From an optimization exercise on the open Yosys and OpenROAD flow, aimed at small area, a short achievable clock period and few clock cycles per item; shortcuts taken in it are not production practice.
In this exercise RTL edits were held to simulation tests only and were not proved equivalent to the original.
Some runs may be left out. An edit can pass the tests and still lose a function that they never use.
Power and IR drop assume default switching activity.

==> design/flow/design.v <==
`timescale 1ns / 1ps
module decision_tree_pipelined #(
    parameter MAX_NODES  = 64,
    parameter MAX_DEPTH  = 6,                     
    parameter ADDR_WIDTH = $clog2(MAX_NODES)
)(
    input  logic         clk,
    input  logic         rst,
    input  logic  [7:0]  market_input,
    input  logic         start,
    output logic  [1:0]  action,
    output logic         action_valid,
    input  logic                  sw_we,
    input  logic [ADDR_WIDTH-1:0] sw_addr,
    input  logic                  sw_data_is_leaf,
    input  logic [7:0]            sw_data_threshold,
    input  logic                  sw_data_less_than,
    input  logic [ADDR_WIDTH-1:0] sw_data_left_idx,
    input  logic [ADDR_WIDTH-1:0] sw_data_right_idx,
    input  logic [1:0]            sw_data_action
);
typedef struct packed {
    logic                  is_leaf;
    logic [7:0]            threshold;
    logic                  less_than;
    logic [ADDR_WIDTH-1:0] left_idx;
    logic [ADDR_WIDTH-1:0] right_idx;
    logic [1:0]            action;
} node_t;
localparam NODE_W = 1 + 8 + 1 + 2*ADDR_WIDTH + 2;           
logic [NODE_W-1:0] tree_mem [0:MAX_NODES-1];    
always_ff @(posedge clk) begin
    if (sw_we) begin
        tree_mem[sw_addr] <= {sw_data_is_leaf, sw_data_threshold,
                              sw_data_less_than, sw_data_left_idx,
                              sw_data_right_idx, sw_data_action};
    end
end
logic                  pipe_valid    [0:MAX_DEPTH];
logic                  pipe_resolved [0:MAX_DEPTH];
logic [ADDR_WIDTH-1:0] pipe_node_idx [0:MAX_DEPTH];
logic [7:0]            pipe_input    [0:MAX_DEPTH];
logic [1:0]            pipe_result   [0:MAX_DEPTH];
always_ff @(posedge clk or posedge rst) begin
    if (rst) begin
        pipe_valid[0]    <= 1'b0;
        pipe_resolved[0] <= 1'b0;
        pipe_node_idx[0] <= '0;
        pipe_input[0]    <= '0;
        pipe_result[0]   <= '0;
    end else begin
        pipe_valid[0]    <= start;
        pipe_resolved[0] <= 1'b0;            
        pipe_node_idx[0] <= '0;              
        pipe_input[0]    <= market_input;    
        pipe_result[0]   <= '0;
    end
end
genvar s;
generate
    for (s = 1; s <= MAX_DEPTH; s++) begin : stage
        node_t                  cur_node;
        logic                   cond;
        logic [ADDR_WIDTH-1:0]  next_idx;
        always_comb begin
            cur_node = tree_mem[pipe_node_idx[s-1]];
            cond     = cur_node.less_than
                         ? (pipe_input[s-1] < cur_node.threshold)
                         : (pipe_input[s-1] > cur_node.threshold);
            next_idx = cond ? cur_node.left_idx : cur_node.right_idx;
        end
        always_ff @(posedge clk or posedge rst) begin
            if (rst) begin
                pipe_valid[s]    <= 1'b0;
                pipe_resolved[s] <= 1'b0;
                pipe_node_idx[s] <= '0;
                pipe_input[s]    <= '0;
                pipe_result[s]   <= '0;
            end else begin
                pipe_valid[s]    <= pipe_valid[s-1];
                pipe_input[s]    <= pipe_input[s-1];
                if (!pipe_valid[s-1]) begin
                    pipe_resolved[s] <= 1'b0;
                    pipe_node_idx[s] <= '0;
                    pipe_result[s]   <= '0;
                end
                else if (pipe_resolved[s-1]) begin
                    pipe_resolved[s] <= 1'b1;
                    pipe_node_idx[s] <= pipe_node_idx[s-1];
                    pipe_result[s]   <= pipe_result[s-1];
                end
                else if (cur_node.is_leaf) begin
                    pipe_resolved[s] <= 1'b1;
                    pipe_node_idx[s] <= pipe_node_idx[s-1];
                    pipe_result[s]   <= cur_node.action;
                end
                else begin
                    pipe_resolved[s] <= 1'b0;
                    pipe_node_idx[s] <= next_idx;
                    pipe_result[s]   <= '0;
                end
            end
        end
    end
endgenerate
always_ff @(posedge clk or posedge rst) begin
    if (rst) begin
        action       <= '0;
        action_valid <= 1'b0;
    end else begin
        action_valid <= pipe_valid[MAX_DEPTH] & pipe_resolved[MAX_DEPTH];
        action       <= pipe_result[MAX_DEPTH];
    end
end
endmodule
==> design/flow/config.mk <==
export PLATFORM = sky130hd
export DESIGN_NAME = decision_tree_pipelined
export DESIGN_NICKNAME = decision_tree_pipelined
export VERILOG_FILES = /design/flow/design.v
export SDC_FILE = /design/flow/constraint.sdc
export NUM_CORES = 4
export LEC_CHECK = 0
export CAP_MARGIN = 20
export CORE_MARGIN = 2
export CORE_UTILIZATION = 40
export SLEW_MARGIN = 20
==> design/flow/constraint.sdc <==
create_clock -name core_clock -period 6.0 [get_ports {clk}]
set_input_delay 1.2000 -clock core_clock [delete_from_list [all_inputs] [get_ports {clk}]]
set_output_delay 1.2000 -clock core_clock [all_outputs]
set_load 0.01 [all_outputs]
==> design/flow/run.sh <==
#!/bin/bash
# synth_recipe.tcl (not shown) runs the flow's synth.tcl, then flattens the netlist and writes it again
# the make line also repeats each setting of config.mk as NAME=value (left out here)
make -C /OpenROAD-flow-scripts/flow DESIGN_CONFIG=/design/flow/config.mk WORK_HOME=/design/flow/orfs CLKGATE_MAP_FILE= SYNTH_SCRIPT=/design/flow/synth_recipe.tcl finish
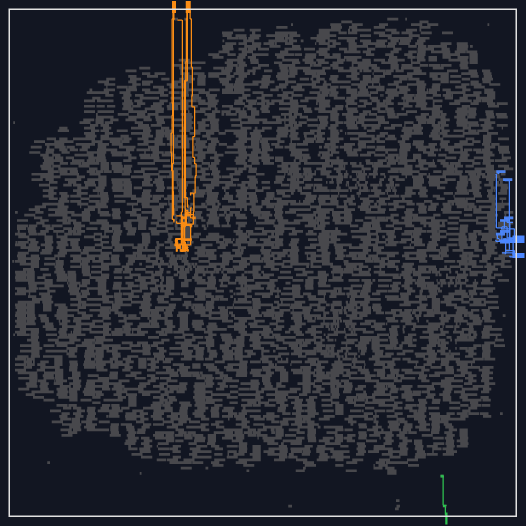
Figure 1: run 1, nets reached from selected ports.
(1 px per um)
Orange shows `sw_addr`, bits 6, direction input, edge north, end cells 30, buffers 6, wire 1650 um. Blue shows `market_input`, bits 8, direction input, edge east, end cells 8, buffers 8, wire 355 um. Green shows `rst`, bits 1, direction input, edge south, end cells 1, buffers 1, wire 44.7 um.

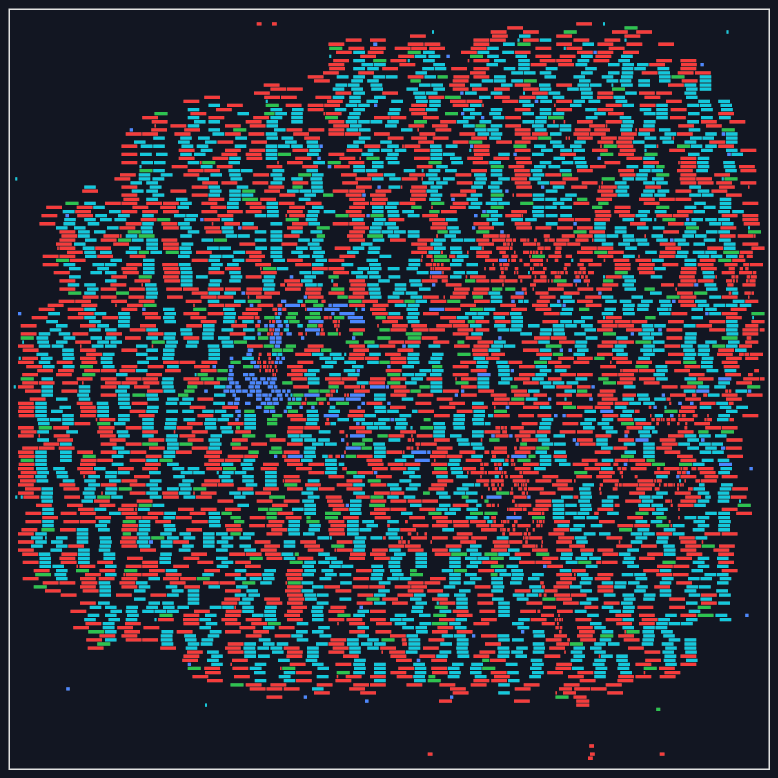
Figure 2: run 1, sizing map.
(1.5 px per um)
Red shows _0 and _1 cells, cells 2117, share 44%. Green shows _6 and larger, cells 324, share 6.8%. Blue shows _3 and _4 cells, cells 239, share 5.0%. Cyan shows _2 cells, cells 2098, share 44%.

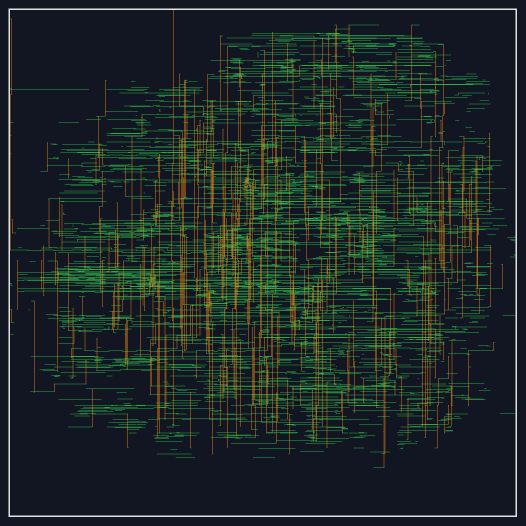
Figure 3: run 1, metal layers overlaid.
(1 px per um) Two of the layers only.
Green shows metal 3, wire length 50.9 mm. Orange shows metal 4, wire length 21.9 mm.

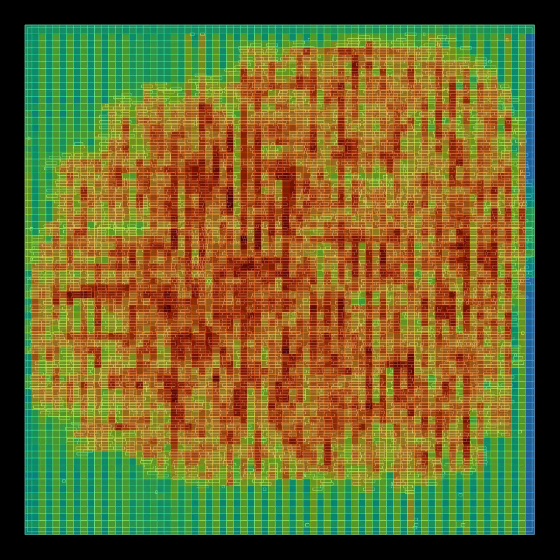
Figure 4: run 1, routing congestion.
drt wl/cell: 47.6 um
met3 Use GR: 9.66%
M1 GR Usage: 39.8%

==> metrics.md, run 1 <==
| Metric | Value |
|---|---|
| Outcome | `complete, no violations` |
| Mux share of post-synthesis cell area | `46.6%` |
| First-pass GRT wire length | `526000 um` |
| Total GRT Usage | `30.2%` |
| P_leak | `32.3 nW` |
| Detail Route Antenna Nets | `0` |
| Leading cell type in the layout, fill and taps excluded | `mux4_2` |
| Beginning of the critical path | `pipe_node_idx[3][0]$_DFF_PP0_` |
| Post-cts gate resize count | `0` |
| Placed inst area | `0.106 mm2` |
| Antenna cells | `18` |
| Nonclk inv count | `46` |
| Final Cell Area | `0.112 mm2` |
| Port bufs | `44` |
| CTS root buf | `clkbuf_16` |
| Synth Area in Adders | `0.497%` |
| DR top layer | `met5` |
| Clock sink count | `1634` |
| First-pass DRT Iterations | `6` |
| Fin Clk Skew | `36.1 ps` |
| Final setup vio count | `0` |
| Routed wire length | `388000 um` |
| Post-synth EDFFs | `1536` |
| Min-Delay Endpoint | `action[0]$_DFF_PP0_` |
| Internal | `24.9 mW` |
| R2r setup slk | `700 ps` |
| Post-place setup slack | `846 ps` |
| Post-Synth Simple-Gate Area | `1.06%` |
| Ports | `45` |
| Seq area share | `43.4%` |
| Post-synth top area share | `45.8%` |
| Drt drc | `0` |
| Max reg flops | `1536` |
| Worst rel slew slack | `20.7%` |
| Starting Density | `40.1%` |
| Yosys top cell by area | `edfxtp_1` |
| Reg2Reg Depth | `14` |
| Clock slew at reported path FFs | `60 ps` |
| Final Util | `44.8%` |
| Clock buffers | `234` |
| Core footprint | `0.251 mm2` |
| DIE WIDTH | `506 um` |
| R2r startpoint | `pipe_node_idx[3][0]$_DFF_PP0_` |
| Period Utilization, post-route | `88.3%` |
| Peak supply drop | `0.340 mV` |
| Delay-heaviest family, CP | `multiplexers` |
| Seq/Total Area, Yosys | `48.3%` |
| CTS tree | `yes` |
| Startpoint Class | `register` |
| CP Class | `reg2reg` |
| Switching Share | `31.2%` |
| R2R Path End | `pipe_node_idx[4][1]$_DFF_PP0_` |
| Fin cells | `8144` |
| GRT Residual Overflow | `0` |
| Initial antenna violation count | `25` |
| Post-CTS Hold Buffers | `0` |
| Hold Path Origin | `pipe_result[6][0]$_DFF_PP0_` |
| FFs & Latches | `1634` |
| Max-cap violation count | `0` |
| CTS Buf Count | `185` |
| NetSw | `11.3 mW` |
| Total die area | `0.256 mm2` |
| Combinational power | `11.0 mW` |
| Hold/Removal Path Class | `reg2reg` |
| Logic gate share of total power | `30.5%` |
| Metal-1 WL | `137000 um` |
| Count leader, synth | `mux4_2` |
| Clock network area share | `5.53%` |
| Critical Path RT | `6710 ps` |
| Gr busiest metal | `met2` |
| Fraction of area in multi-input gates | `44.5%` |
| Critical Path Max Stage Delay | `730 ps` |
| Multi-input logic area | `0.0499 mm2` |
| Top Consumer | `registers` |
| WL met3 | `50900 um` |
| Mapped Area | `0.101 mm2` |
| Clk pwr | `11.8 mW` |
| Setup tns final | `0 ps` |
| Final hold viol count | `0` |
| DR vias | `61832` |
| Syn avg cell area | `21.6 um2` |
| Vias in the first global route | `60323` |
| Postcts setup bufs | `0` |
| Post-synthesis compound-gate area fraction | `0.950%` |
| Initial DRC Count | `10401` |
| Setup WS post-layout | `703 ps` |
| Placed Cells | `7781` |
| Most flops, register | `tree_mem` |
| Tmin final | `5300 ps` |
| Sequential Power | `13.4 mW` |
| Largest cell class by area | `multi-input gates` |
| Register area | `0.0487 mm2` |
| Seq cells post-synth | `1634` |
| Worst path depth | `14` |
| Worst hold stages | `0` |
| Worst Tran Pin Value | `1190 ps` |
| Multi-In Gates | `2503` |
| Met2 Usage GRT | `45.6%` |
| Synth cell count leaders | `mux4_2, edfxtp_1, clkbuf_1` |
Testbench counts for the RTL of run 1, summed over its fixed seeds: cycles 21,040, items 20,480.
--- run 2 (diff from run 1) ---
==> design/flow/design.v (replaced) <==
`timescale 1ns / 1ps
module decision_tree_pipelined #(
    parameter MAX_NODES  = 64,
    parameter MAX_DEPTH  = 6,
    parameter ADDR_WIDTH = $clog2(MAX_NODES)
)(
    input  logic         clk,
    input  logic         rst,
    input  logic  [7:0]  market_input,
    input  logic         start,
    output logic  [1:0]  action,
    output logic         action_valid,
    input  logic                  sw_we,
    input  logic [ADDR_WIDTH-1:0] sw_addr,
    input  logic                  sw_data_is_leaf,
    input  logic [7:0]            sw_data_threshold,
    input  logic                  sw_data_less_than,
    input  logic [ADDR_WIDTH-1:0] sw_data_left_idx,
    input  logic [ADDR_WIDTH-1:0] sw_data_right_idx,
    input  logic [1:0]            sw_data_action
);
localparam AW = ADDR_WIDTH;
localparam W  = 1 + 8 + 2*AW;           
localparam LV = MAX_DEPTH - 2;          
logic [W-1:0] mem [0:MAX_NODES-1];
logic         w_swap;
logic [7:0]   w_t;
logic [AW-1:0] w_a, w_b;
always_comb begin
    w_swap = !sw_data_less_than && (sw_data_threshold != 8'hff);
    w_t    = sw_data_less_than ? sw_data_threshold : sw_data_threshold + 8'd1;
    w_a    = w_swap ? sw_data_right_idx : sw_data_left_idx;
    w_b    = w_swap ? sw_data_left_idx  : sw_data_right_idx;
    if (sw_data_is_leaf) w_b[1:0] = sw_data_action;
end
genvar i;
generate
    for (i = 0; i < MAX_NODES; i++) begin : word
        always_ff @(posedge clk) begin
            if (sw_we && sw_addr == i)
                mem[i] <= {sw_data_is_leaf, w_t, w_a, w_b};
        end
    end
endgenerate
logic       v_in;
logic [7:0] x_in;
always_ff @(posedge clk or posedge rst) begin
    if (rst) v_in <= 1'b0;
    else     v_in <= start;
end
always_ff @(posedge clk) x_in <= market_input;
logic          c_v   [0:LV];
logic          c_r   [0:LV];      
logic [1:0]    c_act [0:LV];
logic [AW-1:0] c_n   [0:LV];
logic [7:0]    c_x   [0:LV];
logic [W-1:0] n0;
assign n0 = mem[0];
always_ff @(posedge clk or posedge rst) begin
    if (rst) c_v[0] <= 1'b0;
    else     c_v[0] <= v_in;
end
always_ff @(posedge clk) begin
    c_r[0]   <= n0[W-1];
    c_act[0] <= n0[1:0];
    c_n[0]   <= (x_in < n0[W-2 -: 8]) ? n0[2*AW-1 -: AW] : n0[AW-1:0];
    c_x[0]   <= x_in;
end
genvar s;
generate
    for (s = 1; s <= LV; s++) begin : lvl
        logic [MAX_NODES-1:0] sel;
        logic [W-1:0]         rd;
        always_comb begin
            sel = '0;
            sel[c_n[s-1]] = 1'b1;
            rd = '0;
            for (int k = 0; k < MAX_NODES; k++)
                rd = rd | (mem[k] & {W{sel[k]}});
        end
        logic          r_v;
        logic          r_r;
        logic [1:0]    r_act;
        logic [7:0]    r_x;
        logic [W-1:0]  r_d;
        always_ff @(posedge clk or posedge rst) begin
            if (rst) r_v <= 1'b0;
            else     r_v <= c_v[s-1];
        end
        always_ff @(posedge clk) begin
            r_r   <= c_r[s-1];
            r_act <= c_act[s-1];
            r_x   <= c_x[s-1];
            r_d   <= rd;
        end
        always_ff @(posedge clk or posedge rst) begin
            if (rst) c_v[s] <= 1'b0;
            else     c_v[s] <= r_v;
        end
        always_ff @(posedge clk) begin
            c_r[s]   <= r_r | r_d[W-1];
            c_act[s] <= r_r ? r_act : r_d[1:0];
            c_n[s]   <= (r_x < r_d[W-2 -: 8]) ? r_d[2*AW-1 -: AW] : r_d[AW-1:0];
            c_x[s]   <= r_x;
        end
    end
endgenerate
logic [MAX_NODES-1:0] l_sel;
logic                 l_leaf;
logic [1:0]           l_act;
always_comb begin
    l_sel = '0;
    l_sel[c_n[LV]] = 1'b1;
    l_leaf = 1'b0;
    l_act  = '0;
    for (int k = 0; k < MAX_NODES; k++) begin
        l_leaf = l_leaf | (mem[k][W-1] & l_sel[k]);
        l_act  = l_act  | (mem[k][1:0] & {2{l_sel[k]}});
    end
end
always_ff @(posedge clk or posedge rst) begin
    if (rst) begin
        action       <= '0;
        action_valid <= 1'b0;
    end else begin
        action_valid <= c_v[LV] & (c_r[LV] | l_leaf);
        action       <= c_r[LV] ? c_act[LV] : l_act;
    end
end
endmodule
==> run 2 against run 1 <==
Effect of this change:
- the flow now stops in 5_1_grt
- synthesized area decreased by 17%
- synthesized cell count increased by 57%
==> metrics.md, run 2 <==
| Metric | Value |
|---|---|
| Yosys top cell by area | `edfxtp_1` |
| Synth Area in Adders | `0.834%` |
| Port bufs | `44` |
| Seq cells post-synth | `1570` |
| CTS Buf Count | `181` |
| Met3 Use GR | `92.8%` |
| CTS root buf | `clkbuf_16` |
| Error msg | `[ERROR GRT-0116] Global routing finished with congestion. Check the congestion regions in the DRC Viewer.` |
| Gr busiest metal | `met2` |
| DIE WIDTH | `462 um` |
| M1 GR Usage | `96.2%` |
| Seq/Total Area, Yosys | `53.5%` |
| Clock sink count | `1570` |
| DP HPWL | `642000 um` |
| Vias in the first global route | `116895` |
| Synth unique cells | `108` |
| Count leader, synth | `edfxtp_1` |
| Met2 Usage GRT | `101%` |
| Largest family of logic cells by synthesized area | `compound AO/OA/AOI/OAI gates` |
| Bufs on Longest Clock Path | `3` |
| Post-Syn Nets | `7446` |
| Post-CTS Hold Buffers | `0` |
| Post-synth top area share | `48.1%` |
| Ports | `45` |
| Die Span Y | `462 um` |
| Fraction of registers with async set or reset after synthesis | `0.828%` |
| Post-Synth Simple-Gate Area | `12.0%` |
| First-pass GRT wire length | `1380000 um` |
| Total number of yosys warnings | `7` |
| CTS H-Tree Depth | `4` |
| Postcts setup bufs | `0` |
| Leading post-synthesis cells by cell area | `edfxtp_1, a22oi_1, dfxtp_1` |
| Mux share of post-synthesis cell area | `1.53%` |
| Outcome | `aborted with a tool error` |
| Total GRT Usage | `96.1%` |
| Pin count of the biggest net entering global routing | `68` |
| Rows | `168` |
| Synth cell count leaders | `edfxtp_1, a22oi_1, clkbuf_1` |
| GPL Wtd Cong | `1.43` |
| Starting Density | `40.2%` |
| Ys flop type | `edfxtp_1` |
| Post-synth EDFFs | `1344` |
| Synth Instances | `7348` |
| Post-synthesis compound-gate area fraction | `28.5%` |
| Syn avg cell area | `11.4 um2` |
| Placed Cells | `10382` |
| Placed inst area | `0.0952 mm2` |
| Mapped Area | `0.0840 mm2` |
| GRT Residual Overflow | `5921` |
| Post-place setup slack | `1010 ps` |
| Post-cts gate resize count | `0` |
| Xor and xnor fraction of the mapped netlist area | `0.261%` |
| Stage reached | `5_1_grt` |
Testbench counts for the RTL of run 2, summed over its fixed seeds: cycles 21,280, items 20,480.
==> run 3: a larger rewrite; changed files in full <==
==> design/flow/design.v <==
`timescale 1ns / 1ps
module decision_tree_pipelined #(
    parameter MAX_NODES  = 64,
    parameter MAX_DEPTH  = 6,
    parameter ADDR_WIDTH = $clog2(MAX_NODES)
)(
    input  logic         clk,
    input  logic         rst,
    input  logic  [7:0]  market_input,
    input  logic         start,
    output logic  [1:0]  action,
    output logic         action_valid,
    input  logic                  sw_we,
    input  logic [ADDR_WIDTH-1:0] sw_addr,
    input  logic                  sw_data_is_leaf,
    input  logic [7:0]            sw_data_threshold,
    input  logic                  sw_data_less_than,
    input  logic [ADDR_WIDTH-1:0] sw_data_left_idx,
    input  logic [ADDR_WIDTH-1:0] sw_data_right_idx,
    input  logic [1:0]            sw_data_action
);
localparam AW = ADDR_WIDTH;               
localparam W  = 1 + 8 + 2*AW;             
localparam LF = W - 1;                    
localparam TH = W - 2;                    
localparam FA = 2*AW - 1;                 
localparam FB = AW - 1;                   
logic [W-1:0] mem [0:MAX_NODES-1];
logic          w_swap;
logic [7:0]    w_t;
logic [AW-1:0] w_a, w_b;
logic [W-1:0]  w_d;
always_comb begin
    w_swap = !sw_data_less_than && (sw_data_threshold != 8'hff);
    w_t    = sw_data_less_than ? sw_data_threshold : sw_data_threshold + 8'd1;
    w_a    = w_swap ? sw_data_right_idx : sw_data_left_idx;
    w_b    = w_swap ? sw_data_left_idx  : sw_data_right_idx;
    if (sw_data_is_leaf) w_b[1:0] = sw_data_action;
    w_d    = {sw_data_is_leaf, w_t, w_a, w_b};
end
genvar i;
generate
    for (i = 0; i < MAX_NODES; i++) begin : word
        always_ff @(posedge clk) begin
            if (sw_we && sw_addr == i)
                mem[i] <= w_d;
        end
    end
endgenerate
logic [15:0] a3, a4, a5;                  
logic [W-1:0] rd3, rd4;
logic [2:0]   rd5;                        
logic [W-1:0] g3, g4;
logic [2:0]   g5;
always_comb begin
    rd3 = '0; rd4 = '0; rd5 = '0;
    for (int h = 0; h < 8; h++) begin
        g3 = '0; g4 = '0; g5 = '0;
        for (int l = 0; l < 8; l++) begin
            g3 = g3 | (mem[8*h+l] & {W{a3[l]}});
            g4 = g4 | (mem[8*h+l] & {W{a4[l]}});
            g5 = g5 | ({mem[8*h+l][LF], mem[8*h+l][1:0]} & {3{a5[l]}});
        end
        rd3 = rd3 | (g3 & {W{a3[8+h]}});
        rd4 = rd4 | (g4 & {W{a4[8+h]}});
        rd5 = rd5 | (g5 & {3{a5[8+h]}});
    end
end
logic q1, q2, q3, q4;
always_ff @(posedge clk) begin
    q1 <= sw_we;
    q2 <= q1 & !sw_we;
    q3 <= q2 & !sw_we;
    q4 <= q3 & !sw_we;
end
logic [W-1:0] c1a, c1b;                   
logic [W-1:0] c2aa, c2ab, c2ba, c2bb;     
always_ff @(posedge clk) begin
    if (q1) begin c1a  <= rd3; c1b  <= rd4; end
    if (q3) begin c2aa <= rd3; c2ab <= rd4; end
    if (q4) begin c2ba <= rd3; c2bb <= rd4; end
end
logic       v_in;
logic [7:0] x_in;
always_ff @(posedge clk or posedge rst) begin
    if (rst) v_in <= 1'b0;
    else     v_in <= start;
end
always_ff @(posedge clk) x_in <= market_input;
logic       e1_c0, e1_c1, e1_r;
logic [1:0] e1_act;
logic [W-1:0] n0, d1;
always_comb begin
    n0 = mem[0];
    e1_c0 = x_in < n0[TH -: 8];
    d1 = e1_c0 ? c1a : c1b;
    e1_c1 = e1_c0 ? (x_in < c1a[TH -: 8]) : (x_in < c1b[TH -: 8]);
    if (n0[LF]) begin
        e1_r = 1'b1; e1_act = n0[1:0];
    end else begin
        e1_r = d1[LF]; e1_act = d1[1:0];
    end
end
logic       s1_v [0:2];
logic       s1_r [0:2];
logic [1:0] s1_act [0:2];
logic [7:0] s1_x [0:2];
logic [1:0] s1_k [0:2];
always_ff @(posedge clk or posedge rst) begin
    if (rst) begin
        s1_v[0] <= 1'b0; s1_v[1] <= 1'b0; s1_v[2] <= 1'b0;
    end else begin
        s1_v[0] <= v_in; s1_v[1] <= s1_v[0]; s1_v[2] <= s1_v[1];
    end
end
always_ff @(posedge clk) begin
    s1_r[0] <= e1_r; s1_act[0] <= e1_act; s1_x[0] <= x_in; s1_k[0] <= {e1_c0, e1_c1};
    for (int k = 1; k < 3; k++) begin
        s1_r[k] <= s1_r[k-1]; s1_act[k] <= s1_act[k-1];
        s1_x[k] <= s1_x[k-1]; s1_k[k] <= s1_k[k-1];
    end
end
logic          e2_r;
logic [1:0]    e2_act;
logic [AW-1:0] e2_n;
logic [W-1:0]  d2;
always_comb begin
    case (s1_k[2])
        2'b11:   d2 = c2aa;
        2'b10:   d2 = c2ab;
        2'b01:   d2 = c2ba;
        default: d2 = c2bb;
    endcase
    e2_n   = (s1_x[2] < d2[TH -: 8]) ? d2[FA -: AW] : d2[FB -: AW];
    e2_r   = s1_r[2] | d2[LF];
    e2_act = s1_r[2] ? s1_act[2] : d2[1:0];
end
logic       s3_v, s3_r;
logic [1:0] s3_act;
logic [7:0] s3_x;
logic       r3_v, r3_r;
logic [1:0] r3_act;
logic [7:0] r3_x;
logic [W-1:0] r3_d;
logic       s4_v, s4_r;
logic [1:0] s4_act;
logic [7:0] s4_x;
logic       r4_v, r4_r;
logic [1:0] r4_act;
logic [7:0] r4_x;
logic [W-1:0] r4_d;
logic       s5_v, s5_r;
logic [1:0] s5_act;
always_ff @(posedge clk or posedge rst) begin
    if (rst) begin
        s3_v <= 1'b0; r3_v <= 1'b0; s4_v <= 1'b0; r4_v <= 1'b0; s5_v <= 1'b0;
    end else begin
        s3_v <= s1_v[2]; r3_v <= s3_v; s4_v <= r3_v; r4_v <= s4_v; s5_v <= r4_v;
    end
end
always_ff @(posedge clk) begin
    s3_r <= e2_r; s3_act <= e2_act; s3_x <= s1_x[2];
    r3_r <= s3_r; r3_act <= s3_act; r3_x <= s3_x; r3_d <= rd3;
    s4_r <= r3_r | r3_d[LF];
    s4_act <= r3_r ? r3_act : r3_d[1:0];
    s4_x <= r3_x;
    r4_r <= s4_r; r4_act <= s4_act; r4_x <= s4_x; r4_d <= rd4;
    s5_r <= r4_r | r4_d[LF];
    s5_act <= r4_r ? r4_act : r4_d[1:0];
end
logic [AW-1:0] n3_nx, n4_nx, n5_nx;
always_comb begin
    if (sw_we) begin
        n3_nx = (sw_addr == '0) ? w_a : mem[0][FA -: AW];
        n4_nx = (sw_addr == '0) ? w_b : mem[0][FB -: AW];
    end else if (q2) begin
        n3_nx = c1a[FA -: AW];
        n4_nx = c1a[FB -: AW];
    end else if (q3) begin
        n3_nx = c1b[FA -: AW];
        n4_nx = c1b[FB -: AW];
    end else begin
        n3_nx = e2_n;
        n4_nx = (r3_x < r3_d[TH -: 8]) ? r3_d[FA -: AW] : r3_d[FB -: AW];
    end
    n5_nx = (r4_x < r4_d[TH -: 8]) ? r4_d[FA -: AW] : r4_d[FB -: AW];
end
always_ff @(posedge clk) begin
    a3 <= {8'd1 << n3_nx[5:3], 8'd1 << n3_nx[2:0]};
    a4 <= {8'd1 << n4_nx[5:3], 8'd1 << n4_nx[2:0]};
    a5 <= {8'd1 << n5_nx[5:3], 8'd1 << n5_nx[2:0]};
end
always_ff @(posedge clk or posedge rst) begin
    if (rst) begin
        action       <= '0;
        action_valid <= 1'b0;
    end else begin
        action_valid <= s5_v & (s5_r | rd5[2]);
        action       <= s5_r ? s5_act : rd5[1:0];
    end
end
endmodule
==> design/flow/config.mk <==
export PLATFORM = sky130hd
export DESIGN_NAME = decision_tree_pipelined
export DESIGN_NICKNAME = decision_tree_pipelined
export VERILOG_FILES = /design/flow/design.v
export SDC_FILE = /design/flow/constraint.sdc
export NUM_CORES = 4
export LEC_CHECK = 0
export CAP_MARGIN = 20
export CORE_MARGIN = 2
export CORE_UTILIZATION = 30
export SETUP_SLACK_MARGIN = 3.3
export SLEW_MARGIN = 20
==> run 3 against run 2 <==
Effect of this change:
- the run now finishes clean
- synthesized cell count fell by 37%
- synthesized area fell by 19%
==> metrics.md, run 3 <==
| Metric | Value |
|---|---|
| Ys flop type | `edfxtp_1` |
| Clock network area share | `6.67%` |
| Placed Cells | `7412` |
| Antenna cells | `18` |
| Placed inst area | `0.0728 mm2` |
| DR vias | `54494` |
| Setup WS post-layout | `3040 ps` |
| Synth cell count leaders | `a22oi_1, edfxtp_1, nand4_1` |
| Largest cell class by area | `flip-flops and latches` |
| Drt drc | `0` |
| CTS Buf Count | `171` |
| NetSw | `13.2 mW` |
| CTS tree | `yes` |
| Core footprint | `0.225 mm2` |
| FFs & Latches | `1670` |
| Pin count of the biggest net entering global routing | `82` |
| Bufs on Longest Clock Path | `3` |
| Metal-1 WL | `102000 um` |
| Leading post-synthesis cells by cell area | `edfxtp_1, a22oi_1, dfxtp_1` |
| Synth Instances | `4604` |
| CTS H-Tree Depth | `4` |
| Multi-In Gates | `2563` |
| Syn avg cell area | `14.8 um2` |
| Tmin final | `2960 ps` |
| Beginning of the critical path | `s1_k[2][0]$_DFF_P_` |
| Most flops, register | `mem` |
| Initial DRC Count | `12356` |
| Register area | `0.0483 mm2` |
| Seq/Total Area, Yosys | `70.9%` |
| Nonclk inv count | `54` |
| Fraction of registers with async set or reset after synthesis | `0.719%` |
| Top Consumer | `registers` |
| Starting Density | `30.2%` |
| Vias in the first global route | `48877` |
| Critical Path RT | `6760 ps` |
| Critical Path Max Stage Delay | `490 ps` |
| Mapped Area | `0.0680 mm2` |
| Reg2Reg Depth | `13` |
| Initial antenna violation count | `21` |
| Clock sink count | `1670` |
| Post-cts gate resize count | `186` |
| Combinational power | `11.3 mW` |
| Met3 Use GR | `11.7%` |
| Logic gate share of total power | `31.4%` |
| Seq area share | `58.0%` |
| Min-Delay Endpoint | `r3_act[1]$_DFF_P_` |
| DR top layer | `met5` |
| Sequential Power | `14.0 mW` |
| Worst path depth | `13` |
| Total number of yosys warnings | `7` |
| Clk pwr | `10.7 mW` |
| Clock buffers | `220` |
| Startpoint Class | `register` |
| Postcts setup bufs | `103` |
| Final setup vio count | `0` |
| Hold/Removal Path Class | `reg2reg` |
| CTS root buf | `clkbuf_16` |
| Post-Syn Nets | `4689` |
| Leading cell type in the layout, fill and taps excluded | `a22oi_1` |
| Post-synthesis compound-gate area fraction | `19.0%` |
| Setup tns final | `0 ps` |
| Worst rel slew slack | `27.7%` |
| Period Utilization, post-route | `49.4%` |
| Synth unique cells | `59` |
| Max-cap violation count | `0` |
| Outcome | `complete, no violations` |
| Final hold viol count | `0` |
| Fin cells | `8064` |
| Multi-input logic area | `0.0201 mm2` |
| Post-synth EDFFs | `1470` |
| Delay-heaviest family, CP | `compound AO/OA/AOI/OAI gates` |
| Yosys top cell by area | `edfxtp_1` |
| Switching Share | `36.6%` |
| Rows | `174` |
| Met2 Usage GRT | `33.8%` |
| Post-Synth Simple-Gate Area | `5.58%` |
| Mux share of post-synthesis cell area | `1.29%` |
| Die Span Y | `480 um` |
| Post-CTS Hold Buffers | `0` |
| Routed wire length | `309000 um` |
| Seq cells post-synth | `1670` |
| GPL Wtd Cong | `0.961` |
| Post-synth top area share | `64.9%` |
| Total die area | `0.230 mm2` |
| Detail Route Antenna Nets | `0` |
| Fraction of area in multi-input gates | `24.1%` |
Testbench counts for the RTL of run 3, summed over its fixed seeds: cycles 21,200, items 20,480.
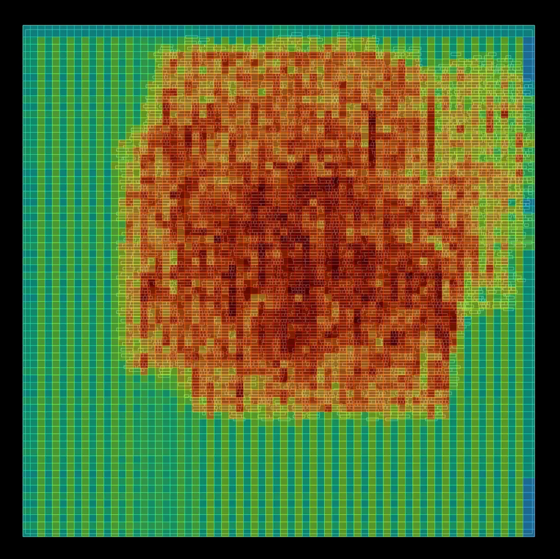
Figure 5: run 3, routing congestion.
Total GRT Usage: 24.5%
M1 GR Usage: 31.0%
Final Util: 37.0%
drt wl/cell: 38.4 um
gr busiest metal: met2

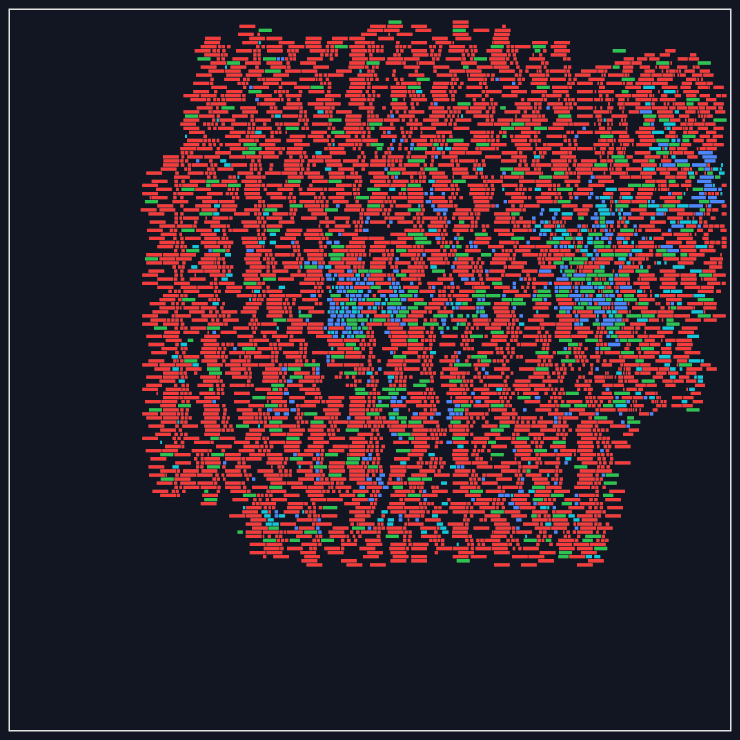
Figure 6: run 3, sizing map.
(1.5 px per um)
Cyan shows _2 cells, cells 258, share 5.1%. Green shows _6 and larger, cells 379, share 7.5%. Blue shows _3 and _4 cells, cells 395, share 7.8%. Red shows _0 and _1 cells, cells 4022, share 80%.

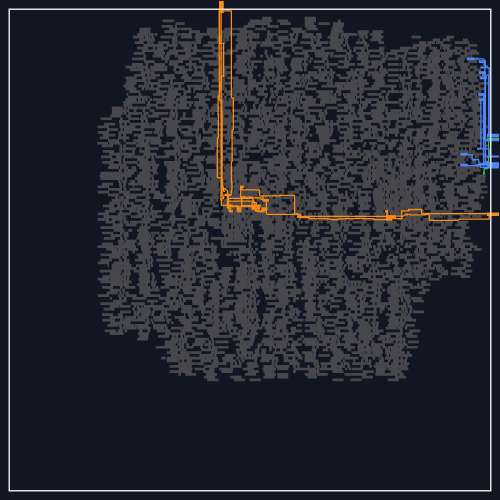
Figure 7: run 3, nets reached from selected ports.
(1 px per um)
Ports: 45
port bufs: 44

==> run 4: a larger rewrite; changed files in full <==
==> design/flow/design.v <==
`timescale 1ns / 1ps
module decision_tree_pipelined #(
    parameter MAX_NODES  = 64,
    parameter MAX_DEPTH  = 6,
    parameter ADDR_WIDTH = $clog2(MAX_NODES)
)(
    input  logic         clk,
    input  logic         rst,
    input  logic  [7:0]  market_input,
    input  logic         start,
    output logic  [1:0]  action,
    output logic         action_valid,
    input  logic                  sw_we,
    input  logic [ADDR_WIDTH-1:0] sw_addr,
    input  logic                  sw_data_is_leaf,
    input  logic [7:0]            sw_data_threshold,
    input  logic                  sw_data_less_than,
    input  logic [ADDR_WIDTH-1:0] sw_data_left_idx,
    input  logic [ADDR_WIDTH-1:0] sw_data_right_idx,
    input  logic [1:0]            sw_data_action
);
localparam AW = ADDR_WIDTH;               
localparam W  = 1 + 8 + 2*AW;             
localparam LF = W - 1;                    
localparam TH = W - 2;                    
localparam FA = 2*AW - 1;                 
localparam FB = AW - 1;                   
function automatic logic lt8(input logic [7:0] x, input logic [7:0] t);
    logic [7:0] l1, g1;
    logic [3:0] l2, g2;
    logic [1:0] l3, g3;
    l1 = ~x & t;
    g1 = x & ~t;
    for (int b = 0; b < 4; b++) begin
        l2[b] = l1[2*b+1] | (~g1[2*b+1] & l1[2*b]);
        g2[b] = g1[2*b+1] | (~l1[2*b+1] & g1[2*b]);
    end
    for (int b = 0; b < 2; b++) begin
        l3[b] = l2[2*b+1] | (~g2[2*b+1] & l2[2*b]);
        g3[b] = g2[2*b+1] | (~l2[2*b+1] & g2[2*b]);
    end
    lt8 = l3[1] | (~g3[1] & l3[0]);
endfunction
logic [W-1:0] mem [0:MAX_NODES-1];
logic          w_swap;
logic [7:0]    w_t;
logic [AW-1:0] w_a, w_b;
logic [W-1:0]  w_d;
always_comb begin
    w_swap = !sw_data_less_than && (sw_data_threshold != 8'hff);
    w_t    = sw_data_less_than ? sw_data_threshold : sw_data_threshold + 8'd1;
    w_a    = w_swap ? sw_data_right_idx : sw_data_left_idx;
    w_b    = w_swap ? sw_data_left_idx  : sw_data_right_idx;
    if (sw_data_is_leaf) w_b[1:0] = sw_data_action;
    w_d    = {sw_data_is_leaf, w_t, w_a, w_b};
end
logic          wr_v;
logic [AW-1:0] wr_addr;
logic [7:0]    wr_hi, wr_lo;
logic [W-1:0]  wr_d;
always_ff @(posedge clk) begin
    wr_v    <= sw_we;
    wr_addr <= sw_addr;
    wr_hi   <= sw_we ? (8'd1 << sw_addr[5:3]) : 8'd0;
    wr_lo   <= 8'd1 << sw_addr[2:0];
    wr_d    <= w_d;
end
genvar i;
generate
    for (i = 0; i < MAX_NODES; i++) begin : word
        always_ff @(posedge clk) begin
            if (wr_hi[i/8] && wr_lo[i%8])
                mem[i] <= wr_d;
        end
    end
endgenerate
logic [15:0] a3, a4, a5;                  
logic [W-1:0] rd3, rd4;
logic [2:0]   rd5;                        
logic [W-1:0] g3, g4;
logic [2:0]   g5;
always_comb begin
    rd3 = '0; rd4 = '0; rd5 = '0;
    for (int h = 0; h < 8; h++) begin
        g3 = '0; g4 = '0; g5 = '0;
        for (int l = 0; l < 8; l++) begin
            g3 = g3 | (mem[8*h+l] & {W{a3[l]}});
            g4 = g4 | (mem[8*h+l] & {W{a4[l]}});
            g5 = g5 | ({mem[8*h+l][LF], mem[8*h+l][1:0]} & {3{a5[l]}});
        end
        rd3 = rd3 | (g3 & {W{a3[8+h]}});
        rd4 = rd4 | (g4 & {W{a4[8+h]}});
        rd5 = rd5 | (g5 & {3{a5[8+h]}});
    end
end
logic q1, q2, q3, q4;
always_ff @(posedge clk) begin
    q1 <= wr_v;
    q2 <= q1 & !wr_v;
    q3 <= q2 & !wr_v;
    q4 <= q3 & !wr_v;
end
logic [W-1:0] c1a, c1b;                   
logic [W-1:0] c2aa, c2ab, c2ba, c2bb;     
always_ff @(posedge clk) begin
    if (q1) begin c1a  <= rd3; c1b  <= rd4; end
    if (q3) begin c2aa <= rd3; c2ab <= rd4; end
    if (q4) begin c2ba <= rd3; c2bb <= rd4; end
end
logic       v_in;
logic [7:0] x_in;
always_ff @(posedge clk or posedge rst) begin
    if (rst) v_in <= 1'b0;
    else     v_in <= start;
end
always_ff @(posedge clk) x_in <= market_input;
logic       v_w;
logic [7:0] x_w;
always_ff @(posedge clk or posedge rst) begin
    if (rst) v_w <= 1'b0;
    else     v_w <= v_in;
end
always_ff @(posedge clk) x_w <= x_in;
logic       e1_c0, e1_c1, e1_r;
logic [1:0] e1_act;
logic [W-1:0] n0, d1;
always_comb begin
    n0 = mem[0];
    e1_c0 = lt8(x_w, n0[TH -: 8]);
    d1 = e1_c0 ? c1a : c1b;
    e1_c1 = e1_c0 ? lt8(x_w, c1a[TH -: 8]) : lt8(x_w, c1b[TH -: 8]);
    if (n0[LF]) begin
        e1_r = 1'b1; e1_act = n0[1:0];
    end else begin
        e1_r = d1[LF]; e1_act = d1[1:0];
    end
end
logic       s1_v [0:2];
logic       s1_r [0:2];
logic [1:0] s1_act [0:2];
logic [7:0] s1_x [0:2];
logic [1:0] s1_k [0:2];
always_ff @(posedge clk or posedge rst) begin
    if (rst) begin
        s1_v[0] <= 1'b0; s1_v[1] <= 1'b0; s1_v[2] <= 1'b0;
    end else begin
        s1_v[0] <= v_w; s1_v[1] <= s1_v[0]; s1_v[2] <= s1_v[1];
    end
end
always_ff @(posedge clk) begin
    s1_r[0] <= e1_r; s1_act[0] <= e1_act; s1_x[0] <= x_w; s1_k[0] <= {e1_c0, e1_c1};
    for (int k = 1; k < 3; k++) begin
        s1_r[k] <= s1_r[k-1]; s1_act[k] <= s1_act[k-1];
        s1_x[k] <= s1_x[k-1]; s1_k[k] <= s1_k[k-1];
    end
end
logic [3:0]    e2_cmp;         
always_comb begin
    e2_cmp[3] = lt8(s1_x[2], c2aa[TH -: 8]);
    e2_cmp[2] = lt8(s1_x[2], c2ab[TH -: 8]);
    e2_cmp[1] = lt8(s1_x[2], c2ba[TH -: 8]);
    e2_cmp[0] = lt8(s1_x[2], c2bb[TH -: 8]);
end
logic       t2_v, t2_r, t2_c;
logic [1:0] t2_act, t2_k;
logic [7:0] t2_x;
always_ff @(posedge clk or posedge rst) begin
    if (rst) t2_v <= 1'b0;
    else     t2_v <= s1_v[2];
end
always_ff @(posedge clk) begin
    t2_r <= s1_r[2]; t2_act <= s1_act[2]; t2_x <= s1_x[2]; t2_k <= s1_k[2];
    t2_c <= e2_cmp[s1_k[2]];
end
logic          e2_r;
logic [1:0]    e2_act;
logic [AW-1:0] e2_n;
logic [W-1:0]  d2;             
always_comb begin
    case (t2_k)
        2'b11:   d2 = c2aa;
        2'b10:   d2 = c2ab;
        2'b01:   d2 = c2ba;
        default: d2 = c2bb;
    endcase
    e2_n   = t2_c ? d2[FA -: AW] : d2[FB -: AW];
    e2_r   = t2_r | d2[LF];
    e2_act = t2_r ? t2_act : d2[1:0];
end
logic       s3_v, s3_r;
logic [1:0] s3_act;
logic [7:0] s3_x;
logic       r3_v, r3_r;
logic [1:0] r3_act;
logic [7:0] r3_x;
logic [W-1:0] r3_d;
logic       s4_v, s4_r;
logic [1:0] s4_act;
logic [7:0] s4_x;
logic       r4_v, r4_r;
logic [1:0] r4_act;
logic [7:0] r4_x;
logic [W-1:0] r4_d;
logic       s5_v, s5_r;
logic [1:0] s5_act;
always_ff @(posedge clk or posedge rst) begin
    if (rst) begin
        s3_v <= 1'b0; r3_v <= 1'b0; s4_v <= 1'b0; r4_v <= 1'b0; s5_v <= 1'b0;
    end else begin
        s3_v <= t2_v; r3_v <= s3_v; s4_v <= r3_v; r4_v <= s4_v; s5_v <= r4_v;
    end
end
always_ff @(posedge clk) begin
    s3_r <= e2_r; s3_act <= e2_act; s3_x <= t2_x;
    r3_r <= s3_r; r3_act <= s3_act; r3_x <= s3_x; r3_d <= rd3;
    s4_r <= r3_r | r3_d[LF];
    s4_act <= r3_r ? r3_act : r3_d[1:0];
    s4_x <= r3_x;
    r4_r <= s4_r; r4_act <= s4_act; r4_x <= s4_x; r4_d <= rd4;
    s5_r <= r4_r | r4_d[LF];
    s5_act <= r4_r ? r4_act : r4_d[1:0];
end
logic [AW-1:0] n3_nx, n4_nx, n5_nx;
always_comb begin
    if (wr_v) begin
        n3_nx = (wr_addr == '0) ? wr_d[FA -: AW] : mem[0][FA -: AW];
        n4_nx = (wr_addr == '0) ? wr_d[FB -: AW] : mem[0][FB -: AW];
    end else if (q2) begin
        n3_nx = c1a[FA -: AW];
        n4_nx = c1a[FB -: AW];
    end else if (q3) begin
        n3_nx = c1b[FA -: AW];
        n4_nx = c1b[FB -: AW];
    end else begin
        n3_nx = e2_n;
        n4_nx = lt8(r3_x, r3_d[TH -: 8]) ? r3_d[FA -: AW] : r3_d[FB -: AW];
    end
    n5_nx = lt8(r4_x, r4_d[TH -: 8]) ? r4_d[FA -: AW] : r4_d[FB -: AW];
end
always_ff @(posedge clk) begin
    a3 <= {8'd1 << n3_nx[5:3], 8'd1 << n3_nx[2:0]};
    a4 <= {8'd1 << n4_nx[5:3], 8'd1 << n4_nx[2:0]};
    a5 <= {8'd1 << n5_nx[5:3], 8'd1 << n5_nx[2:0]};
end
always_ff @(posedge clk or posedge rst) begin
    if (rst) begin
        action       <= '0;
        action_valid <= 1'b0;
    end else begin
        action_valid <= s5_v & (s5_r | rd5[2]);
        action       <= s5_r ? s5_act : rd5[1:0];
    end
end
endmodule
==> design/flow/config.mk <==
export PLATFORM = sky130hd
export DESIGN_NAME = decision_tree_pipelined
export DESIGN_NICKNAME = decision_tree_pipelined
export VERILOG_FILES = /design/flow/design.v
export SDC_FILE = /design/flow/constraint.sdc
export NUM_CORES = 4
export LEC_CHECK = 0
export CAP_MARGIN = 20
export CORE_MARGIN = 2
export CORE_UTILIZATION = 30
export CTS_CLUSTER_DIAMETER = 300
export CTS_CLUSTER_SIZE = 20
export SETUP_SLACK_MARGIN = 3.6
export SLEW_MARGIN = 20
==> run 4 against run 3 <==
Effect of this change:
- still clean on timing, DRC and antenna
- non-clock buffer count shrank 186
- first-iteration DRC count shrank 13%
- worst hold slack improved by 1.8 ps
- critical path depth decreased by 8
- routed wire length down 7.2%
- utilization fell by 3.0 points
- design area down 6.0%
- critical endpoint is now c1b[5]$_DFFE_PP_
- largest cell class unchanged
- largest power group unchanged
==> metrics.md, run 4 <==
| Metric | Value |
|---|---|
| Register area | `0.0497 mm2` |
| Total number of yosys warnings | `7` |
| Count leader, synth | `a22oi_1` |
| Die Span Y | `485 um` |
| Tmin final | `2520 ps` |
| R2r setup slk | `3480 ps` |
| NetSw | `10.9 mW` |
| Drt drc | `0` |
| Post-Synth Simple-Gate Area | `5.80%` |
| Largest cell class by area | `flip-flops and latches` |
| Post-cts gate resize count | `86` |
| Startpoint Class | `register` |
| Hold Path Origin | `s4_x[6]$_DFF_P_` |
| Postcts setup bufs | `28` |
| Gr busiest metal | `met2` |
| Clk pwr | `7.16 mW` |
| Fraction of registers with async set or reset after synthesis | `0.806%` |
| GRT Residual Overflow | `0` |
| Multi-In Gates | `2516` |
| Nonclk inv count | `36` |
| Syn avg cell area | `14.9 um2` |
| Largest family of logic cells by synthesized area | `compound AO/OA/AOI/OAI gates` |
| Mapped Area | `0.0694 mm2` |
| Post-synthesis compound-gate area fraction | `18.6%` |
| R2r startpoint | `a4[5]$_SDFF_PN0_` |
| Final hold viol count | `0` |
| Antenna cells | `6` |
| DIE WIDTH | `485 um` |
| Post-synth EDFFs | `1470` |
| CTS tree | `yes` |
| Seq area share | `63.5%` |
| Fraction of area in multi-input gates | `23.8%` |
| Ports | `45` |
| CTS root buf | `clkbuf_16` |
| Min-Delay Endpoint | `r4_x[6]$_DFF_P_` |
| Initial DRC Count | `10698` |
| Post-place setup slack | `2640 ps` |
| Setup tns final | `0 ps` |
| Outcome | `complete, no violations` |
| Peak supply drop | `0.254 mV` |
| Routed wire length | `287000 um` |
| Leading cell type in the layout, fill and taps excluded | `a22oi_1` |
| Yosys top cell by area | `edfxtp_1` |
| Placed inst area | `0.0736 mm2` |
| P_leak | `23.5 nW` |
| Period Utilization, post-route | `41.9%` |
| Sequential Power | `14.9 mW` |
| Hold/Removal Path Class | `reg2reg` |
| Delay-heaviest family, CP | `compound AO/OA/AOI/OAI gates` |
| Seq/Total Area, Yosys | `71.5%` |
| CP Class | `reg2reg` |
| Logic gate share of total power | `28.1%` |
Testbench counts for the RTL of run 4, summed over its fixed seeds: cycles 21,360, items 20,480.
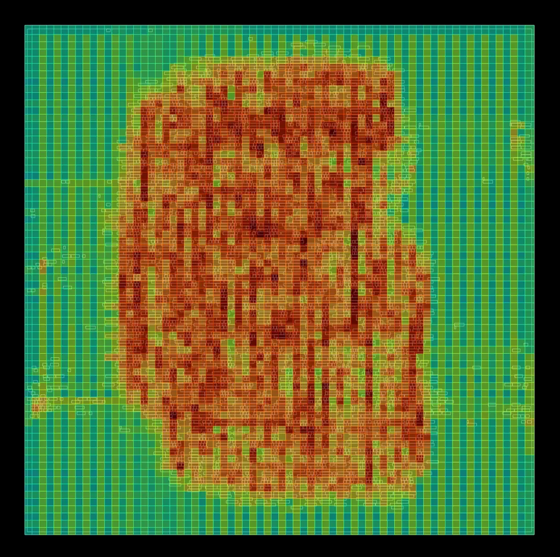
Figure 8: run 4, routing congestion.
met2 Usage GRT: 33.3%
drt wl/cell: 37.0 um
Final Util: 34.0%
met3 Use GR: 7.63%
Total GRT Usage: 22.8%

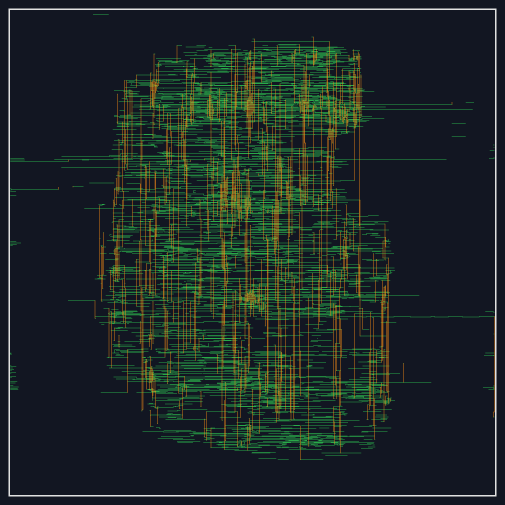
Figure 9: run 4, metal layers overlaid.
(1 px per um) Two of the layers only.
Green shows metal 3, wire length 46.9 mm. Orange shows metal 4, wire length 19100 um.

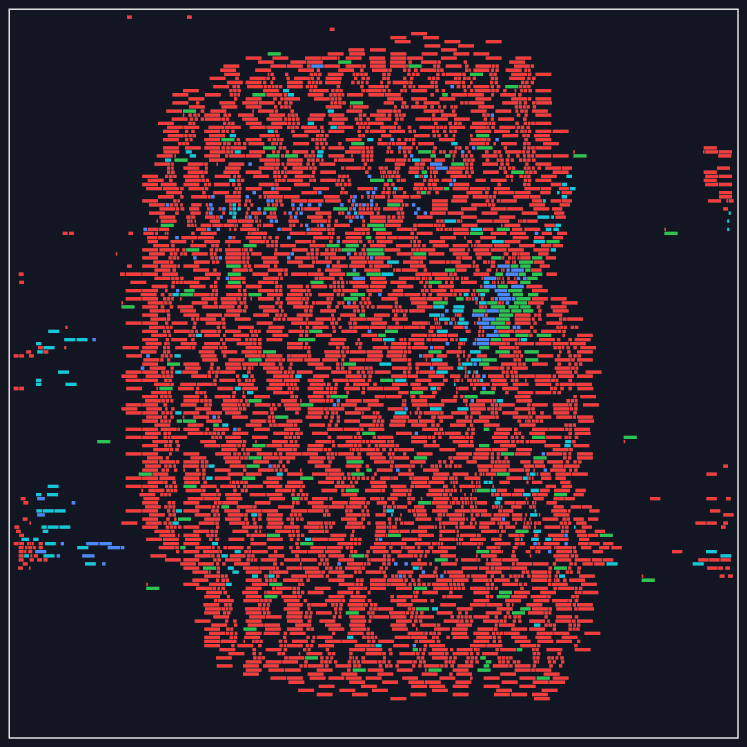
Figure 10: run 4, sizing map.
(1.5 px per um)
Green shows _6 and larger, cells 185, share 3.9%. Cyan shows _2 cells, cells 162, share 3.4%. Blue shows _3 and _4 cells, cells 164, share 3.5%. Red shows _0 and _1 cells, cells 4223, share 89%.

--- run 5 (diff from run 4) ---
--- a/design/flow/design.v
+++ b/design/flow/design.v
@@ -22,5 +22,4 @@
 localparam AW = ADDR_WIDTH;               
-localparam W  = 1 + 8 + 2*AW;             
-localparam LF = W - 1;                    
-localparam TH = W - 2;                    
+localparam W  = 8 + 2*AW;                 
+localparam TH = W - 1;                    
 localparam FA = 2*AW - 1;                 
@@ -28,19 +27,17 @@
 function automatic logic lt8(input logic [7:0] x, input logic [7:0] t);
-    logic [7:0] l1, g1;
-    logic [3:0] l2, g2;
-    logic [1:0] l3, g3;
-    l1 = ~x & t;
-    g1 = x & ~t;
-    for (int b = 0; b < 4; b++) begin
-        l2[b] = l1[2*b+1] | (~g1[2*b+1] & l1[2*b]);
-        g2[b] = g1[2*b+1] | (~l1[2*b+1] & g1[2*b]);
-    end
-    for (int b = 0; b < 2; b++) begin
-        l3[b] = l2[2*b+1] | (~g2[2*b+1] & l2[2*b]);
-        g3[b] = g2[2*b+1] | (~l2[2*b+1] & g2[2*b]);
-    end
-    lt8 = l3[1] | (~g3[1] & l3[0]);
+    logic [7:0] l, e;
+    logic       r, p;
+    l = ~x & t;
+    e = ~(x ^ t);
+    r = 1'b0;
+    for (int i = 0; i < 8; i++) begin
+        p = l[i];
+        for (int j = i + 1; j < 8; j++)
+            p = p & e[j];
+        r = r | p;
+    end
+    lt8 = r;
 endfunction
 logic [W-1:0] mem [0:MAX_NODES-1];
-logic          w_swap;
+logic          w_never;
 logic [7:0]    w_t;
@@ -49,8 +46,22 @@
 always_comb begin
-    w_swap = !sw_data_less_than && (sw_data_threshold != 8'hff);
-    w_t    = sw_data_less_than ? sw_data_threshold : sw_data_threshold + 8'd1;
-    w_a    = w_swap ? sw_data_right_idx : sw_data_left_idx;
-    w_b    = w_swap ? sw_data_left_idx  : sw_data_right_idx;
-    if (sw_data_is_leaf) w_b[1:0] = sw_data_action;
-    w_d    = {sw_data_is_leaf, w_t, w_a, w_b};
+    w_never = sw_data_less_than ? (sw_data_threshold == 8'h00)
+                                : (sw_data_threshold == 8'hff);
+    if (sw_data_is_leaf) begin
+        w_t = 8'h00;
+        w_a = sw_data_left_idx;
+        w_b = {sw_data_right_idx[AW-1:2], sw_data_action};
+    end else if (w_never) begin
+        w_t = 8'hff;
+        w_a = sw_data_right_idx;
+        w_b = sw_data_right_idx;
+    end else if (sw_data_less_than) begin
+        w_t = sw_data_threshold;
+        w_a = sw_data_left_idx;
+        w_b = sw_data_right_idx;
+    end else begin
+        w_t = sw_data_threshold + 8'd1;
+        w_a = sw_data_right_idx;
+        w_b = sw_data_left_idx;
+    end
+    w_d = {w_t, w_a, w_b};
 end
@@ -88,3 +99,3 @@
             g4 = g4 | (mem[8*h+l] & {W{a4[l]}});
-            g5 = g5 | ({mem[8*h+l][LF], mem[8*h+l][1:0]} & {3{a5[l]}});
+            g5 = g5 | ({mem[8*h+l][TH -: 8] == 8'd0, mem[8*h+l][1:0]} & {3{a5[l]}});
         end
@@ -131,6 +142,6 @@
     e1_c1 = e1_c0 ? lt8(x_w, c1a[TH -: 8]) : lt8(x_w, c1b[TH -: 8]);
-    if (n0[LF]) begin
+    if ((n0[TH -: 8] == 8'd0)) begin
         e1_r = 1'b1; e1_act = n0[1:0];
     end else begin
-        e1_r = d1[LF]; e1_act = d1[1:0];
+        e1_r = (d1[TH -: 8] == 8'd0); e1_act = d1[1:0];
     end
@@ -163,3 +174,4 @@
 end
-logic       t2_v, t2_r, t2_c;
+logic       t2_v, t2_r;
+logic [3:0] t2_cmp;
 logic [1:0] t2_act, t2_k;
@@ -172,3 +184,3 @@
     t2_r <= s1_r[2]; t2_act <= s1_act[2]; t2_x <= s1_x[2]; t2_k <= s1_k[2];
-    t2_c <= e2_cmp[s1_k[2]];
+    t2_cmp <= e2_cmp;
 end
@@ -185,4 +197,4 @@
     endcase
-    e2_n   = t2_c ? d2[FA -: AW] : d2[FB -: AW];
-    e2_r   = t2_r | d2[LF];
+    e2_n   = t2_cmp[t2_k] ? d2[FA -: AW] : d2[FB -: AW];
+    e2_r   = t2_r | (d2[TH -: 8] == 8'd0);
     e2_act = t2_r ? t2_act : d2[1:0];
@@ -215,3 +227,3 @@
     r3_r <= s3_r; r3_act <= s3_act; r3_x <= s3_x; r3_d <= rd3;
-    s4_r <= r3_r | r3_d[LF];
+    s4_r <= r3_r | (r3_d[TH -: 8] == 8'd0);
     s4_act <= r3_r ? r3_act : r3_d[1:0];
@@ -219,3 +231,3 @@
     r4_r <= s4_r; r4_act <= s4_act; r4_x <= s4_x; r4_d <= rd4;
-    s5_r <= r4_r | r4_d[LF];
+    s5_r <= r4_r | (r4_d[TH -: 8] == 8'd0);
     s5_act <= r4_r ? r4_act : r4_d[1:0];
==> run 5 against run 4 <==
Effect of this change:
- via count grew 0.91%
- sequential cell count fell by 70
- global-route usage is 0.24 points higher
- design area is 1.1% lower
- critical path type unchanged
- non-clock buffer count rose by 8
- largest cell class unchanged
==> metrics.md, run 5 <==
| Metric | Value |
|---|---|
| Setup tns final | `0 ps` |
| FFs & Latches | `1668` |
| Syn avg cell area | `14.4 um2` |
| CTS tree | `yes` |
| Switching Share | `35.9%` |
| WL met3 | `47000 um` |
| Clk pwr | `6.95 mW` |
| Drt drc | `0` |
| Gr busiest metal | `met2` |
| Worst rel slew slack | `21.5%` |
| Critical Path RT | `6520 ps` |
| Yosys top cell by area | `edfxtp_1` |
| Bufs on Longest Clock Path | `3` |
| Final setup vio count | `0` |
| Fin cells | `7816` |
| Outcome | `complete, no violations` |
| Largest family of logic cells by synthesized area | `compound AO/OA/AOI/OAI gates` |
| Vias in the first global route | `48883` |
| Count leader, synth | `a22oi_1` |
| Delay-heaviest family, CP | `compound AO/OA/AOI/OAI gates` |
| Clock network area share | `3.57%` |
| CTS root buf | `clkbuf_16` |
| Placed Cells | `7522` |
| Postcts setup bufs | `63` |
| R2r setup slk | `3450 ps` |
| Leading cell type in the layout, fill and taps excluded | `a22oi_1` |
| Metal-1 WL | `98700 um` |
| Internal | `19.3 mW` |
| Period Utilization, post-route | `42.4%` |
| P_leak | `22.9 nW` |
| Synth unique cells | `58` |
| Final Util | `34.4%` |
| Top Consumer | `registers` |
| Worst path depth | `6` |
| Largest cell class by area | `flip-flops and latches` |
| Die Span Y | `480 um` |
| Hold/Removal Path Class | `reg2reg` |
| Max-cap violation count | `0` |
| Total die area | `0.231 mm2` |
| Post-CTS Hold Buffers | `0` |
| Critical Path Max Stage Delay | `550 ps` |
| CTS H-Tree Depth | `3` |
Testbench counts for the RTL of run 5, summed over its fixed seeds: cycles 21,360, items 20,480.
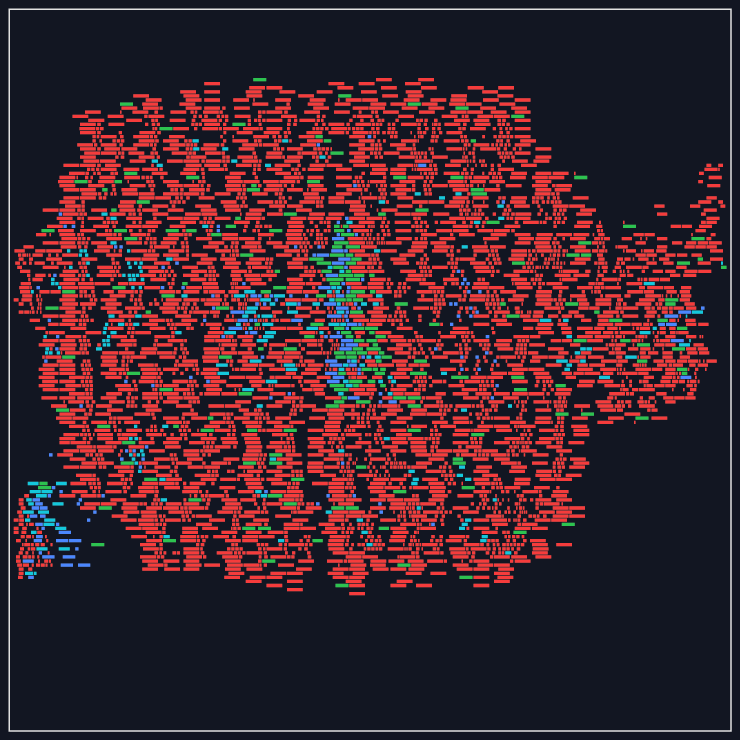
Figure 11: run 5, sizing map.
(1.5 px per um)
Red shows _0 and _1 cells, cells 4220, share 88%. Green shows _6 and larger, cells 206, share 4.3%. Blue shows _3 and _4 cells, cells 181, share 3.8%. Cyan shows _2 cells, cells 211, share 4.4%.

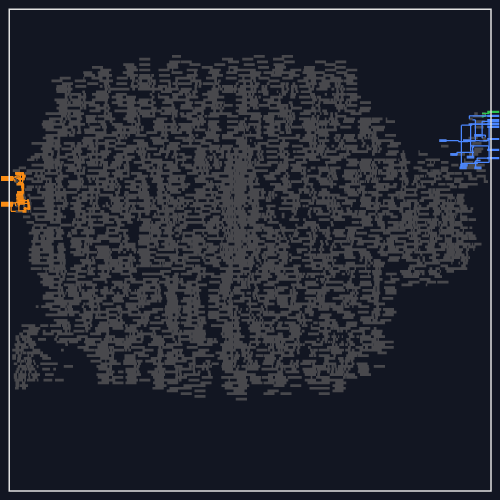
Figure 12: run 5, nets reached from selected ports.
(1 px per um)
Green shows `rst`, bits 1, direction input, edge east, end cells 1, buffers 1, wire 14.1 um. Blue shows `market_input`, bits 8, direction input, edge east, end cells 8, buffers 8, wire 432 um. Orange shows `sw_addr`, bits 6, direction input, edge west, end cells 22, buffers 6, wire 234 um.

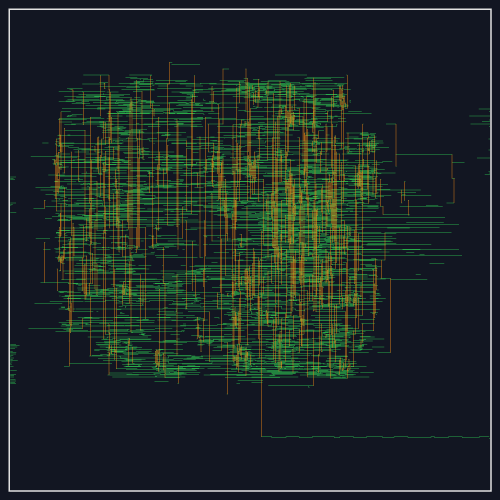
Figure 13: run 5, metal layers overlaid.
(1 px per um) Two of the layers only.
Orange shows metal 4, wire length 20.0 mm. Green shows metal 3, wire length 47.0 mm.

--- run 6 (diff from run 5) ---
--- a/design/flow/config.mk
+++ b/design/flow/config.mk
@@ -12,3 +12,3 @@
 export CTS_CLUSTER_SIZE = 20
-export SETUP_SLACK_MARGIN = 3.6
+export SETUP_SLACK_MARGIN = 3.75
 export SLEW_MARGIN = 20
==> run 6 against run 5 <==
Effect of this change:
- worst hold slack got worse by 0.54 ps
- still clean on timing, DRC and antenna
- largest power group unchanged
- highest routed layer unchanged
- combinational power rose by 19%
- via count up 3.6%
- critical path type unchanged
==> metrics.md, run 6 <==
| Metric | Value |
|---|---|
| Largest family of logic cells by synthesized area | `compound AO/OA/AOI/OAI gates` |
| Sequential Power | `14.3 mW` |
| NetSw | `11.6 mW` |
| Detail Route Antenna Nets | `0` |
| Tmin final | `2620 ps` |
| Critical Path Max Stage Delay | `560 ps` |
| Port bufs | `44` |
| DP HPWL | `159000 um` |
| Final Util | `35.9%` |
| Internal | `20.2 mW` |
| Met3 Use GR | `10.3%` |
| Antenna cells | `10` |
| Worst hold stages | `0` |
| Hold Path Origin | `s4_x[1]$_DFF_P_` |
| DR vias | `53910` |
| Fin Clk Skew | `43.0 ps` |
| Fin cells | `7952` |
| DR top layer | `met5` |
| CP Class | `reg2reg` |
| Min-Delay Endpoint | `r4_x[1]$_DFF_P_` |
| Total die area | `0.231 mm2` |
| Total GRT Usage | `23.9%` |
| Outcome | `complete, no violations` |
| Ys flop type | `edfxtp_1` |
| Drt wl/cell | `37.8 um` |
| Leading cell type in the layout, fill and taps excluded | `edfxtp_1` |
| Gr busiest metal | `met2` |
| Yosys top cell by area | `edfxtp_1` |
| Final hold viol count | `0` |
| DIE WIDTH | `480 um` |
| Placed inst area | `0.0720 mm2` |
| Seq cells post-synth | `1668` |
| Worst Tran Pin Value | `1190 ps` |
| First-pass DRT Iterations | `10` |
| Clock slew at reported path FFs | `90 ps` |
| Total number of yosys warnings | `7` |
| Reg2Reg Depth | `7` |
| Switching Share | `36.6%` |
| Final Cell Area | `0.0808 mm2` |
| GPL Wtd Cong | `0.984` |
| Routed wire length | `301000 um` |
| FFs & Latches | `1668` |
| Period Utilization, post-route | `43.6%` |
| Post-synth EDFFs | `1400` |
| Multi-In Gates | `2678` |
| Multi-input logic area | `0.0208 mm2` |
| Register area | `0.0476 mm2` |
| CTS Buf Count | `93` |
| Fraction of registers with async set or reset after synthesis | `0.839%` |
| R2r setup slk | `3380 ps` |
| Post-Synth Simple-Gate Area | `7.43%` |
| Synth Area in Adders | `1.20%` |
| Met2 Usage GRT | `33.5%` |
| M1 GR Usage | `29.9%` |
| Max-cap violation count | `0` |
| WL met3 | `52900 um` |
| Placed Cells | `7522` |
| Post-Syn Nets | `4838` |
| Drt drc | `0` |
| Beginning of the critical path | `a4[1]$_SDFF_PP0_` |
| Clock sink count | `1668` |
| Largest cell class by area | `flip-flops and latches` |
| P_leak | `24.1 nW` |
| Fraction of area in multi-input gates | `25.7%` |
| First-pass GRT wire length | `393000 um` |
| Hold/Removal Path Class | `reg2reg` |
| Syn avg cell area | `14.4 um2` |
| Post-synth top area share | `61.8%` |
| Rows | `174` |
| Peak supply drop | `0.248 mV` |
| Synth cell count leaders | `a22oi_1, edfxtp_1, nand4_1` |
| Synth unique cells | `58` |
| Clock network area share | `3.42%` |
| Startpoint Class | `register` |
| Logic gate share of total power | `33.2%` |
| Pin count of the biggest net entering global routing | `77` |
| Clk pwr | `6.96 mW` |
| Metal-1 WL | `102000 um` |
| Count leader, synth | `a22oi_1` |
| Setup WS post-layout | `3380 ps` |
| Final setup vio count | `0` |
| Vias in the first global route | `49899` |
| Post-cts gate resize count | `297` |
| Worst rel slew slack | `21.0%` |
| Max reg flops | `1280` |
| Ports | `45` |
| Seq/Total Area, Yosys | `69.8%` |
| R2r startpoint | `a4[1]$_SDFF_PP0_` |
| Clock buffers | `163` |
| Bufs on Longest Clock Path | `3` |
| Xor and xnor fraction of the mapped netlist area | `0.0901%` |
| Post-synthesis compound-gate area fraction | `18.0%` |
| Nonclk inv count | `33` |
| Delay-heaviest family, CP | `simple AND/OR/NAND/NOR gates` |
| Initial DRC Count | `12225` |
| Postcts setup bufs | `102` |
| Critical Path RT | `6520 ps` |
| Mapped Area | `0.0680 mm2` |
| Core footprint | `0.225 mm2` |
| Synth Instances | `4731` |
| Via-to-Cell Ratio | `6.78` |
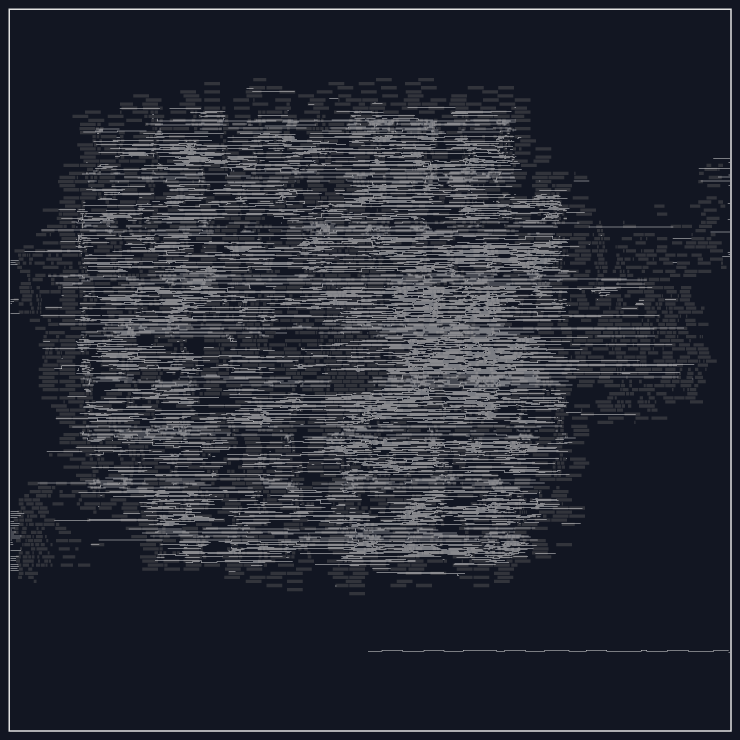
Figure 14: run 6, the metal 3 layer.
(1.5 px per um)
The layer holds 18% of the routed length. The layer carries 52.9 mm of wire. 1134 nets have wire on it. The longest straight run is 240 um.

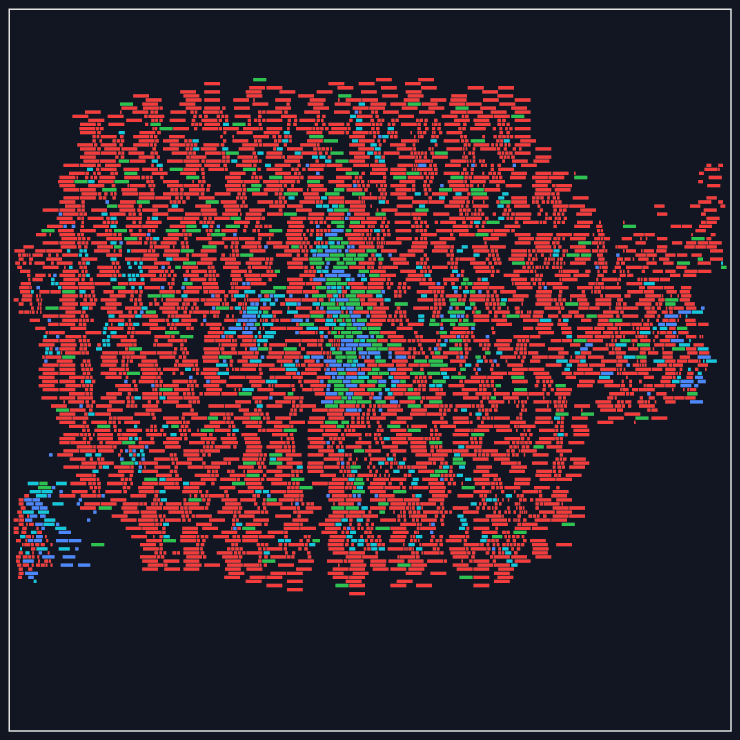
Figure 15: run 6, sizing map.
(1.5 px per um)
Cyan shows _2 cells, cells 343, share 6.9%. Blue shows _3 and _4 cells, cells 246, share 5.0%. Red shows _0 and _1 cells, cells 4053, share 82%. Green shows _6 and larger, cells 308, share 6.2%.

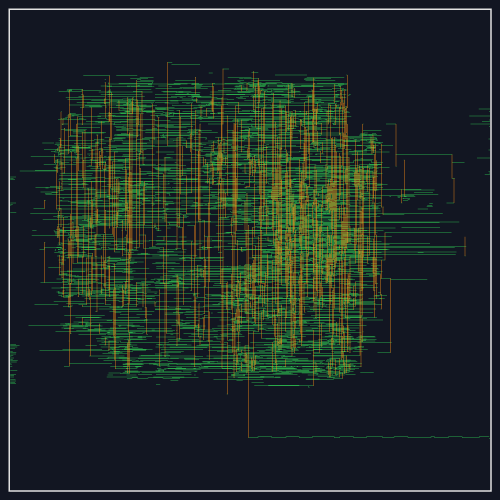
Figure 16: run 6, metal layers overlaid.
(1 px per um) Two of the layers only.
Orange shows metal 4, wire length 23.9 mm. Green shows metal 3, wire length 52.9 mm.

--- run 7 (diff from run 6) ---
--- a/design/flow/design.v
+++ b/design/flow/design.v
@@ -68,3 +68,3 @@
 logic          wr_v;
-logic [AW-1:0] wr_addr;
+logic          wr_is0;          
 logic [7:0]    wr_hi, wr_lo;
@@ -73,3 +73,3 @@
     wr_v    <= sw_we;
-    wr_addr <= sw_addr;
+    wr_is0  <= (sw_addr == '0);
     wr_hi   <= sw_we ? (8'd1 << sw_addr[5:3]) : 8'd0;
@@ -113,6 +113,8 @@
 end
-logic [W-1:0] c1a, c1b;                   
+logic [7:0]   c1a_t;                      
+logic [1:0]   c1a_act;                    
+logic [W-1:0] c1b;                        
 logic [W-1:0] c2aa, c2ab, c2ba, c2bb;     
 always_ff @(posedge clk) begin
-    if (q1) begin c1a  <= rd3; c1b  <= rd4; end
+    if (q1) begin c1a_t <= rd3[TH -: 8]; c1a_act <= rd3[1:0]; c1b <= rd4; end
     if (q3) begin c2aa <= rd3; c2ab <= rd4; end
@@ -136,3 +138,5 @@
 logic [1:0] e1_act;
-logic [W-1:0] n0, d1;
+logic [W-1:0] n0;
+logic [7:0]   d1_t;
+logic [1:0]   d1_act;
 always_comb begin
@@ -140,4 +144,5 @@
     e1_c0 = lt8(x_w, n0[TH -: 8]);
-    d1 = e1_c0 ? c1a : c1b;
-    e1_c1 = e1_c0 ? lt8(x_w, c1a[TH -: 8]) : lt8(x_w, c1b[TH -: 8]);
+    d1_t   = e1_c0 ? c1a_t   : c1b[TH -: 8];
+    d1_act = e1_c0 ? c1a_act : c1b[1:0];
+    e1_c1 = e1_c0 ? lt8(x_w, c1a_t) : lt8(x_w, c1b[TH -: 8]);
     if ((n0[TH -: 8] == 8'd0)) begin
@@ -145,3 +150,3 @@
     end else begin
-        e1_r = (d1[TH -: 8] == 8'd0); e1_act = d1[1:0];
+        e1_r = (d1_t == 8'd0); e1_act = d1_act;
     end
@@ -237,7 +242,7 @@
     if (wr_v) begin
-        n3_nx = (wr_addr == '0) ? wr_d[FA -: AW] : mem[0][FA -: AW];
-        n4_nx = (wr_addr == '0) ? wr_d[FB -: AW] : mem[0][FB -: AW];
+        n3_nx = wr_is0 ? wr_d[FA -: AW] : mem[0][FA -: AW];
+        n4_nx = wr_is0 ? wr_d[FB -: AW] : mem[0][FB -: AW];
     end else if (q2) begin
-        n3_nx = c1a[FA -: AW];
-        n4_nx = c1a[FB -: AW];
+        n3_nx = r3_d[FA -: AW];
+        n4_nx = r3_d[FB -: AW];
     end else if (q3) begin
@@ -256,4 +261,8 @@
 end
+logic       o_v;
+logic [1:0] o_act;
 always_ff @(posedge clk or posedge rst) begin
     if (rst) begin
+        o_v          <= 1'b0;
+        o_act        <= '0;
         action       <= '0;
@@ -261,4 +270,6 @@
     end else begin
-        action_valid <= s5_v & (s5_r | rd5[2]);
-        action       <= s5_r ? s5_act : rd5[1:0];
+        o_v          <= s5_v & (s5_r | rd5[2]);
+        o_act        <= s5_r ? s5_act : rd5[1:0];
+        action       <= o_act;
+        action_valid <= o_v;
     end
--- a/design/flow/config.mk
+++ b/design/flow/config.mk
@@ -12,3 +12,3 @@
 export CTS_CLUSTER_SIZE = 20
-export SETUP_SLACK_MARGIN = 3.75
+export SETUP_SLACK_MARGIN = 3.6
 export SLEW_MARGIN = 20
==> run 7 against run 6 <==
Effect of this change:
- die area decreased by 0.35%
- total power fell by 3.0%
- via count is 3.3% lower
- utilization down 1.3 points
- count of clock-buffer cells in the layout decreased by 17
- critical path type unchanged
- largest cell class unchanged
==> metrics.md, run 7 <==
| Metric | Value |
|---|---|
| Clock network area share | `3.39%` |
| Yosys top cell by area | `edfxtp_1` |
| DR vias | `52138` |
| Seq/Total Area, Yosys | `69.5%` |
| Seq cells post-synth | `1656` |
| R2r setup slk | `3480 ps` |
| Outcome | `complete, no violations` |
| WL met3 | `47300 um` |
| Placed Cells | `7555` |
| Synth unique cells | `61` |
| Drt drc | `0` |
| Worst path depth | `7` |
| CTS tree | `yes` |
| Critical Path RT | `6510 ps` |
| Gr busiest metal | `met2` |
| Post-cts gate resize count | `160` |
| DR top layer | `met5` |
| Final Cell Area | `0.0777 mm2` |
| Initial DRC Count | `11460` |
| Worst rel slew slack | `14.7%` |
| Pin count of the biggest net entering global routing | `95` |
| Final hold viol count | `0` |
| Detail Route Antenna Nets | `0` |
| Largest family of logic cells by synthesized area | `compound AO/OA/AOI/OAI gates` |
| Nonclk inv count | `33` |
| Max reg flops | `1280` |
| Hold Path Origin | `s1_act[1][0]$_DFF_P_` |
| Multi-input logic area | `0.0199 mm2` |
| Internal | `19.5 mW` |
| CTS Buf Count | `92` |
| R2R Path End | `c2bb[4]$_DFFE_PP_` |
| Mapped Area | `0.0678 mm2` |
| Total GRT Usage | `23.5%` |
| Vias in the first global route | `48321` |
| Clk pwr | `6.74 mW` |
| Ports | `45` |
| Total number of yosys warnings | `7` |
| GRT Residual Overflow | `0` |
| Synth Area in Adders | `1.20%` |
| Routed wire length | `288000 um` |
| Post-synth EDFFs | `1390` |
| Fin cells | `7878` |
| DIE WIDTH | `479 um` |
| Worst hold stages | `0` |
| Die Span Y | `479 um` |
| FFs & Latches | `1656` |
| CTS root buf | `clkbuf_16` |
| Setup WS post-layout | `3480 ps` |
| Total die area | `0.230 mm2` |
| Most flops, register | `mem` |
| NetSw | `11.3 mW` |
| Placed inst area | `0.0721 mm2` |
| First-pass DRT Iterations | `10` |
| Post-synthesis compound-gate area fraction | `18.1%` |
| Port bufs | `44` |
| Metal-1 WL | `101000 um` |
| Switching Share | `36.7%` |
| Mux share of post-synthesis cell area | `1.34%` |
| Xor and xnor fraction of the mapped netlist area | `0.0904%` |
| Post-CTS Hold Buffers | `0` |
| Critical Path Max Stage Delay | `500 ps` |
| Synth cell count leaders | `a22oi_1, edfxtp_1, nand4_1` |
| Rows | `174` |
| Syn avg cell area | `14.3 um2` |
| Fraction of registers with async set or reset after synthesis | `1.03%` |
| Via-to-Cell Ratio | `6.62` |
| Post-Syn Nets | `4841` |
| GPL Wtd Cong | `1.00` |
Testbench counts for the RTL of run 7, summed over its fixed seeds: cycles 21,440, items 20,480.
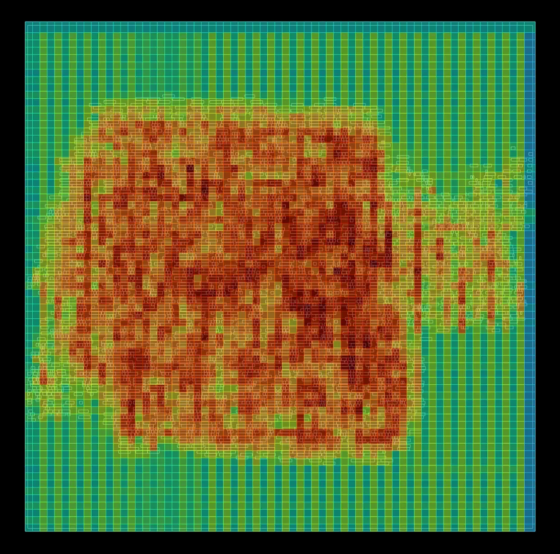
Figure 17: run 7, routing congestion.
met2 Usage GRT: 33.7%
drt wl/cell: 36.6 um

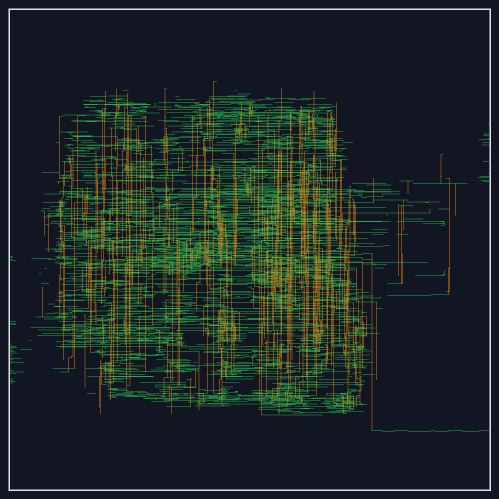
Figure 18: run 7, metal layers overlaid.
(1 px per um) Two of the layers only.
Green shows metal 3, wire length 47.3 mm. Orange shows metal 4, wire length 21.0 mm.

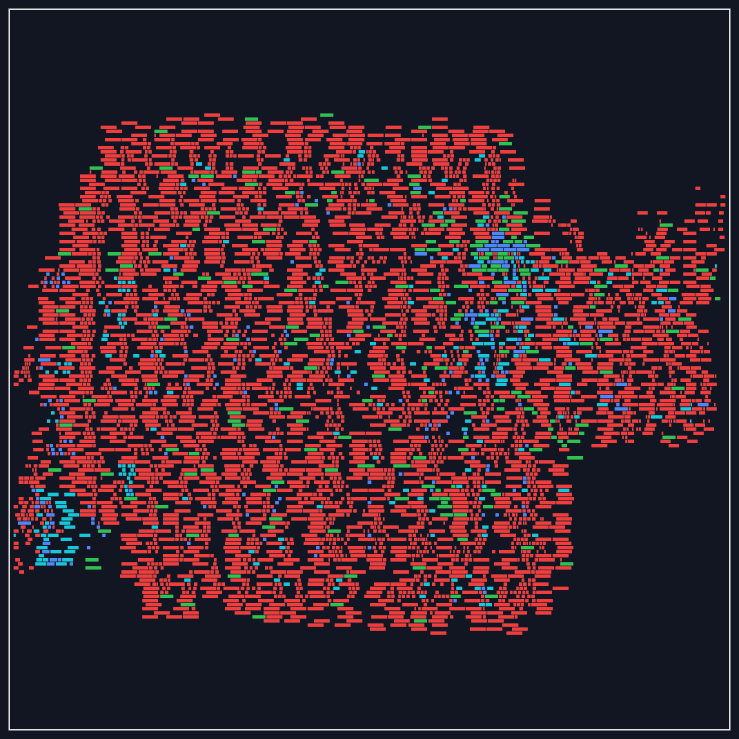
Figure 19: run 7, sizing map.
(1.5 px per um)
Area Growth Syn to Fin: 14.6%
Non-CTS buffers: 347

--- run 8 (diff from run 7) ---
--- a/design/flow/config.mk
+++ b/design/flow/config.mk
@@ -11,3 +11,4 @@
 export CTS_CLUSTER_DIAMETER = 300
-export CTS_CLUSTER_SIZE = 20
+export CTS_CLUSTER_SIZE = 25
+export PLACE_DENSITY = 0.75
 export SETUP_SLACK_MARGIN = 3.6
==> run 8 against run 7 <==
Effect of this change:
- still clean on timing, DRC and antenna
- synthesized area unchanged
- clock power fell by 8.8%
- register-to-register slack worse by 310 ps
- via count up 3.1%
- maximum frequency down 11%
- synthesized cell count unchanged
- worst hold slack lost 21 ps
- critical path depth down 1
- design area shrank 1.2%
- highest routed layer unchanged
==> metrics.md, run 8 <==
| Metric | Value |
|---|---|
| Outcome | `complete, no violations` |
| Bufs on Longest Clock Path | `3` |
| Detail Route Antenna Nets | `0` |
| Met2 Usage GRT | `31.0%` |
| Starting Density | `30.2%` |
| Vias in the first global route | `49751` |
| Via-to-Cell Ratio | `6.88` |
| Mux share of post-synthesis cell area | `1.34%` |
| Beginning of the critical path | `a4[1]$_SDFF_PP0_` |
| Top Consumer | `registers` |
| Worst rel slew slack | `14.4%` |
| DP HPWL | `153000 um` |
| Worst hold stages | `0` |
| Synth cell count leaders | `a22oi_1, edfxtp_1, nand4_1` |
| Post-cts gate resize count | `103` |
| Ys flop type | `edfxtp_1` |
| First-pass DRT Iterations | `17` |
| Fin cells | `7813` |
| Clock network area share | `2.88%` |
| Initial antenna violation count | `11` |
| Critical Path Max Stage Delay | `710 ps` |
| Pin count of the biggest net entering global routing | `107` |
| Fin Clk Skew | `80.3 ps` |
| Tmin final | `2830 ps` |
| Xor and xnor fraction of the mapped netlist area | `0.0904%` |
| Area Growth Syn to Fin | `13.2%` |
| Ports | `45` |
| DR top layer | `met5` |
| Peak supply drop | `0.235 mV` |
| Placed Cells | `7551` |
| Worst Tran Pin Value | `1280 ps` |
| Syn avg cell area | `14.3 um2` |
| Post-place setup slack | `2410 ps` |
| CTS Buf Count | `76` |
| Non-CTS buffers | `316` |
| GPL Wtd Cong | `1.07` |
| R2r setup slk | `3170 ps` |
| Leading post-synthesis cells by cell area | `edfxtp_1, a22oi_1, dfxtp_1` |
| Count leader, synth | `a22oi_1` |
| Hold Path Origin | `s3_act[0]$_DFF_P_` |
| CTS root buf | `clkbuf_16` |
| Reg2Reg Depth | `6` |
| Combinational power | `10.2 mW` |
| Synth unique cells | `61` |
| Metal-1 WL | `87500 um` |
| Most flops, register | `mem` |
| Leading cell type in the layout, fill and taps excluded | `a22oi_1` |
| P_leak | `22.7 nW` |
| Clk pwr | `6.15 mW` |
| Sequential Power | `14.0 mW` |
| Multi-In Gates | `2690` |
| Switching Share | `37.7%` |
| Final setup vio count | `0` |
| Antenna cells | `4` |
| NetSw | `11.4 mW` |
| CTS H-Tree Depth | `3` |
| Post-synth EDFFs | `1390` |
| WL met3 | `55100 um` |
| Post-Synth Simple-Gate Area | `7.52%` |
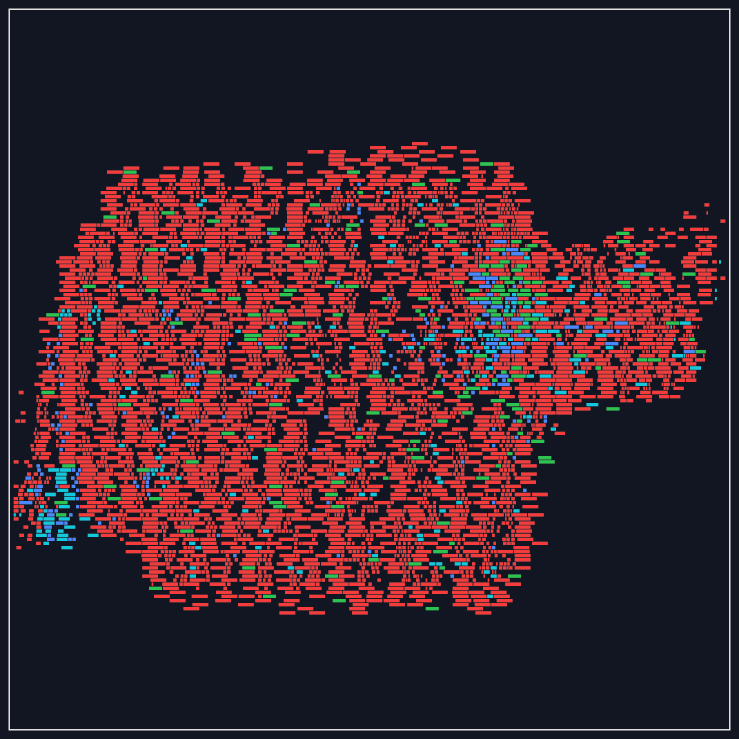
Figure 20: run 8, sizing map.
(1.5 px per um)
Green shows _6 and larger, cells 182, share 3.8%. Blue shows _3 and _4 cells, cells 220, share 4.6%. Red shows _0 and _1 cells, cells 4206, share 87%. Cyan shows _2 cells, cells 209, share 4.3%.

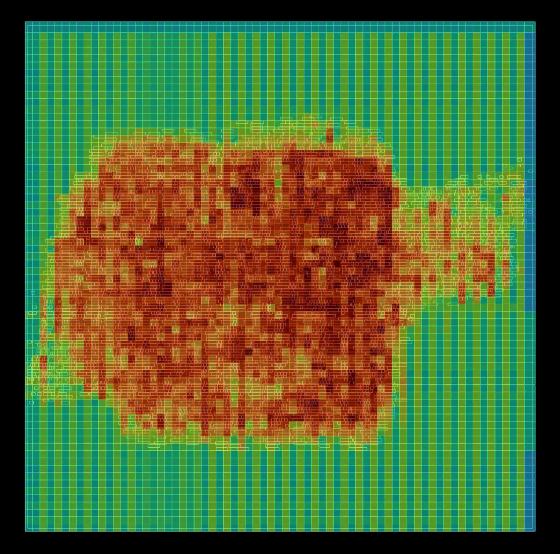
Figure 21: run 8, routing congestion.
M1 GR Usage: 27.2%
drt wl/cell: 35.6 um

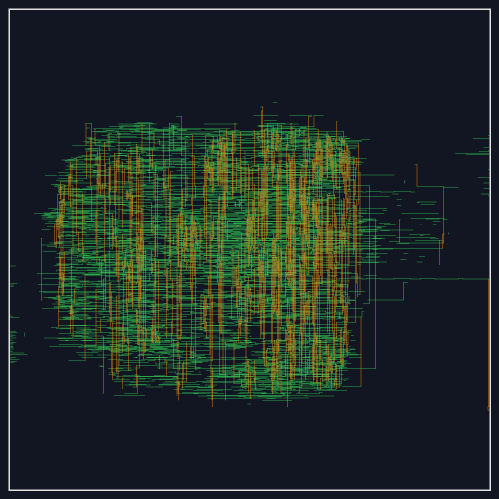
Figure 22: run 8, metal layers overlaid.
(1 px per um) Two of the layers only.
Green shows metal 3, wire length 55.1 mm. Orange shows metal 4, wire length 25.4 mm.

--- run 9 (diff from run 8) ---
--- a/design/flow/design.v
+++ b/design/flow/design.v
@@ -106,3 +106,3 @@
 end
-logic q1, q2, q3, q4;
+logic q1, q2, q3, q4, q5;
 always_ff @(posedge clk) begin
@@ -112,11 +112,15 @@
     q4 <= q3 & !wr_v;
-end
-logic [7:0]   c1a_t;                      
-logic [1:0]   c1a_act;                    
-logic [W-1:0] c1b;                        
+    q5 <= q4 & !wr_v;
+end
+logic [W-1:0] r3_d, r4_d;                 
+logic [7:0]   c1a_t, c1b_t;               
+logic [1:0]   c1a_act, c1b_act;           
 logic [W-1:0] c2aa, c2ab, c2ba, c2bb;     
 always_ff @(posedge clk) begin
-    if (q1) begin c1a_t <= rd3[TH -: 8]; c1a_act <= rd3[1:0]; c1b <= rd4; end
-    if (q3) begin c2aa <= rd3; c2ab <= rd4; end
-    if (q4) begin c2ba <= rd3; c2bb <= rd4; end
+    if (q2) begin
+        c1a_t <= r3_d[TH -: 8]; c1a_act <= r3_d[1:0];
+        c1b_t <= r4_d[TH -: 8]; c1b_act <= r4_d[1:0];
+    end
+    if (q4) begin c2aa <= r3_d; c2ba <= r4_d; end
+    if (q5) begin c2ab <= r3_d; c2bb <= r4_d; end
 end
@@ -129,9 +133,14 @@
 always_ff @(posedge clk) x_in <= market_input;
-logic       v_w;
-logic [7:0] x_w;
-always_ff @(posedge clk or posedge rst) begin
-    if (rst) v_w <= 1'b0;
-    else     v_w <= v_in;
-end
-always_ff @(posedge clk) x_w <= x_in;
+logic       v_w0, v_w;
+logic [7:0] x_w0, x_w;
+always_ff @(posedge clk or posedge rst) begin
+    if (rst) begin
+        v_w0 <= 1'b0; v_w <= 1'b0;
+    end else begin
+        v_w0 <= v_in; v_w <= v_w0;
+    end
+end
+always_ff @(posedge clk) begin
+    x_w0 <= x_in; x_w <= x_w0;
+end
 logic       e1_c0, e1_c1, e1_r;
@@ -144,5 +153,5 @@
     e1_c0 = lt8(x_w, n0[TH -: 8]);
-    d1_t   = e1_c0 ? c1a_t   : c1b[TH -: 8];
-    d1_act = e1_c0 ? c1a_act : c1b[1:0];
-    e1_c1 = e1_c0 ? lt8(x_w, c1a_t) : lt8(x_w, c1b[TH -: 8]);
+    d1_t   = e1_c0 ? c1a_t   : c1b_t;
+    d1_act = e1_c0 ? c1a_act : c1b_act;
+    e1_c1 = e1_c0 ? lt8(x_w, c1a_t) : lt8(x_w, c1b_t);
     if ((n0[TH -: 8] == 8'd0)) begin
@@ -212,3 +221,2 @@
 logic [7:0] r3_x;
-logic [W-1:0] r3_d;
 logic       s4_v, s4_r;
@@ -219,3 +227,2 @@
 logic [7:0] r4_x;
-logic [W-1:0] r4_d;
 logic       s5_v, s5_r;
@@ -241,11 +248,11 @@
 always_comb begin
-    if (wr_v) begin
-        n3_nx = wr_is0 ? wr_d[FA -: AW] : mem[0][FA -: AW];
-        n4_nx = wr_is0 ? wr_d[FB -: AW] : mem[0][FB -: AW];
+    if (wr_v || q1) begin
+        n3_nx = (wr_v && wr_is0) ? wr_d[FA -: AW] : mem[0][FA -: AW];
+        n4_nx = (wr_v && wr_is0) ? wr_d[FB -: AW] : mem[0][FB -: AW];
     end else if (q2) begin
         n3_nx = r3_d[FA -: AW];
-        n4_nx = r3_d[FB -: AW];
+        n4_nx = r4_d[FA -: AW];
     end else if (q3) begin
-        n3_nx = c1b[FA -: AW];
-        n4_nx = c1b[FB -: AW];
+        n3_nx = r3_d[FB -: AW];
+        n4_nx = r4_d[FB -: AW];
     end else begin
--- a/design/flow/config.mk
+++ b/design/flow/config.mk
@@ -13,3 +13,3 @@
 export PLACE_DENSITY = 0.75
-export SETUP_SLACK_MARGIN = 3.6
+export SETUP_SLACK_MARGIN = 3.5
 export SLEW_MARGIN = 20
==> run 9 against run 8 <==
Effect of this change:
- critical endpoint is now r3_d[4]$_DFF_P_
- still clean
- total power shrank 19%
- synthesized area shrank 0.19%
- largest cell class unchanged
- critical path depth is 1 lower
- register-to-register slack better by 110 ps
==> metrics.md, run 9 <==
| Metric | Value |
|---|---|
| R2R Path End | `r3_d[4]$_DFF_P_` |
| Hold Path Origin | `s1_k[1][0]$_DFF_P_` |
| Starting Density | `30.1%` |
| Yosys top cell by area | `edfxtp_1` |
| FFs & Latches | `1656` |
| Xor and xnor fraction of the mapped netlist area | `0.0906%` |
| Port bufs | `44` |
| Multi-In Gates | `2692` |
| Top Consumer | `registers` |
| Core footprint | `0.224 mm2` |
| Count leader, synth | `a22oi_1` |
| CTS root buf | `clkbuf_16` |
| Peak supply drop | `0.277 mV` |
| Post-synth EDFFs | `1380` |
| Critical Path RT | `6610 ps` |
| Max reg flops | `1280` |
| Largest family of logic cells by synthesized area | `compound AO/OA/AOI/OAI gates` |
| Fin cells | `7715` |
| Drt drc | `0` |
| Internal | `16.8 mW` |
| First-pass GRT wire length | `359000 um` |
| DIE WIDTH | `479 um` |
| CP Class | `reg2reg` |
| Setup WS post-layout | `3280 ps` |
| Largest cell class by area | `flip-flops and latches` |
| Multi-input logic area | `0.0195 mm2` |
| Clock network area share | `3.04%` |
| R2r startpoint | `a3[1]$_SDFF_PP0_` |
| Post-synthesis compound-gate area fraction | `18.0%` |
| Startpoint Class | `register` |
| Post-Syn Nets | `4840` |
| Die Span Y | `479 um` |
| CTS Buf Count | `76` |
| First-pass DRT Iterations | `17` |
| Combinational power | `4.55 mW` |
| Tmin final | `2720 ps` |
| Synth cell count leaders | `a22oi_1, edfxtp_1, nand4_1` |
| Clk pwr | `6.19 mW` |
| Outcome | `complete, no violations` |
| Post-place setup slack | `2570 ps` |
| Min-Delay Endpoint | `s1_k[2][0]$_DFF_P_` |
| Fraction of area in multi-input gates | `26.0%` |
| Delay-heaviest family, CP | `compound AO/OA/AOI/OAI gates` |
| Switching Share | `31.7%` |
| DR top layer | `met5` |
| Seq area share | `63.0%` |
| Synth Area in Adders | `1.20%` |
| Leading post-synthesis cells by cell area | `edfxtp_1, a22oi_1, dfxtp_1` |
| Fraction of registers with async set or reset after synthesis | `1.09%` |
| Final Cell Area | `0.0749 mm2` |
| WL met3 | `49600 um` |
| Post-CTS Hold Buffers | `0` |
| Total GRT Usage | `21.5%` |
| Most flops, register | `mem` |
| Beginning of the critical path | `a3[1]$_SDFF_PP0_` |
| Initial DRC Count | `12292` |
Testbench counts for the RTL of run 9, summed over its fixed seeds: cycles 21,520, items 20,480.
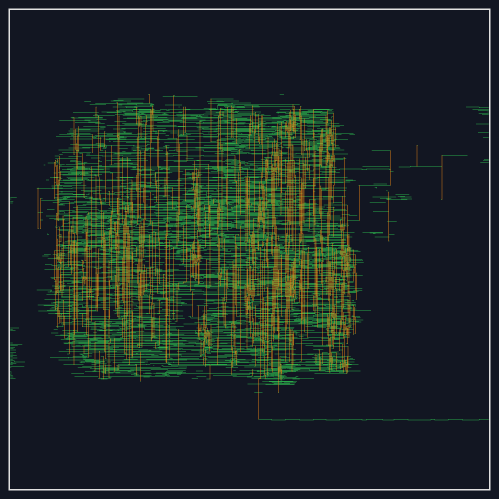
Figure 23: run 9, metal layers overlaid.
(1 px per um) Two of the layers only.
Orange shows metal 4, wire length 21.6 mm. Green shows metal 3, wire length 49.6 mm.

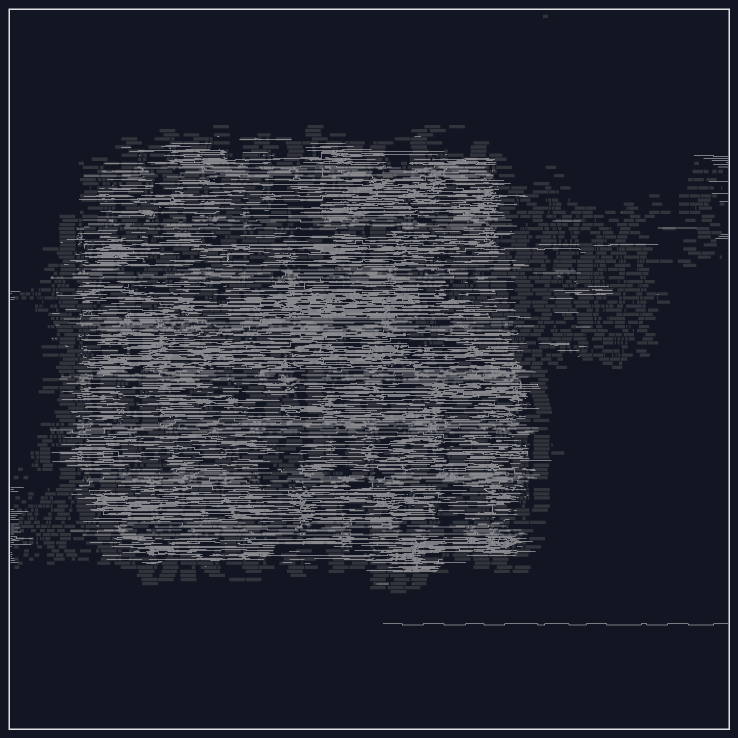
Figure 24: run 9, the metal 3 layer.
(1.5 px per um)
The layer holds 19% of the routed length. The longest straight run is 173 um. The wires run mostly horizontal. The layer carries 49.6 mm of wire. 972 nets have wire on it.

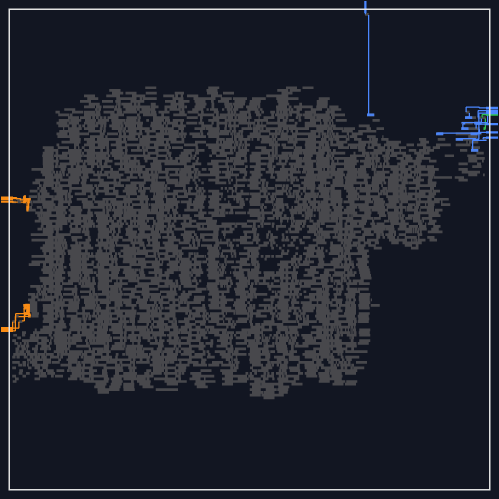
Figure 25: run 9, nets reached from selected ports.
(1 px per um)
Blue shows `market_input`, bits 8, direction input, edge 7 east, 1 north, end cells 8, buffers 8, wire 386 um. Green shows `rst`, bits 1, direction input, edge east, end cells 1, buffers 1, wire 20.1 um. Orange shows `sw_addr`, bits 6, direction input, edge west, end cells 17, buffers 6, wire 241 um.

--- run 10 (diff from run 9) ---
--- a/design/flow/config.mk
+++ b/design/flow/config.mk
@@ -11,5 +11,4 @@
 export CTS_CLUSTER_DIAMETER = 300
-export CTS_CLUSTER_SIZE = 25
-export PLACE_DENSITY = 0.75
-export SETUP_SLACK_MARGIN = 3.5
+export CTS_CLUSTER_SIZE = 20
+export SETUP_SLACK_MARGIN = 3.6
 export SLEW_MARGIN = 20
==> run 10 against run 9 <==
Effect of this change:
- register-to-register slack better by 20 ps
- maximum frequency up 0.75%
- first-iteration DRC count down 9.8%
- still clean
- clock skew up 18 ps
- design area up 0.92%
- count of clock-buffer cells in the layout up 26
- worst hold slack worse by 6.5 ps
- routed wire length up 6.9%
- utilization up 0.31 points
- total power up 4.0%
==> metrics.md, run 10 <==
| Metric | Value |
|---|---|
| Outcome | `complete, no violations` |
| Register area | `0.0472 mm2` |
| Post-place setup slack | `2550 ps` |
| Drt drc | `0` |
| Final hold viol count | `0` |
| Placed Cells | `7506` |
| Clock sink count | `1656` |
| DP HPWL | `159000 um` |
| Max reg flops | `1280` |
| Setup tns final | `0 ps` |
| Leading cell type in the layout, fill and taps excluded | `a22oi_1` |
| Xor and xnor fraction of the mapped netlist area | `0.0906%` |
| Post-CTS Hold Buffers | `0` |
| First-pass DRT Iterations | `12` |
| Period Utilization, post-route | `44.9%` |
| Initial DRC Count | `11087` |
| Detail Route Antenna Nets | `0` |
| Final setup vio count | `0` |
| Tmin final | `2700 ps` |
| Synth Area in Adders | `1.20%` |
| Worst rel slew slack | `19.6%` |
| Via-to-Cell Ratio | `6.67` |
| Vias in the first global route | `48520` |
| Synth Instances | `4733` |
| Nonclk inv count | `33` |
| Clock network area share | `3.65%` |
| Post-Syn Nets | `4840` |
| Startpoint Class | `register` |
| Final Util | `33.7%` |
| Ys flop type | `edfxtp_1` |
| Seq area share | `62.4%` |
| Metal-1 WL | `98600 um` |
| Combinational power | `4.77 mW` |
| FFs & Latches | `1656` |
| NetSw | `8.12 mW` |
| Post-synthesis compound-gate area fraction | `18.0%` |
| Worst path depth | `5` |
| Fin cells | `7728` |
| Worst Tran Pin Value | `1210 ps` |
| CTS root buf | `clkbuf_16` |
| Core footprint | `0.224 mm2` |
| Most flops, register | `mem` |
| Post-Synth Simple-Gate Area | `7.48%` |
| CTS Buf Count | `92` |
| Routed wire length | `285000 um` |
| Mapped Area | `0.0677 mm2` |
| GPL Wtd Cong | `0.976` |
| Peak supply drop | `0.254 mV` |
| DR vias | `51547` |
| DIE WIDTH | `479 um` |
| P_leak | `22.0 nW` |
| Synth unique cells | `55` |
| Logic gate share of total power | `18.7%` |
| Fraction of registers with async set or reset after synthesis | `1.09%` |
| WL met3 | `47800 um` |
| Port bufs | `44` |
| Leading post-synthesis cells by cell area | `edfxtp_1, a22oi_1, dfxtp_1` |
| Clk pwr | `6.89 mW` |
| Multi-input logic area | `0.0197 mm2` |
| Max-cap violation count | `0` |
| Critical Path Max Stage Delay | `570 ps` |
| Total number of yosys warnings | `7` |
| Reg2Reg Depth | `5` |
| Min-Delay Endpoint | `s1_x[1][4]$_DFF_P_` |
| Largest cell class by area | `flip-flops and latches` |
| Multi-In Gates | `2693` |
| Post-synth top area share | `61.2%` |
| Fraction of area in multi-input gates | `26.0%` |
| Seq cells post-synth | `1656` |
| Seq/Total Area, Yosys | `69.5%` |
| Top Consumer | `registers` |
| Rows | `174` |
| Clock buffers | `160` |
| Fin Clk Skew | `65.0 ps` |
| Switching Share | `31.7%` |
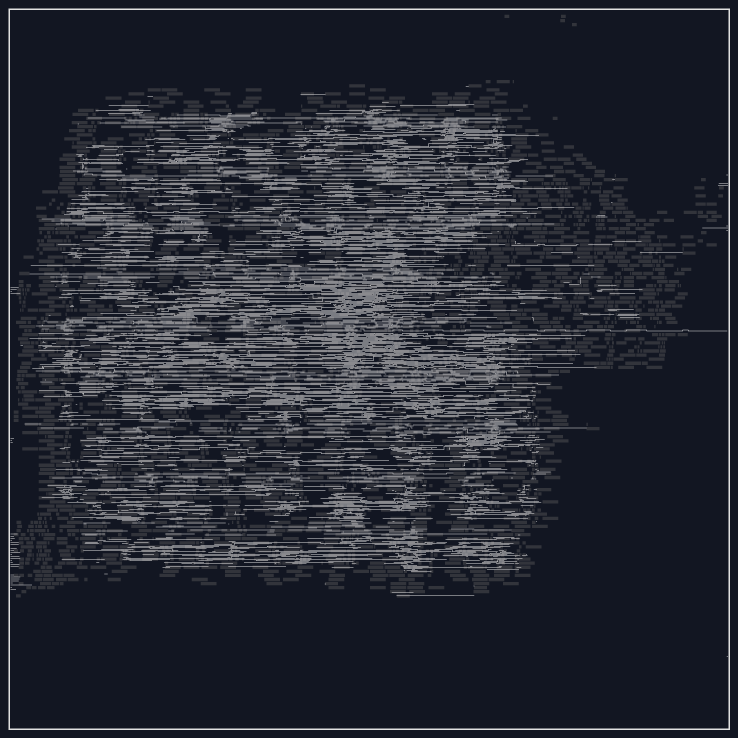
Figure 26: run 10, the metal 3 layer.
(1.5 px per um)
The layer holds 17% of the routed length. The wires run mostly horizontal. The layer carries 47.8 mm of wire. The longest straight run is 221 um. 979 nets have wire on it.

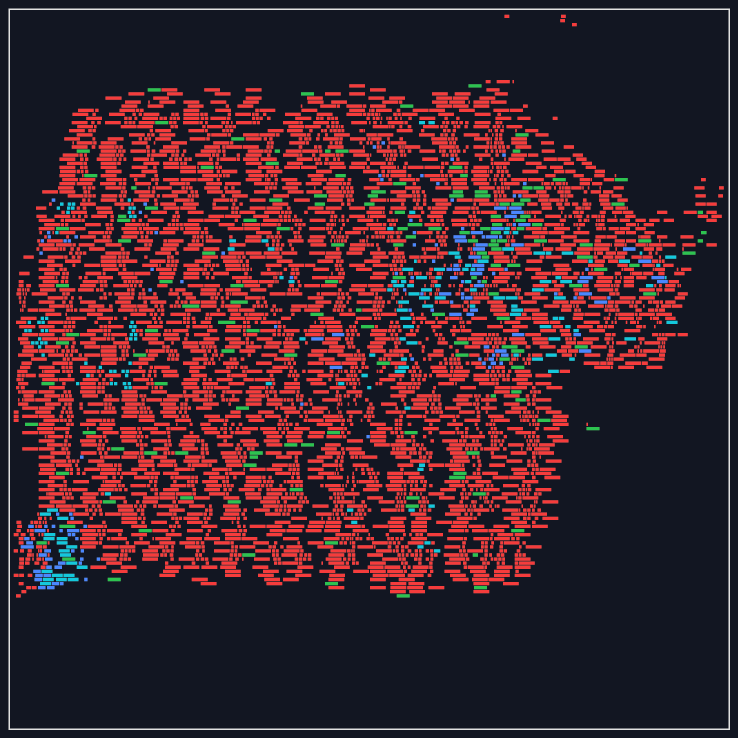
Figure 27: run 10, sizing map.
(1.5 px per um)
Setup WS post-layout: 3300 ps
Area Growth Syn to Fin: 11.7%
Final Cell Area: 0.0756 mm2
Non-CTS buffers: 179

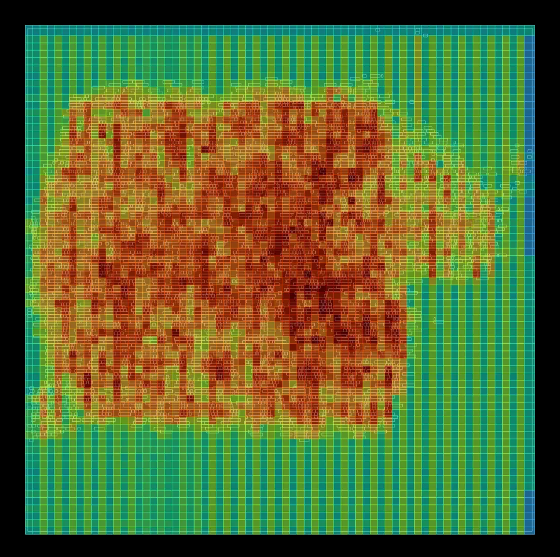
Figure 28: run 10, routing congestion.
M1 GR Usage: 29.9%
met2 Usage GRT: 33.6%
Total GRT Usage: 23.4%

--- run 11 (diff from run 10) ---
--- a/design/flow/config.mk
+++ b/design/flow/config.mk
@@ -12,3 +12,3 @@
 export CTS_CLUSTER_SIZE = 20
-export SETUP_SLACK_MARGIN = 3.6
+export SETUP_SLACK_MARGIN = 3.75
 export SLEW_MARGIN = 20
==> run 11 against run 10 <==
Effect of this change:
- critical path depth rose by 5
- synthesized cell count did not move
- total power rose by 2.7%
- clock power barely moved
- highest routed layer unchanged
- routed wire length rose by 3.8%
- clock skew fell by 6.3 ps
- register-to-register slack improved by 190 ps
- largest power group unchanged
==> metrics.md, run 11 <==
| Metric | Value |
|---|---|
| Logic gate share of total power | `21.3%` |
| P_leak | `23.1 nW` |
| CTS Buf Count | `92` |
| Largest family of logic cells by synthesized area | `compound AO/OA/AOI/OAI gates` |
| First-pass GRT wire length | `396000 um` |
| Critical Path RT | `6710 ps` |
| Gr busiest metal | `met2` |
| Post-Syn Nets | `4840` |
| Fraction of area in multi-input gates | `26.0%` |
| Final Util | `34.7%` |
| Post-synth top area share | `61.2%` |
| Period Utilization, post-route | `41.8%` |
| R2R Path End | `a4[4]$_SDFF_PN0_` |
| Post-CTS Hold Buffers | `0` |
| Peak supply drop | `0.243 mV` |
| Drt drc | `0` |
| Count leader, synth | `a22oi_1` |
| Starting Density | `30.1%` |
| Hold/Removal Path Class | `reg2reg` |
| Clock slew at reported path FFs | `90 ps` |
| CTS tree | `yes` |
| Core footprint | `0.224 mm2` |
| Ys flop type | `edfxtp_1` |
| Placed inst area | `0.0718 mm2` |
| Met3 Use GR | `9.23%` |
| Vias in the first global route | `48747` |
| Outcome | `complete, no violations` |
| Final setup vio count | `0` |
| Leading post-synthesis cells by cell area | `edfxtp_1, a22oi_1, dfxtp_1` |
| Met2 Usage GRT | `34.9%` |
| Antenna cells | `3` |
| Worst rel slew slack | `24.6%` |
| Sequential Power | `13.8 mW` |
| Rows | `174` |
| Most flops, register | `mem` |
| Post-synthesis compound-gate area fraction | `18.0%` |
| Worst path depth | `10` |
| DIE WIDTH | `479 um` |
| Clock buffers | `158` |
| Clock network area share | `3.51%` |
| Postcts setup bufs | `68` |
| GPL Wtd Cong | `1.01` |
| Critical Path Max Stage Delay | `430 ps` |
| Beginning of the critical path | `r3_x[6]$_DFF_P_` |
| Yosys top cell by area | `edfxtp_1` |
| Max reg flops | `1280` |
| Post-synth EDFFs | `1380` |
| Die Span Y | `479 um` |
| DR top layer | `met5` |
| Worst hold stages | `0` |
| Fraction of registers with async set or reset after synthesis | `1.09%` |
| Fin cells | `7852` |
| Total number of yosys warnings | `7` |
| First-pass DRT Iterations | `11` |
| Switching Share | `32.0%` |
| Multi-input logic area | `0.0202 mm2` |
| Synth Instances | `4733` |
| Pin count of the biggest net entering global routing | `73` |
| Initial antenna violation count | `12` |
| Reg2Reg Depth | `10` |
| WL met3 | `48200 um` |
| FFs & Latches | `1656` |
| Syn avg cell area | `14.3 um2` |
| Mapped Area | `0.0677 mm2` |
| Hold Path Origin | `t2_x[7]$_DFF_P_` |
| Fin Clk Skew | `58.7 ps` |
| Leading cell type in the layout, fill and taps excluded | `a22oi_1` |
| Min-Delay Endpoint | `s3_x[7]$_DFF_P_` |
| Delay-heaviest family, CP | `compound AO/OA/AOI/OAI gates` |
| Synth Area in Adders | `1.20%` |
| Seq area share | `60.5%` |
| CP Class | `reg2reg` |
| Placed Cells | `7529` |
| Via-to-Cell Ratio | `6.71` |
| DP HPWL | `163000 um` |
| Max-cap violation count | `0` |
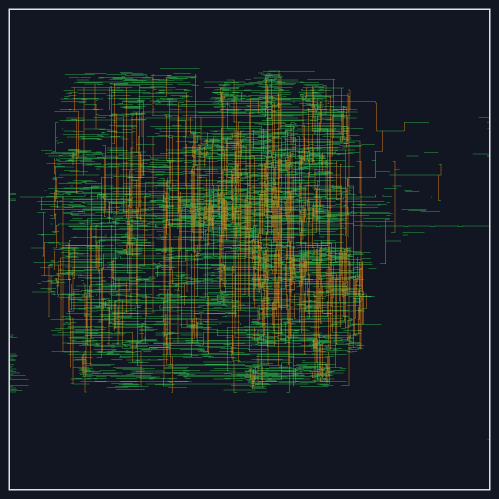
Figure 29: run 11, metal layers overlaid.
(1 px per um) Two of the layers only.
Total GRT Usage: 24.2%
DR vias: 52697
routed wire length: 296000 um

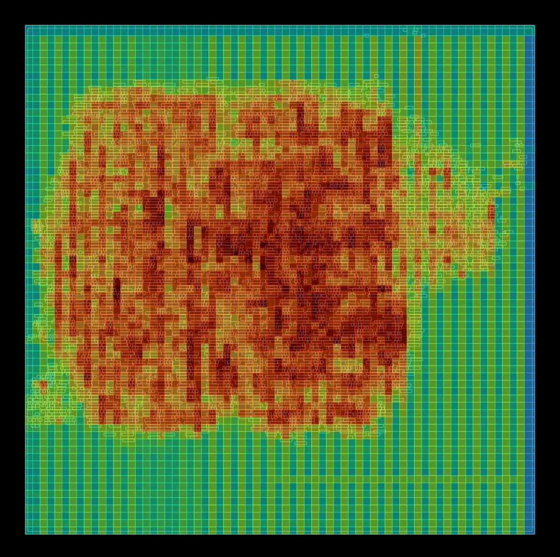
Figure 30: run 11, routing congestion.
M1 GR Usage: 30.8%
drt wl/cell: 37.6 um

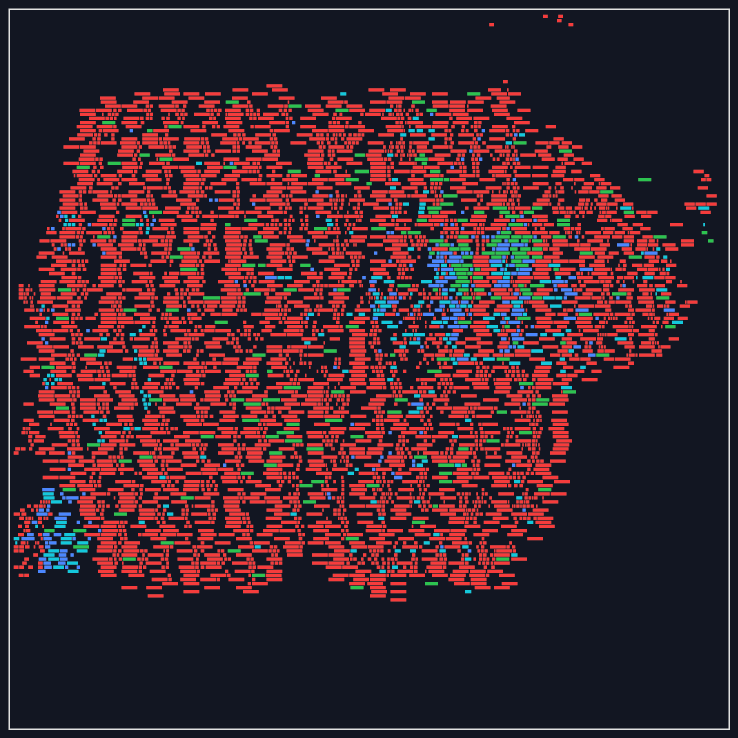
Figure 31: run 11, sizing map.
(1.5 px per um)
Non-CTS buffers: 312
Final Cell Area: 0.0780 mm2
Setup WS post-layout: 3490 ps
Area Growth Syn to Fin: 15.2%

--- run 12 (diff from run 11) ---
--- a/design/flow/config.mk
+++ b/design/flow/config.mk
@@ -9,6 +9,6 @@
 export CORE_MARGIN = 2
-export CORE_UTILIZATION = 30
+export CORE_UTILIZATION = 25
 export CTS_CLUSTER_DIAMETER = 300
 export CTS_CLUSTER_SIZE = 20
-export SETUP_SLACK_MARGIN = 3.75
+export SETUP_SLACK_MARGIN = 3.7
 export SLEW_MARGIN = 20
==> run 12 against run 11 <==
Effect of this change:
- still clean on timing, DRC and antenna
- count of clock-buffer cells in the layout decreased by 2
- combinational power decreased by 6.8%
- clock power decreased by 0.7%
- first-iteration DRC count decreased by 2.0%
- non-clock buffer count decreased by 9
- setup slack improved by 33 ps
- routed wire length decreased by 2.7%
- clock skew increased by 21 ps
- critical path depth decreased by 2
- sequential power about the same
- sequential share of layout area increased by 0.059 points
==> metrics.md, run 12 <==
| Metric | Value |
|---|---|
| Switching Share | `31.9%` |
| Top Consumer | `registers` |
| Drt wl/cell | `34.1 um` |
| Antenna cells | `12` |
| Total number of yosys warnings | `7` |
| Max reg flops | `1280` |
| Final Util | `28.8%` |
| Via-to-Cell Ratio | `6.19` |
| DIE WIDTH | `524 um` |
| Critical Path Max Stage Delay | `430 ps` |
| Metal-1 WL | `98800 um` |
| CTS tree | `yes` |
| Clock network area share | `3.50%` |
| Core footprint | `0.270 mm2` |
| Synth Instances | `4733` |
| Critical Path RT | `6500 ps` |
| Pin count of the biggest net entering global routing | `105` |
| Vias in the first global route | `48934` |
| CP Class | `reg2reg` |
| Min-Delay Endpoint | `t2_k[1]$_DFF_P_` |
| Worst path depth | `8` |
| Seq/Total Area, Yosys | `69.5%` |
| Non-CTS buffers | `303` |
| Period Utilization, post-route | `41.2%` |
| Sequential Power | `13.8 mW` |
| Mapped Area | `0.0677 mm2` |
| Delay-heaviest family, CP | `simple AND/OR/NAND/NOR gates` |
| P_leak | `22.8 nW` |
| Seq area share | `60.6%` |
| Multi-input logic area | `0.0199 mm2` |
| Logic gate share of total power | `20.2%` |
| DR top layer | `met5` |
| Fraction of registers with async set or reset after synthesis | `1.09%` |
| Clk pwr | `6.85 mW` |
| Outcome | `complete, no violations` |
| CTS Buf Count | `92` |
| Syn avg cell area | `14.3 um2` |
| Setup tns final | `0 ps` |
| Setup WS post-layout | `3530 ps` |
| Routed wire length | `288000 um` |
| Max-cap violation count | `0` |
| Count leader, synth | `a22oi_1` |
| R2r setup slk | `3530 ps` |
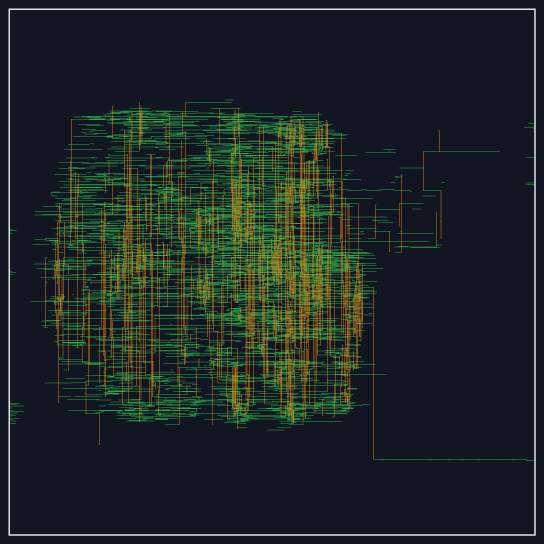
Figure 32: run 12, metal layers overlaid.
(1 px per um) Two of the layers only.
Orange shows metal 4, wire length 23.5 mm. Green shows metal 3, wire length 47.8 mm.

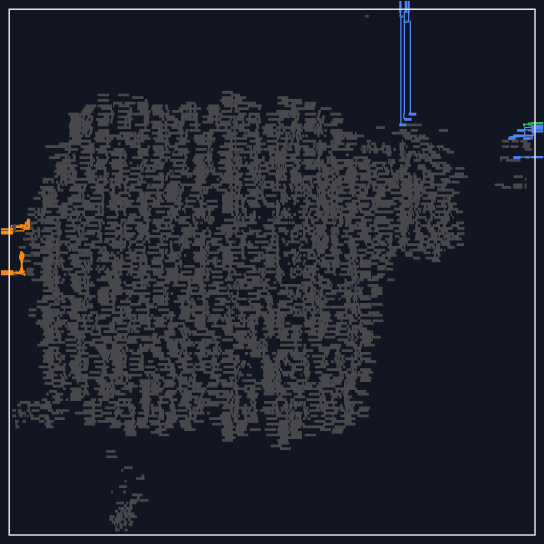
Figure 33: run 12, nets reached from selected ports.
(1 px per um)
Green shows `rst`, bits 1, direction input, edge east, end cells 1, buffers 1, wire 15.1 um. Orange shows `sw_addr`, bits 6, direction input, edge west, end cells 17, buffers 6, wire 201 um. Blue shows `market_input`, bits 8, direction input, edge 5 east, 3 north, end cells 8, buffers 8, wire 468 um.

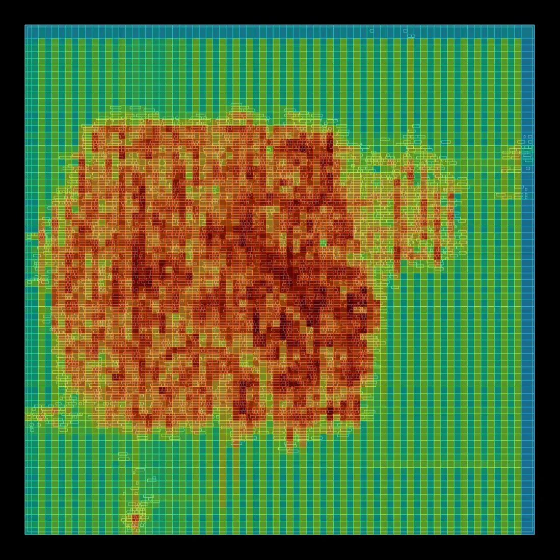
Figure 34: run 12, routing congestion.
met3 Use GR: 7.63%
met2 Usage GRT: 28.5%
M1 GR Usage: 24.7%
Total GRT Usage: 19.6%

[what the ideal ports hide]
In the flow no input, the clock included, has a driving cell. The finished layouts below were timed again as built, in two steps.
Step 1 assumes that a clkbuf_16 drives the clock port and a buf_2 every other input.
Step 2, shift: input delay + t, output delay - t, t = (earliest + latest rising clock arrival at the registers) / 2. This alone moves slack from input paths to output paths.
a / b / c = no drivers / after step 1 / after step 2; a / b = the first two.
run | t, ns | setup slack, ns | worst slew at a driven data input, ns
run 1 | 0.946 | 0.703 / 0.703 / 0.703 | 0.24
run 3 | 0.931 | 3.035 / 3.035 / 2.183 | 0.19
run 4 | 0.837 | 3.484 / 3.408 / 2.967 | 0.08
run 5 | 0.868 | 3.454 / 3.447 / 2.859 | 0.05
run 6 | 0.863 | 3.382 / 3.382 / 3.011 | 0.05
run 7 | 0.866 | 3.483 / 3.448 / 2.858 | 0.04
run 8 | 0.842 | 3.174 / 3.174 / 2.824 | 0.07
run 9 | 0.847 | 3.284 / 3.284 / 2.921 | 0.05
run 10 | 0.855 | 3.304 / 3.304 / 2.891 | 0.05
run 11 | 0.866 | 3.492 / 3.436 / 3.005 | 0.07
run 12 | 0.858 | 3.526 / 3.443 / 2.954 | 0.04
After both steps every run listed still meets setup and hold. For run 3, which loses most, drivers alone change the setup slack by 0.000 ns; drivers and shift together by -0.852 ns.
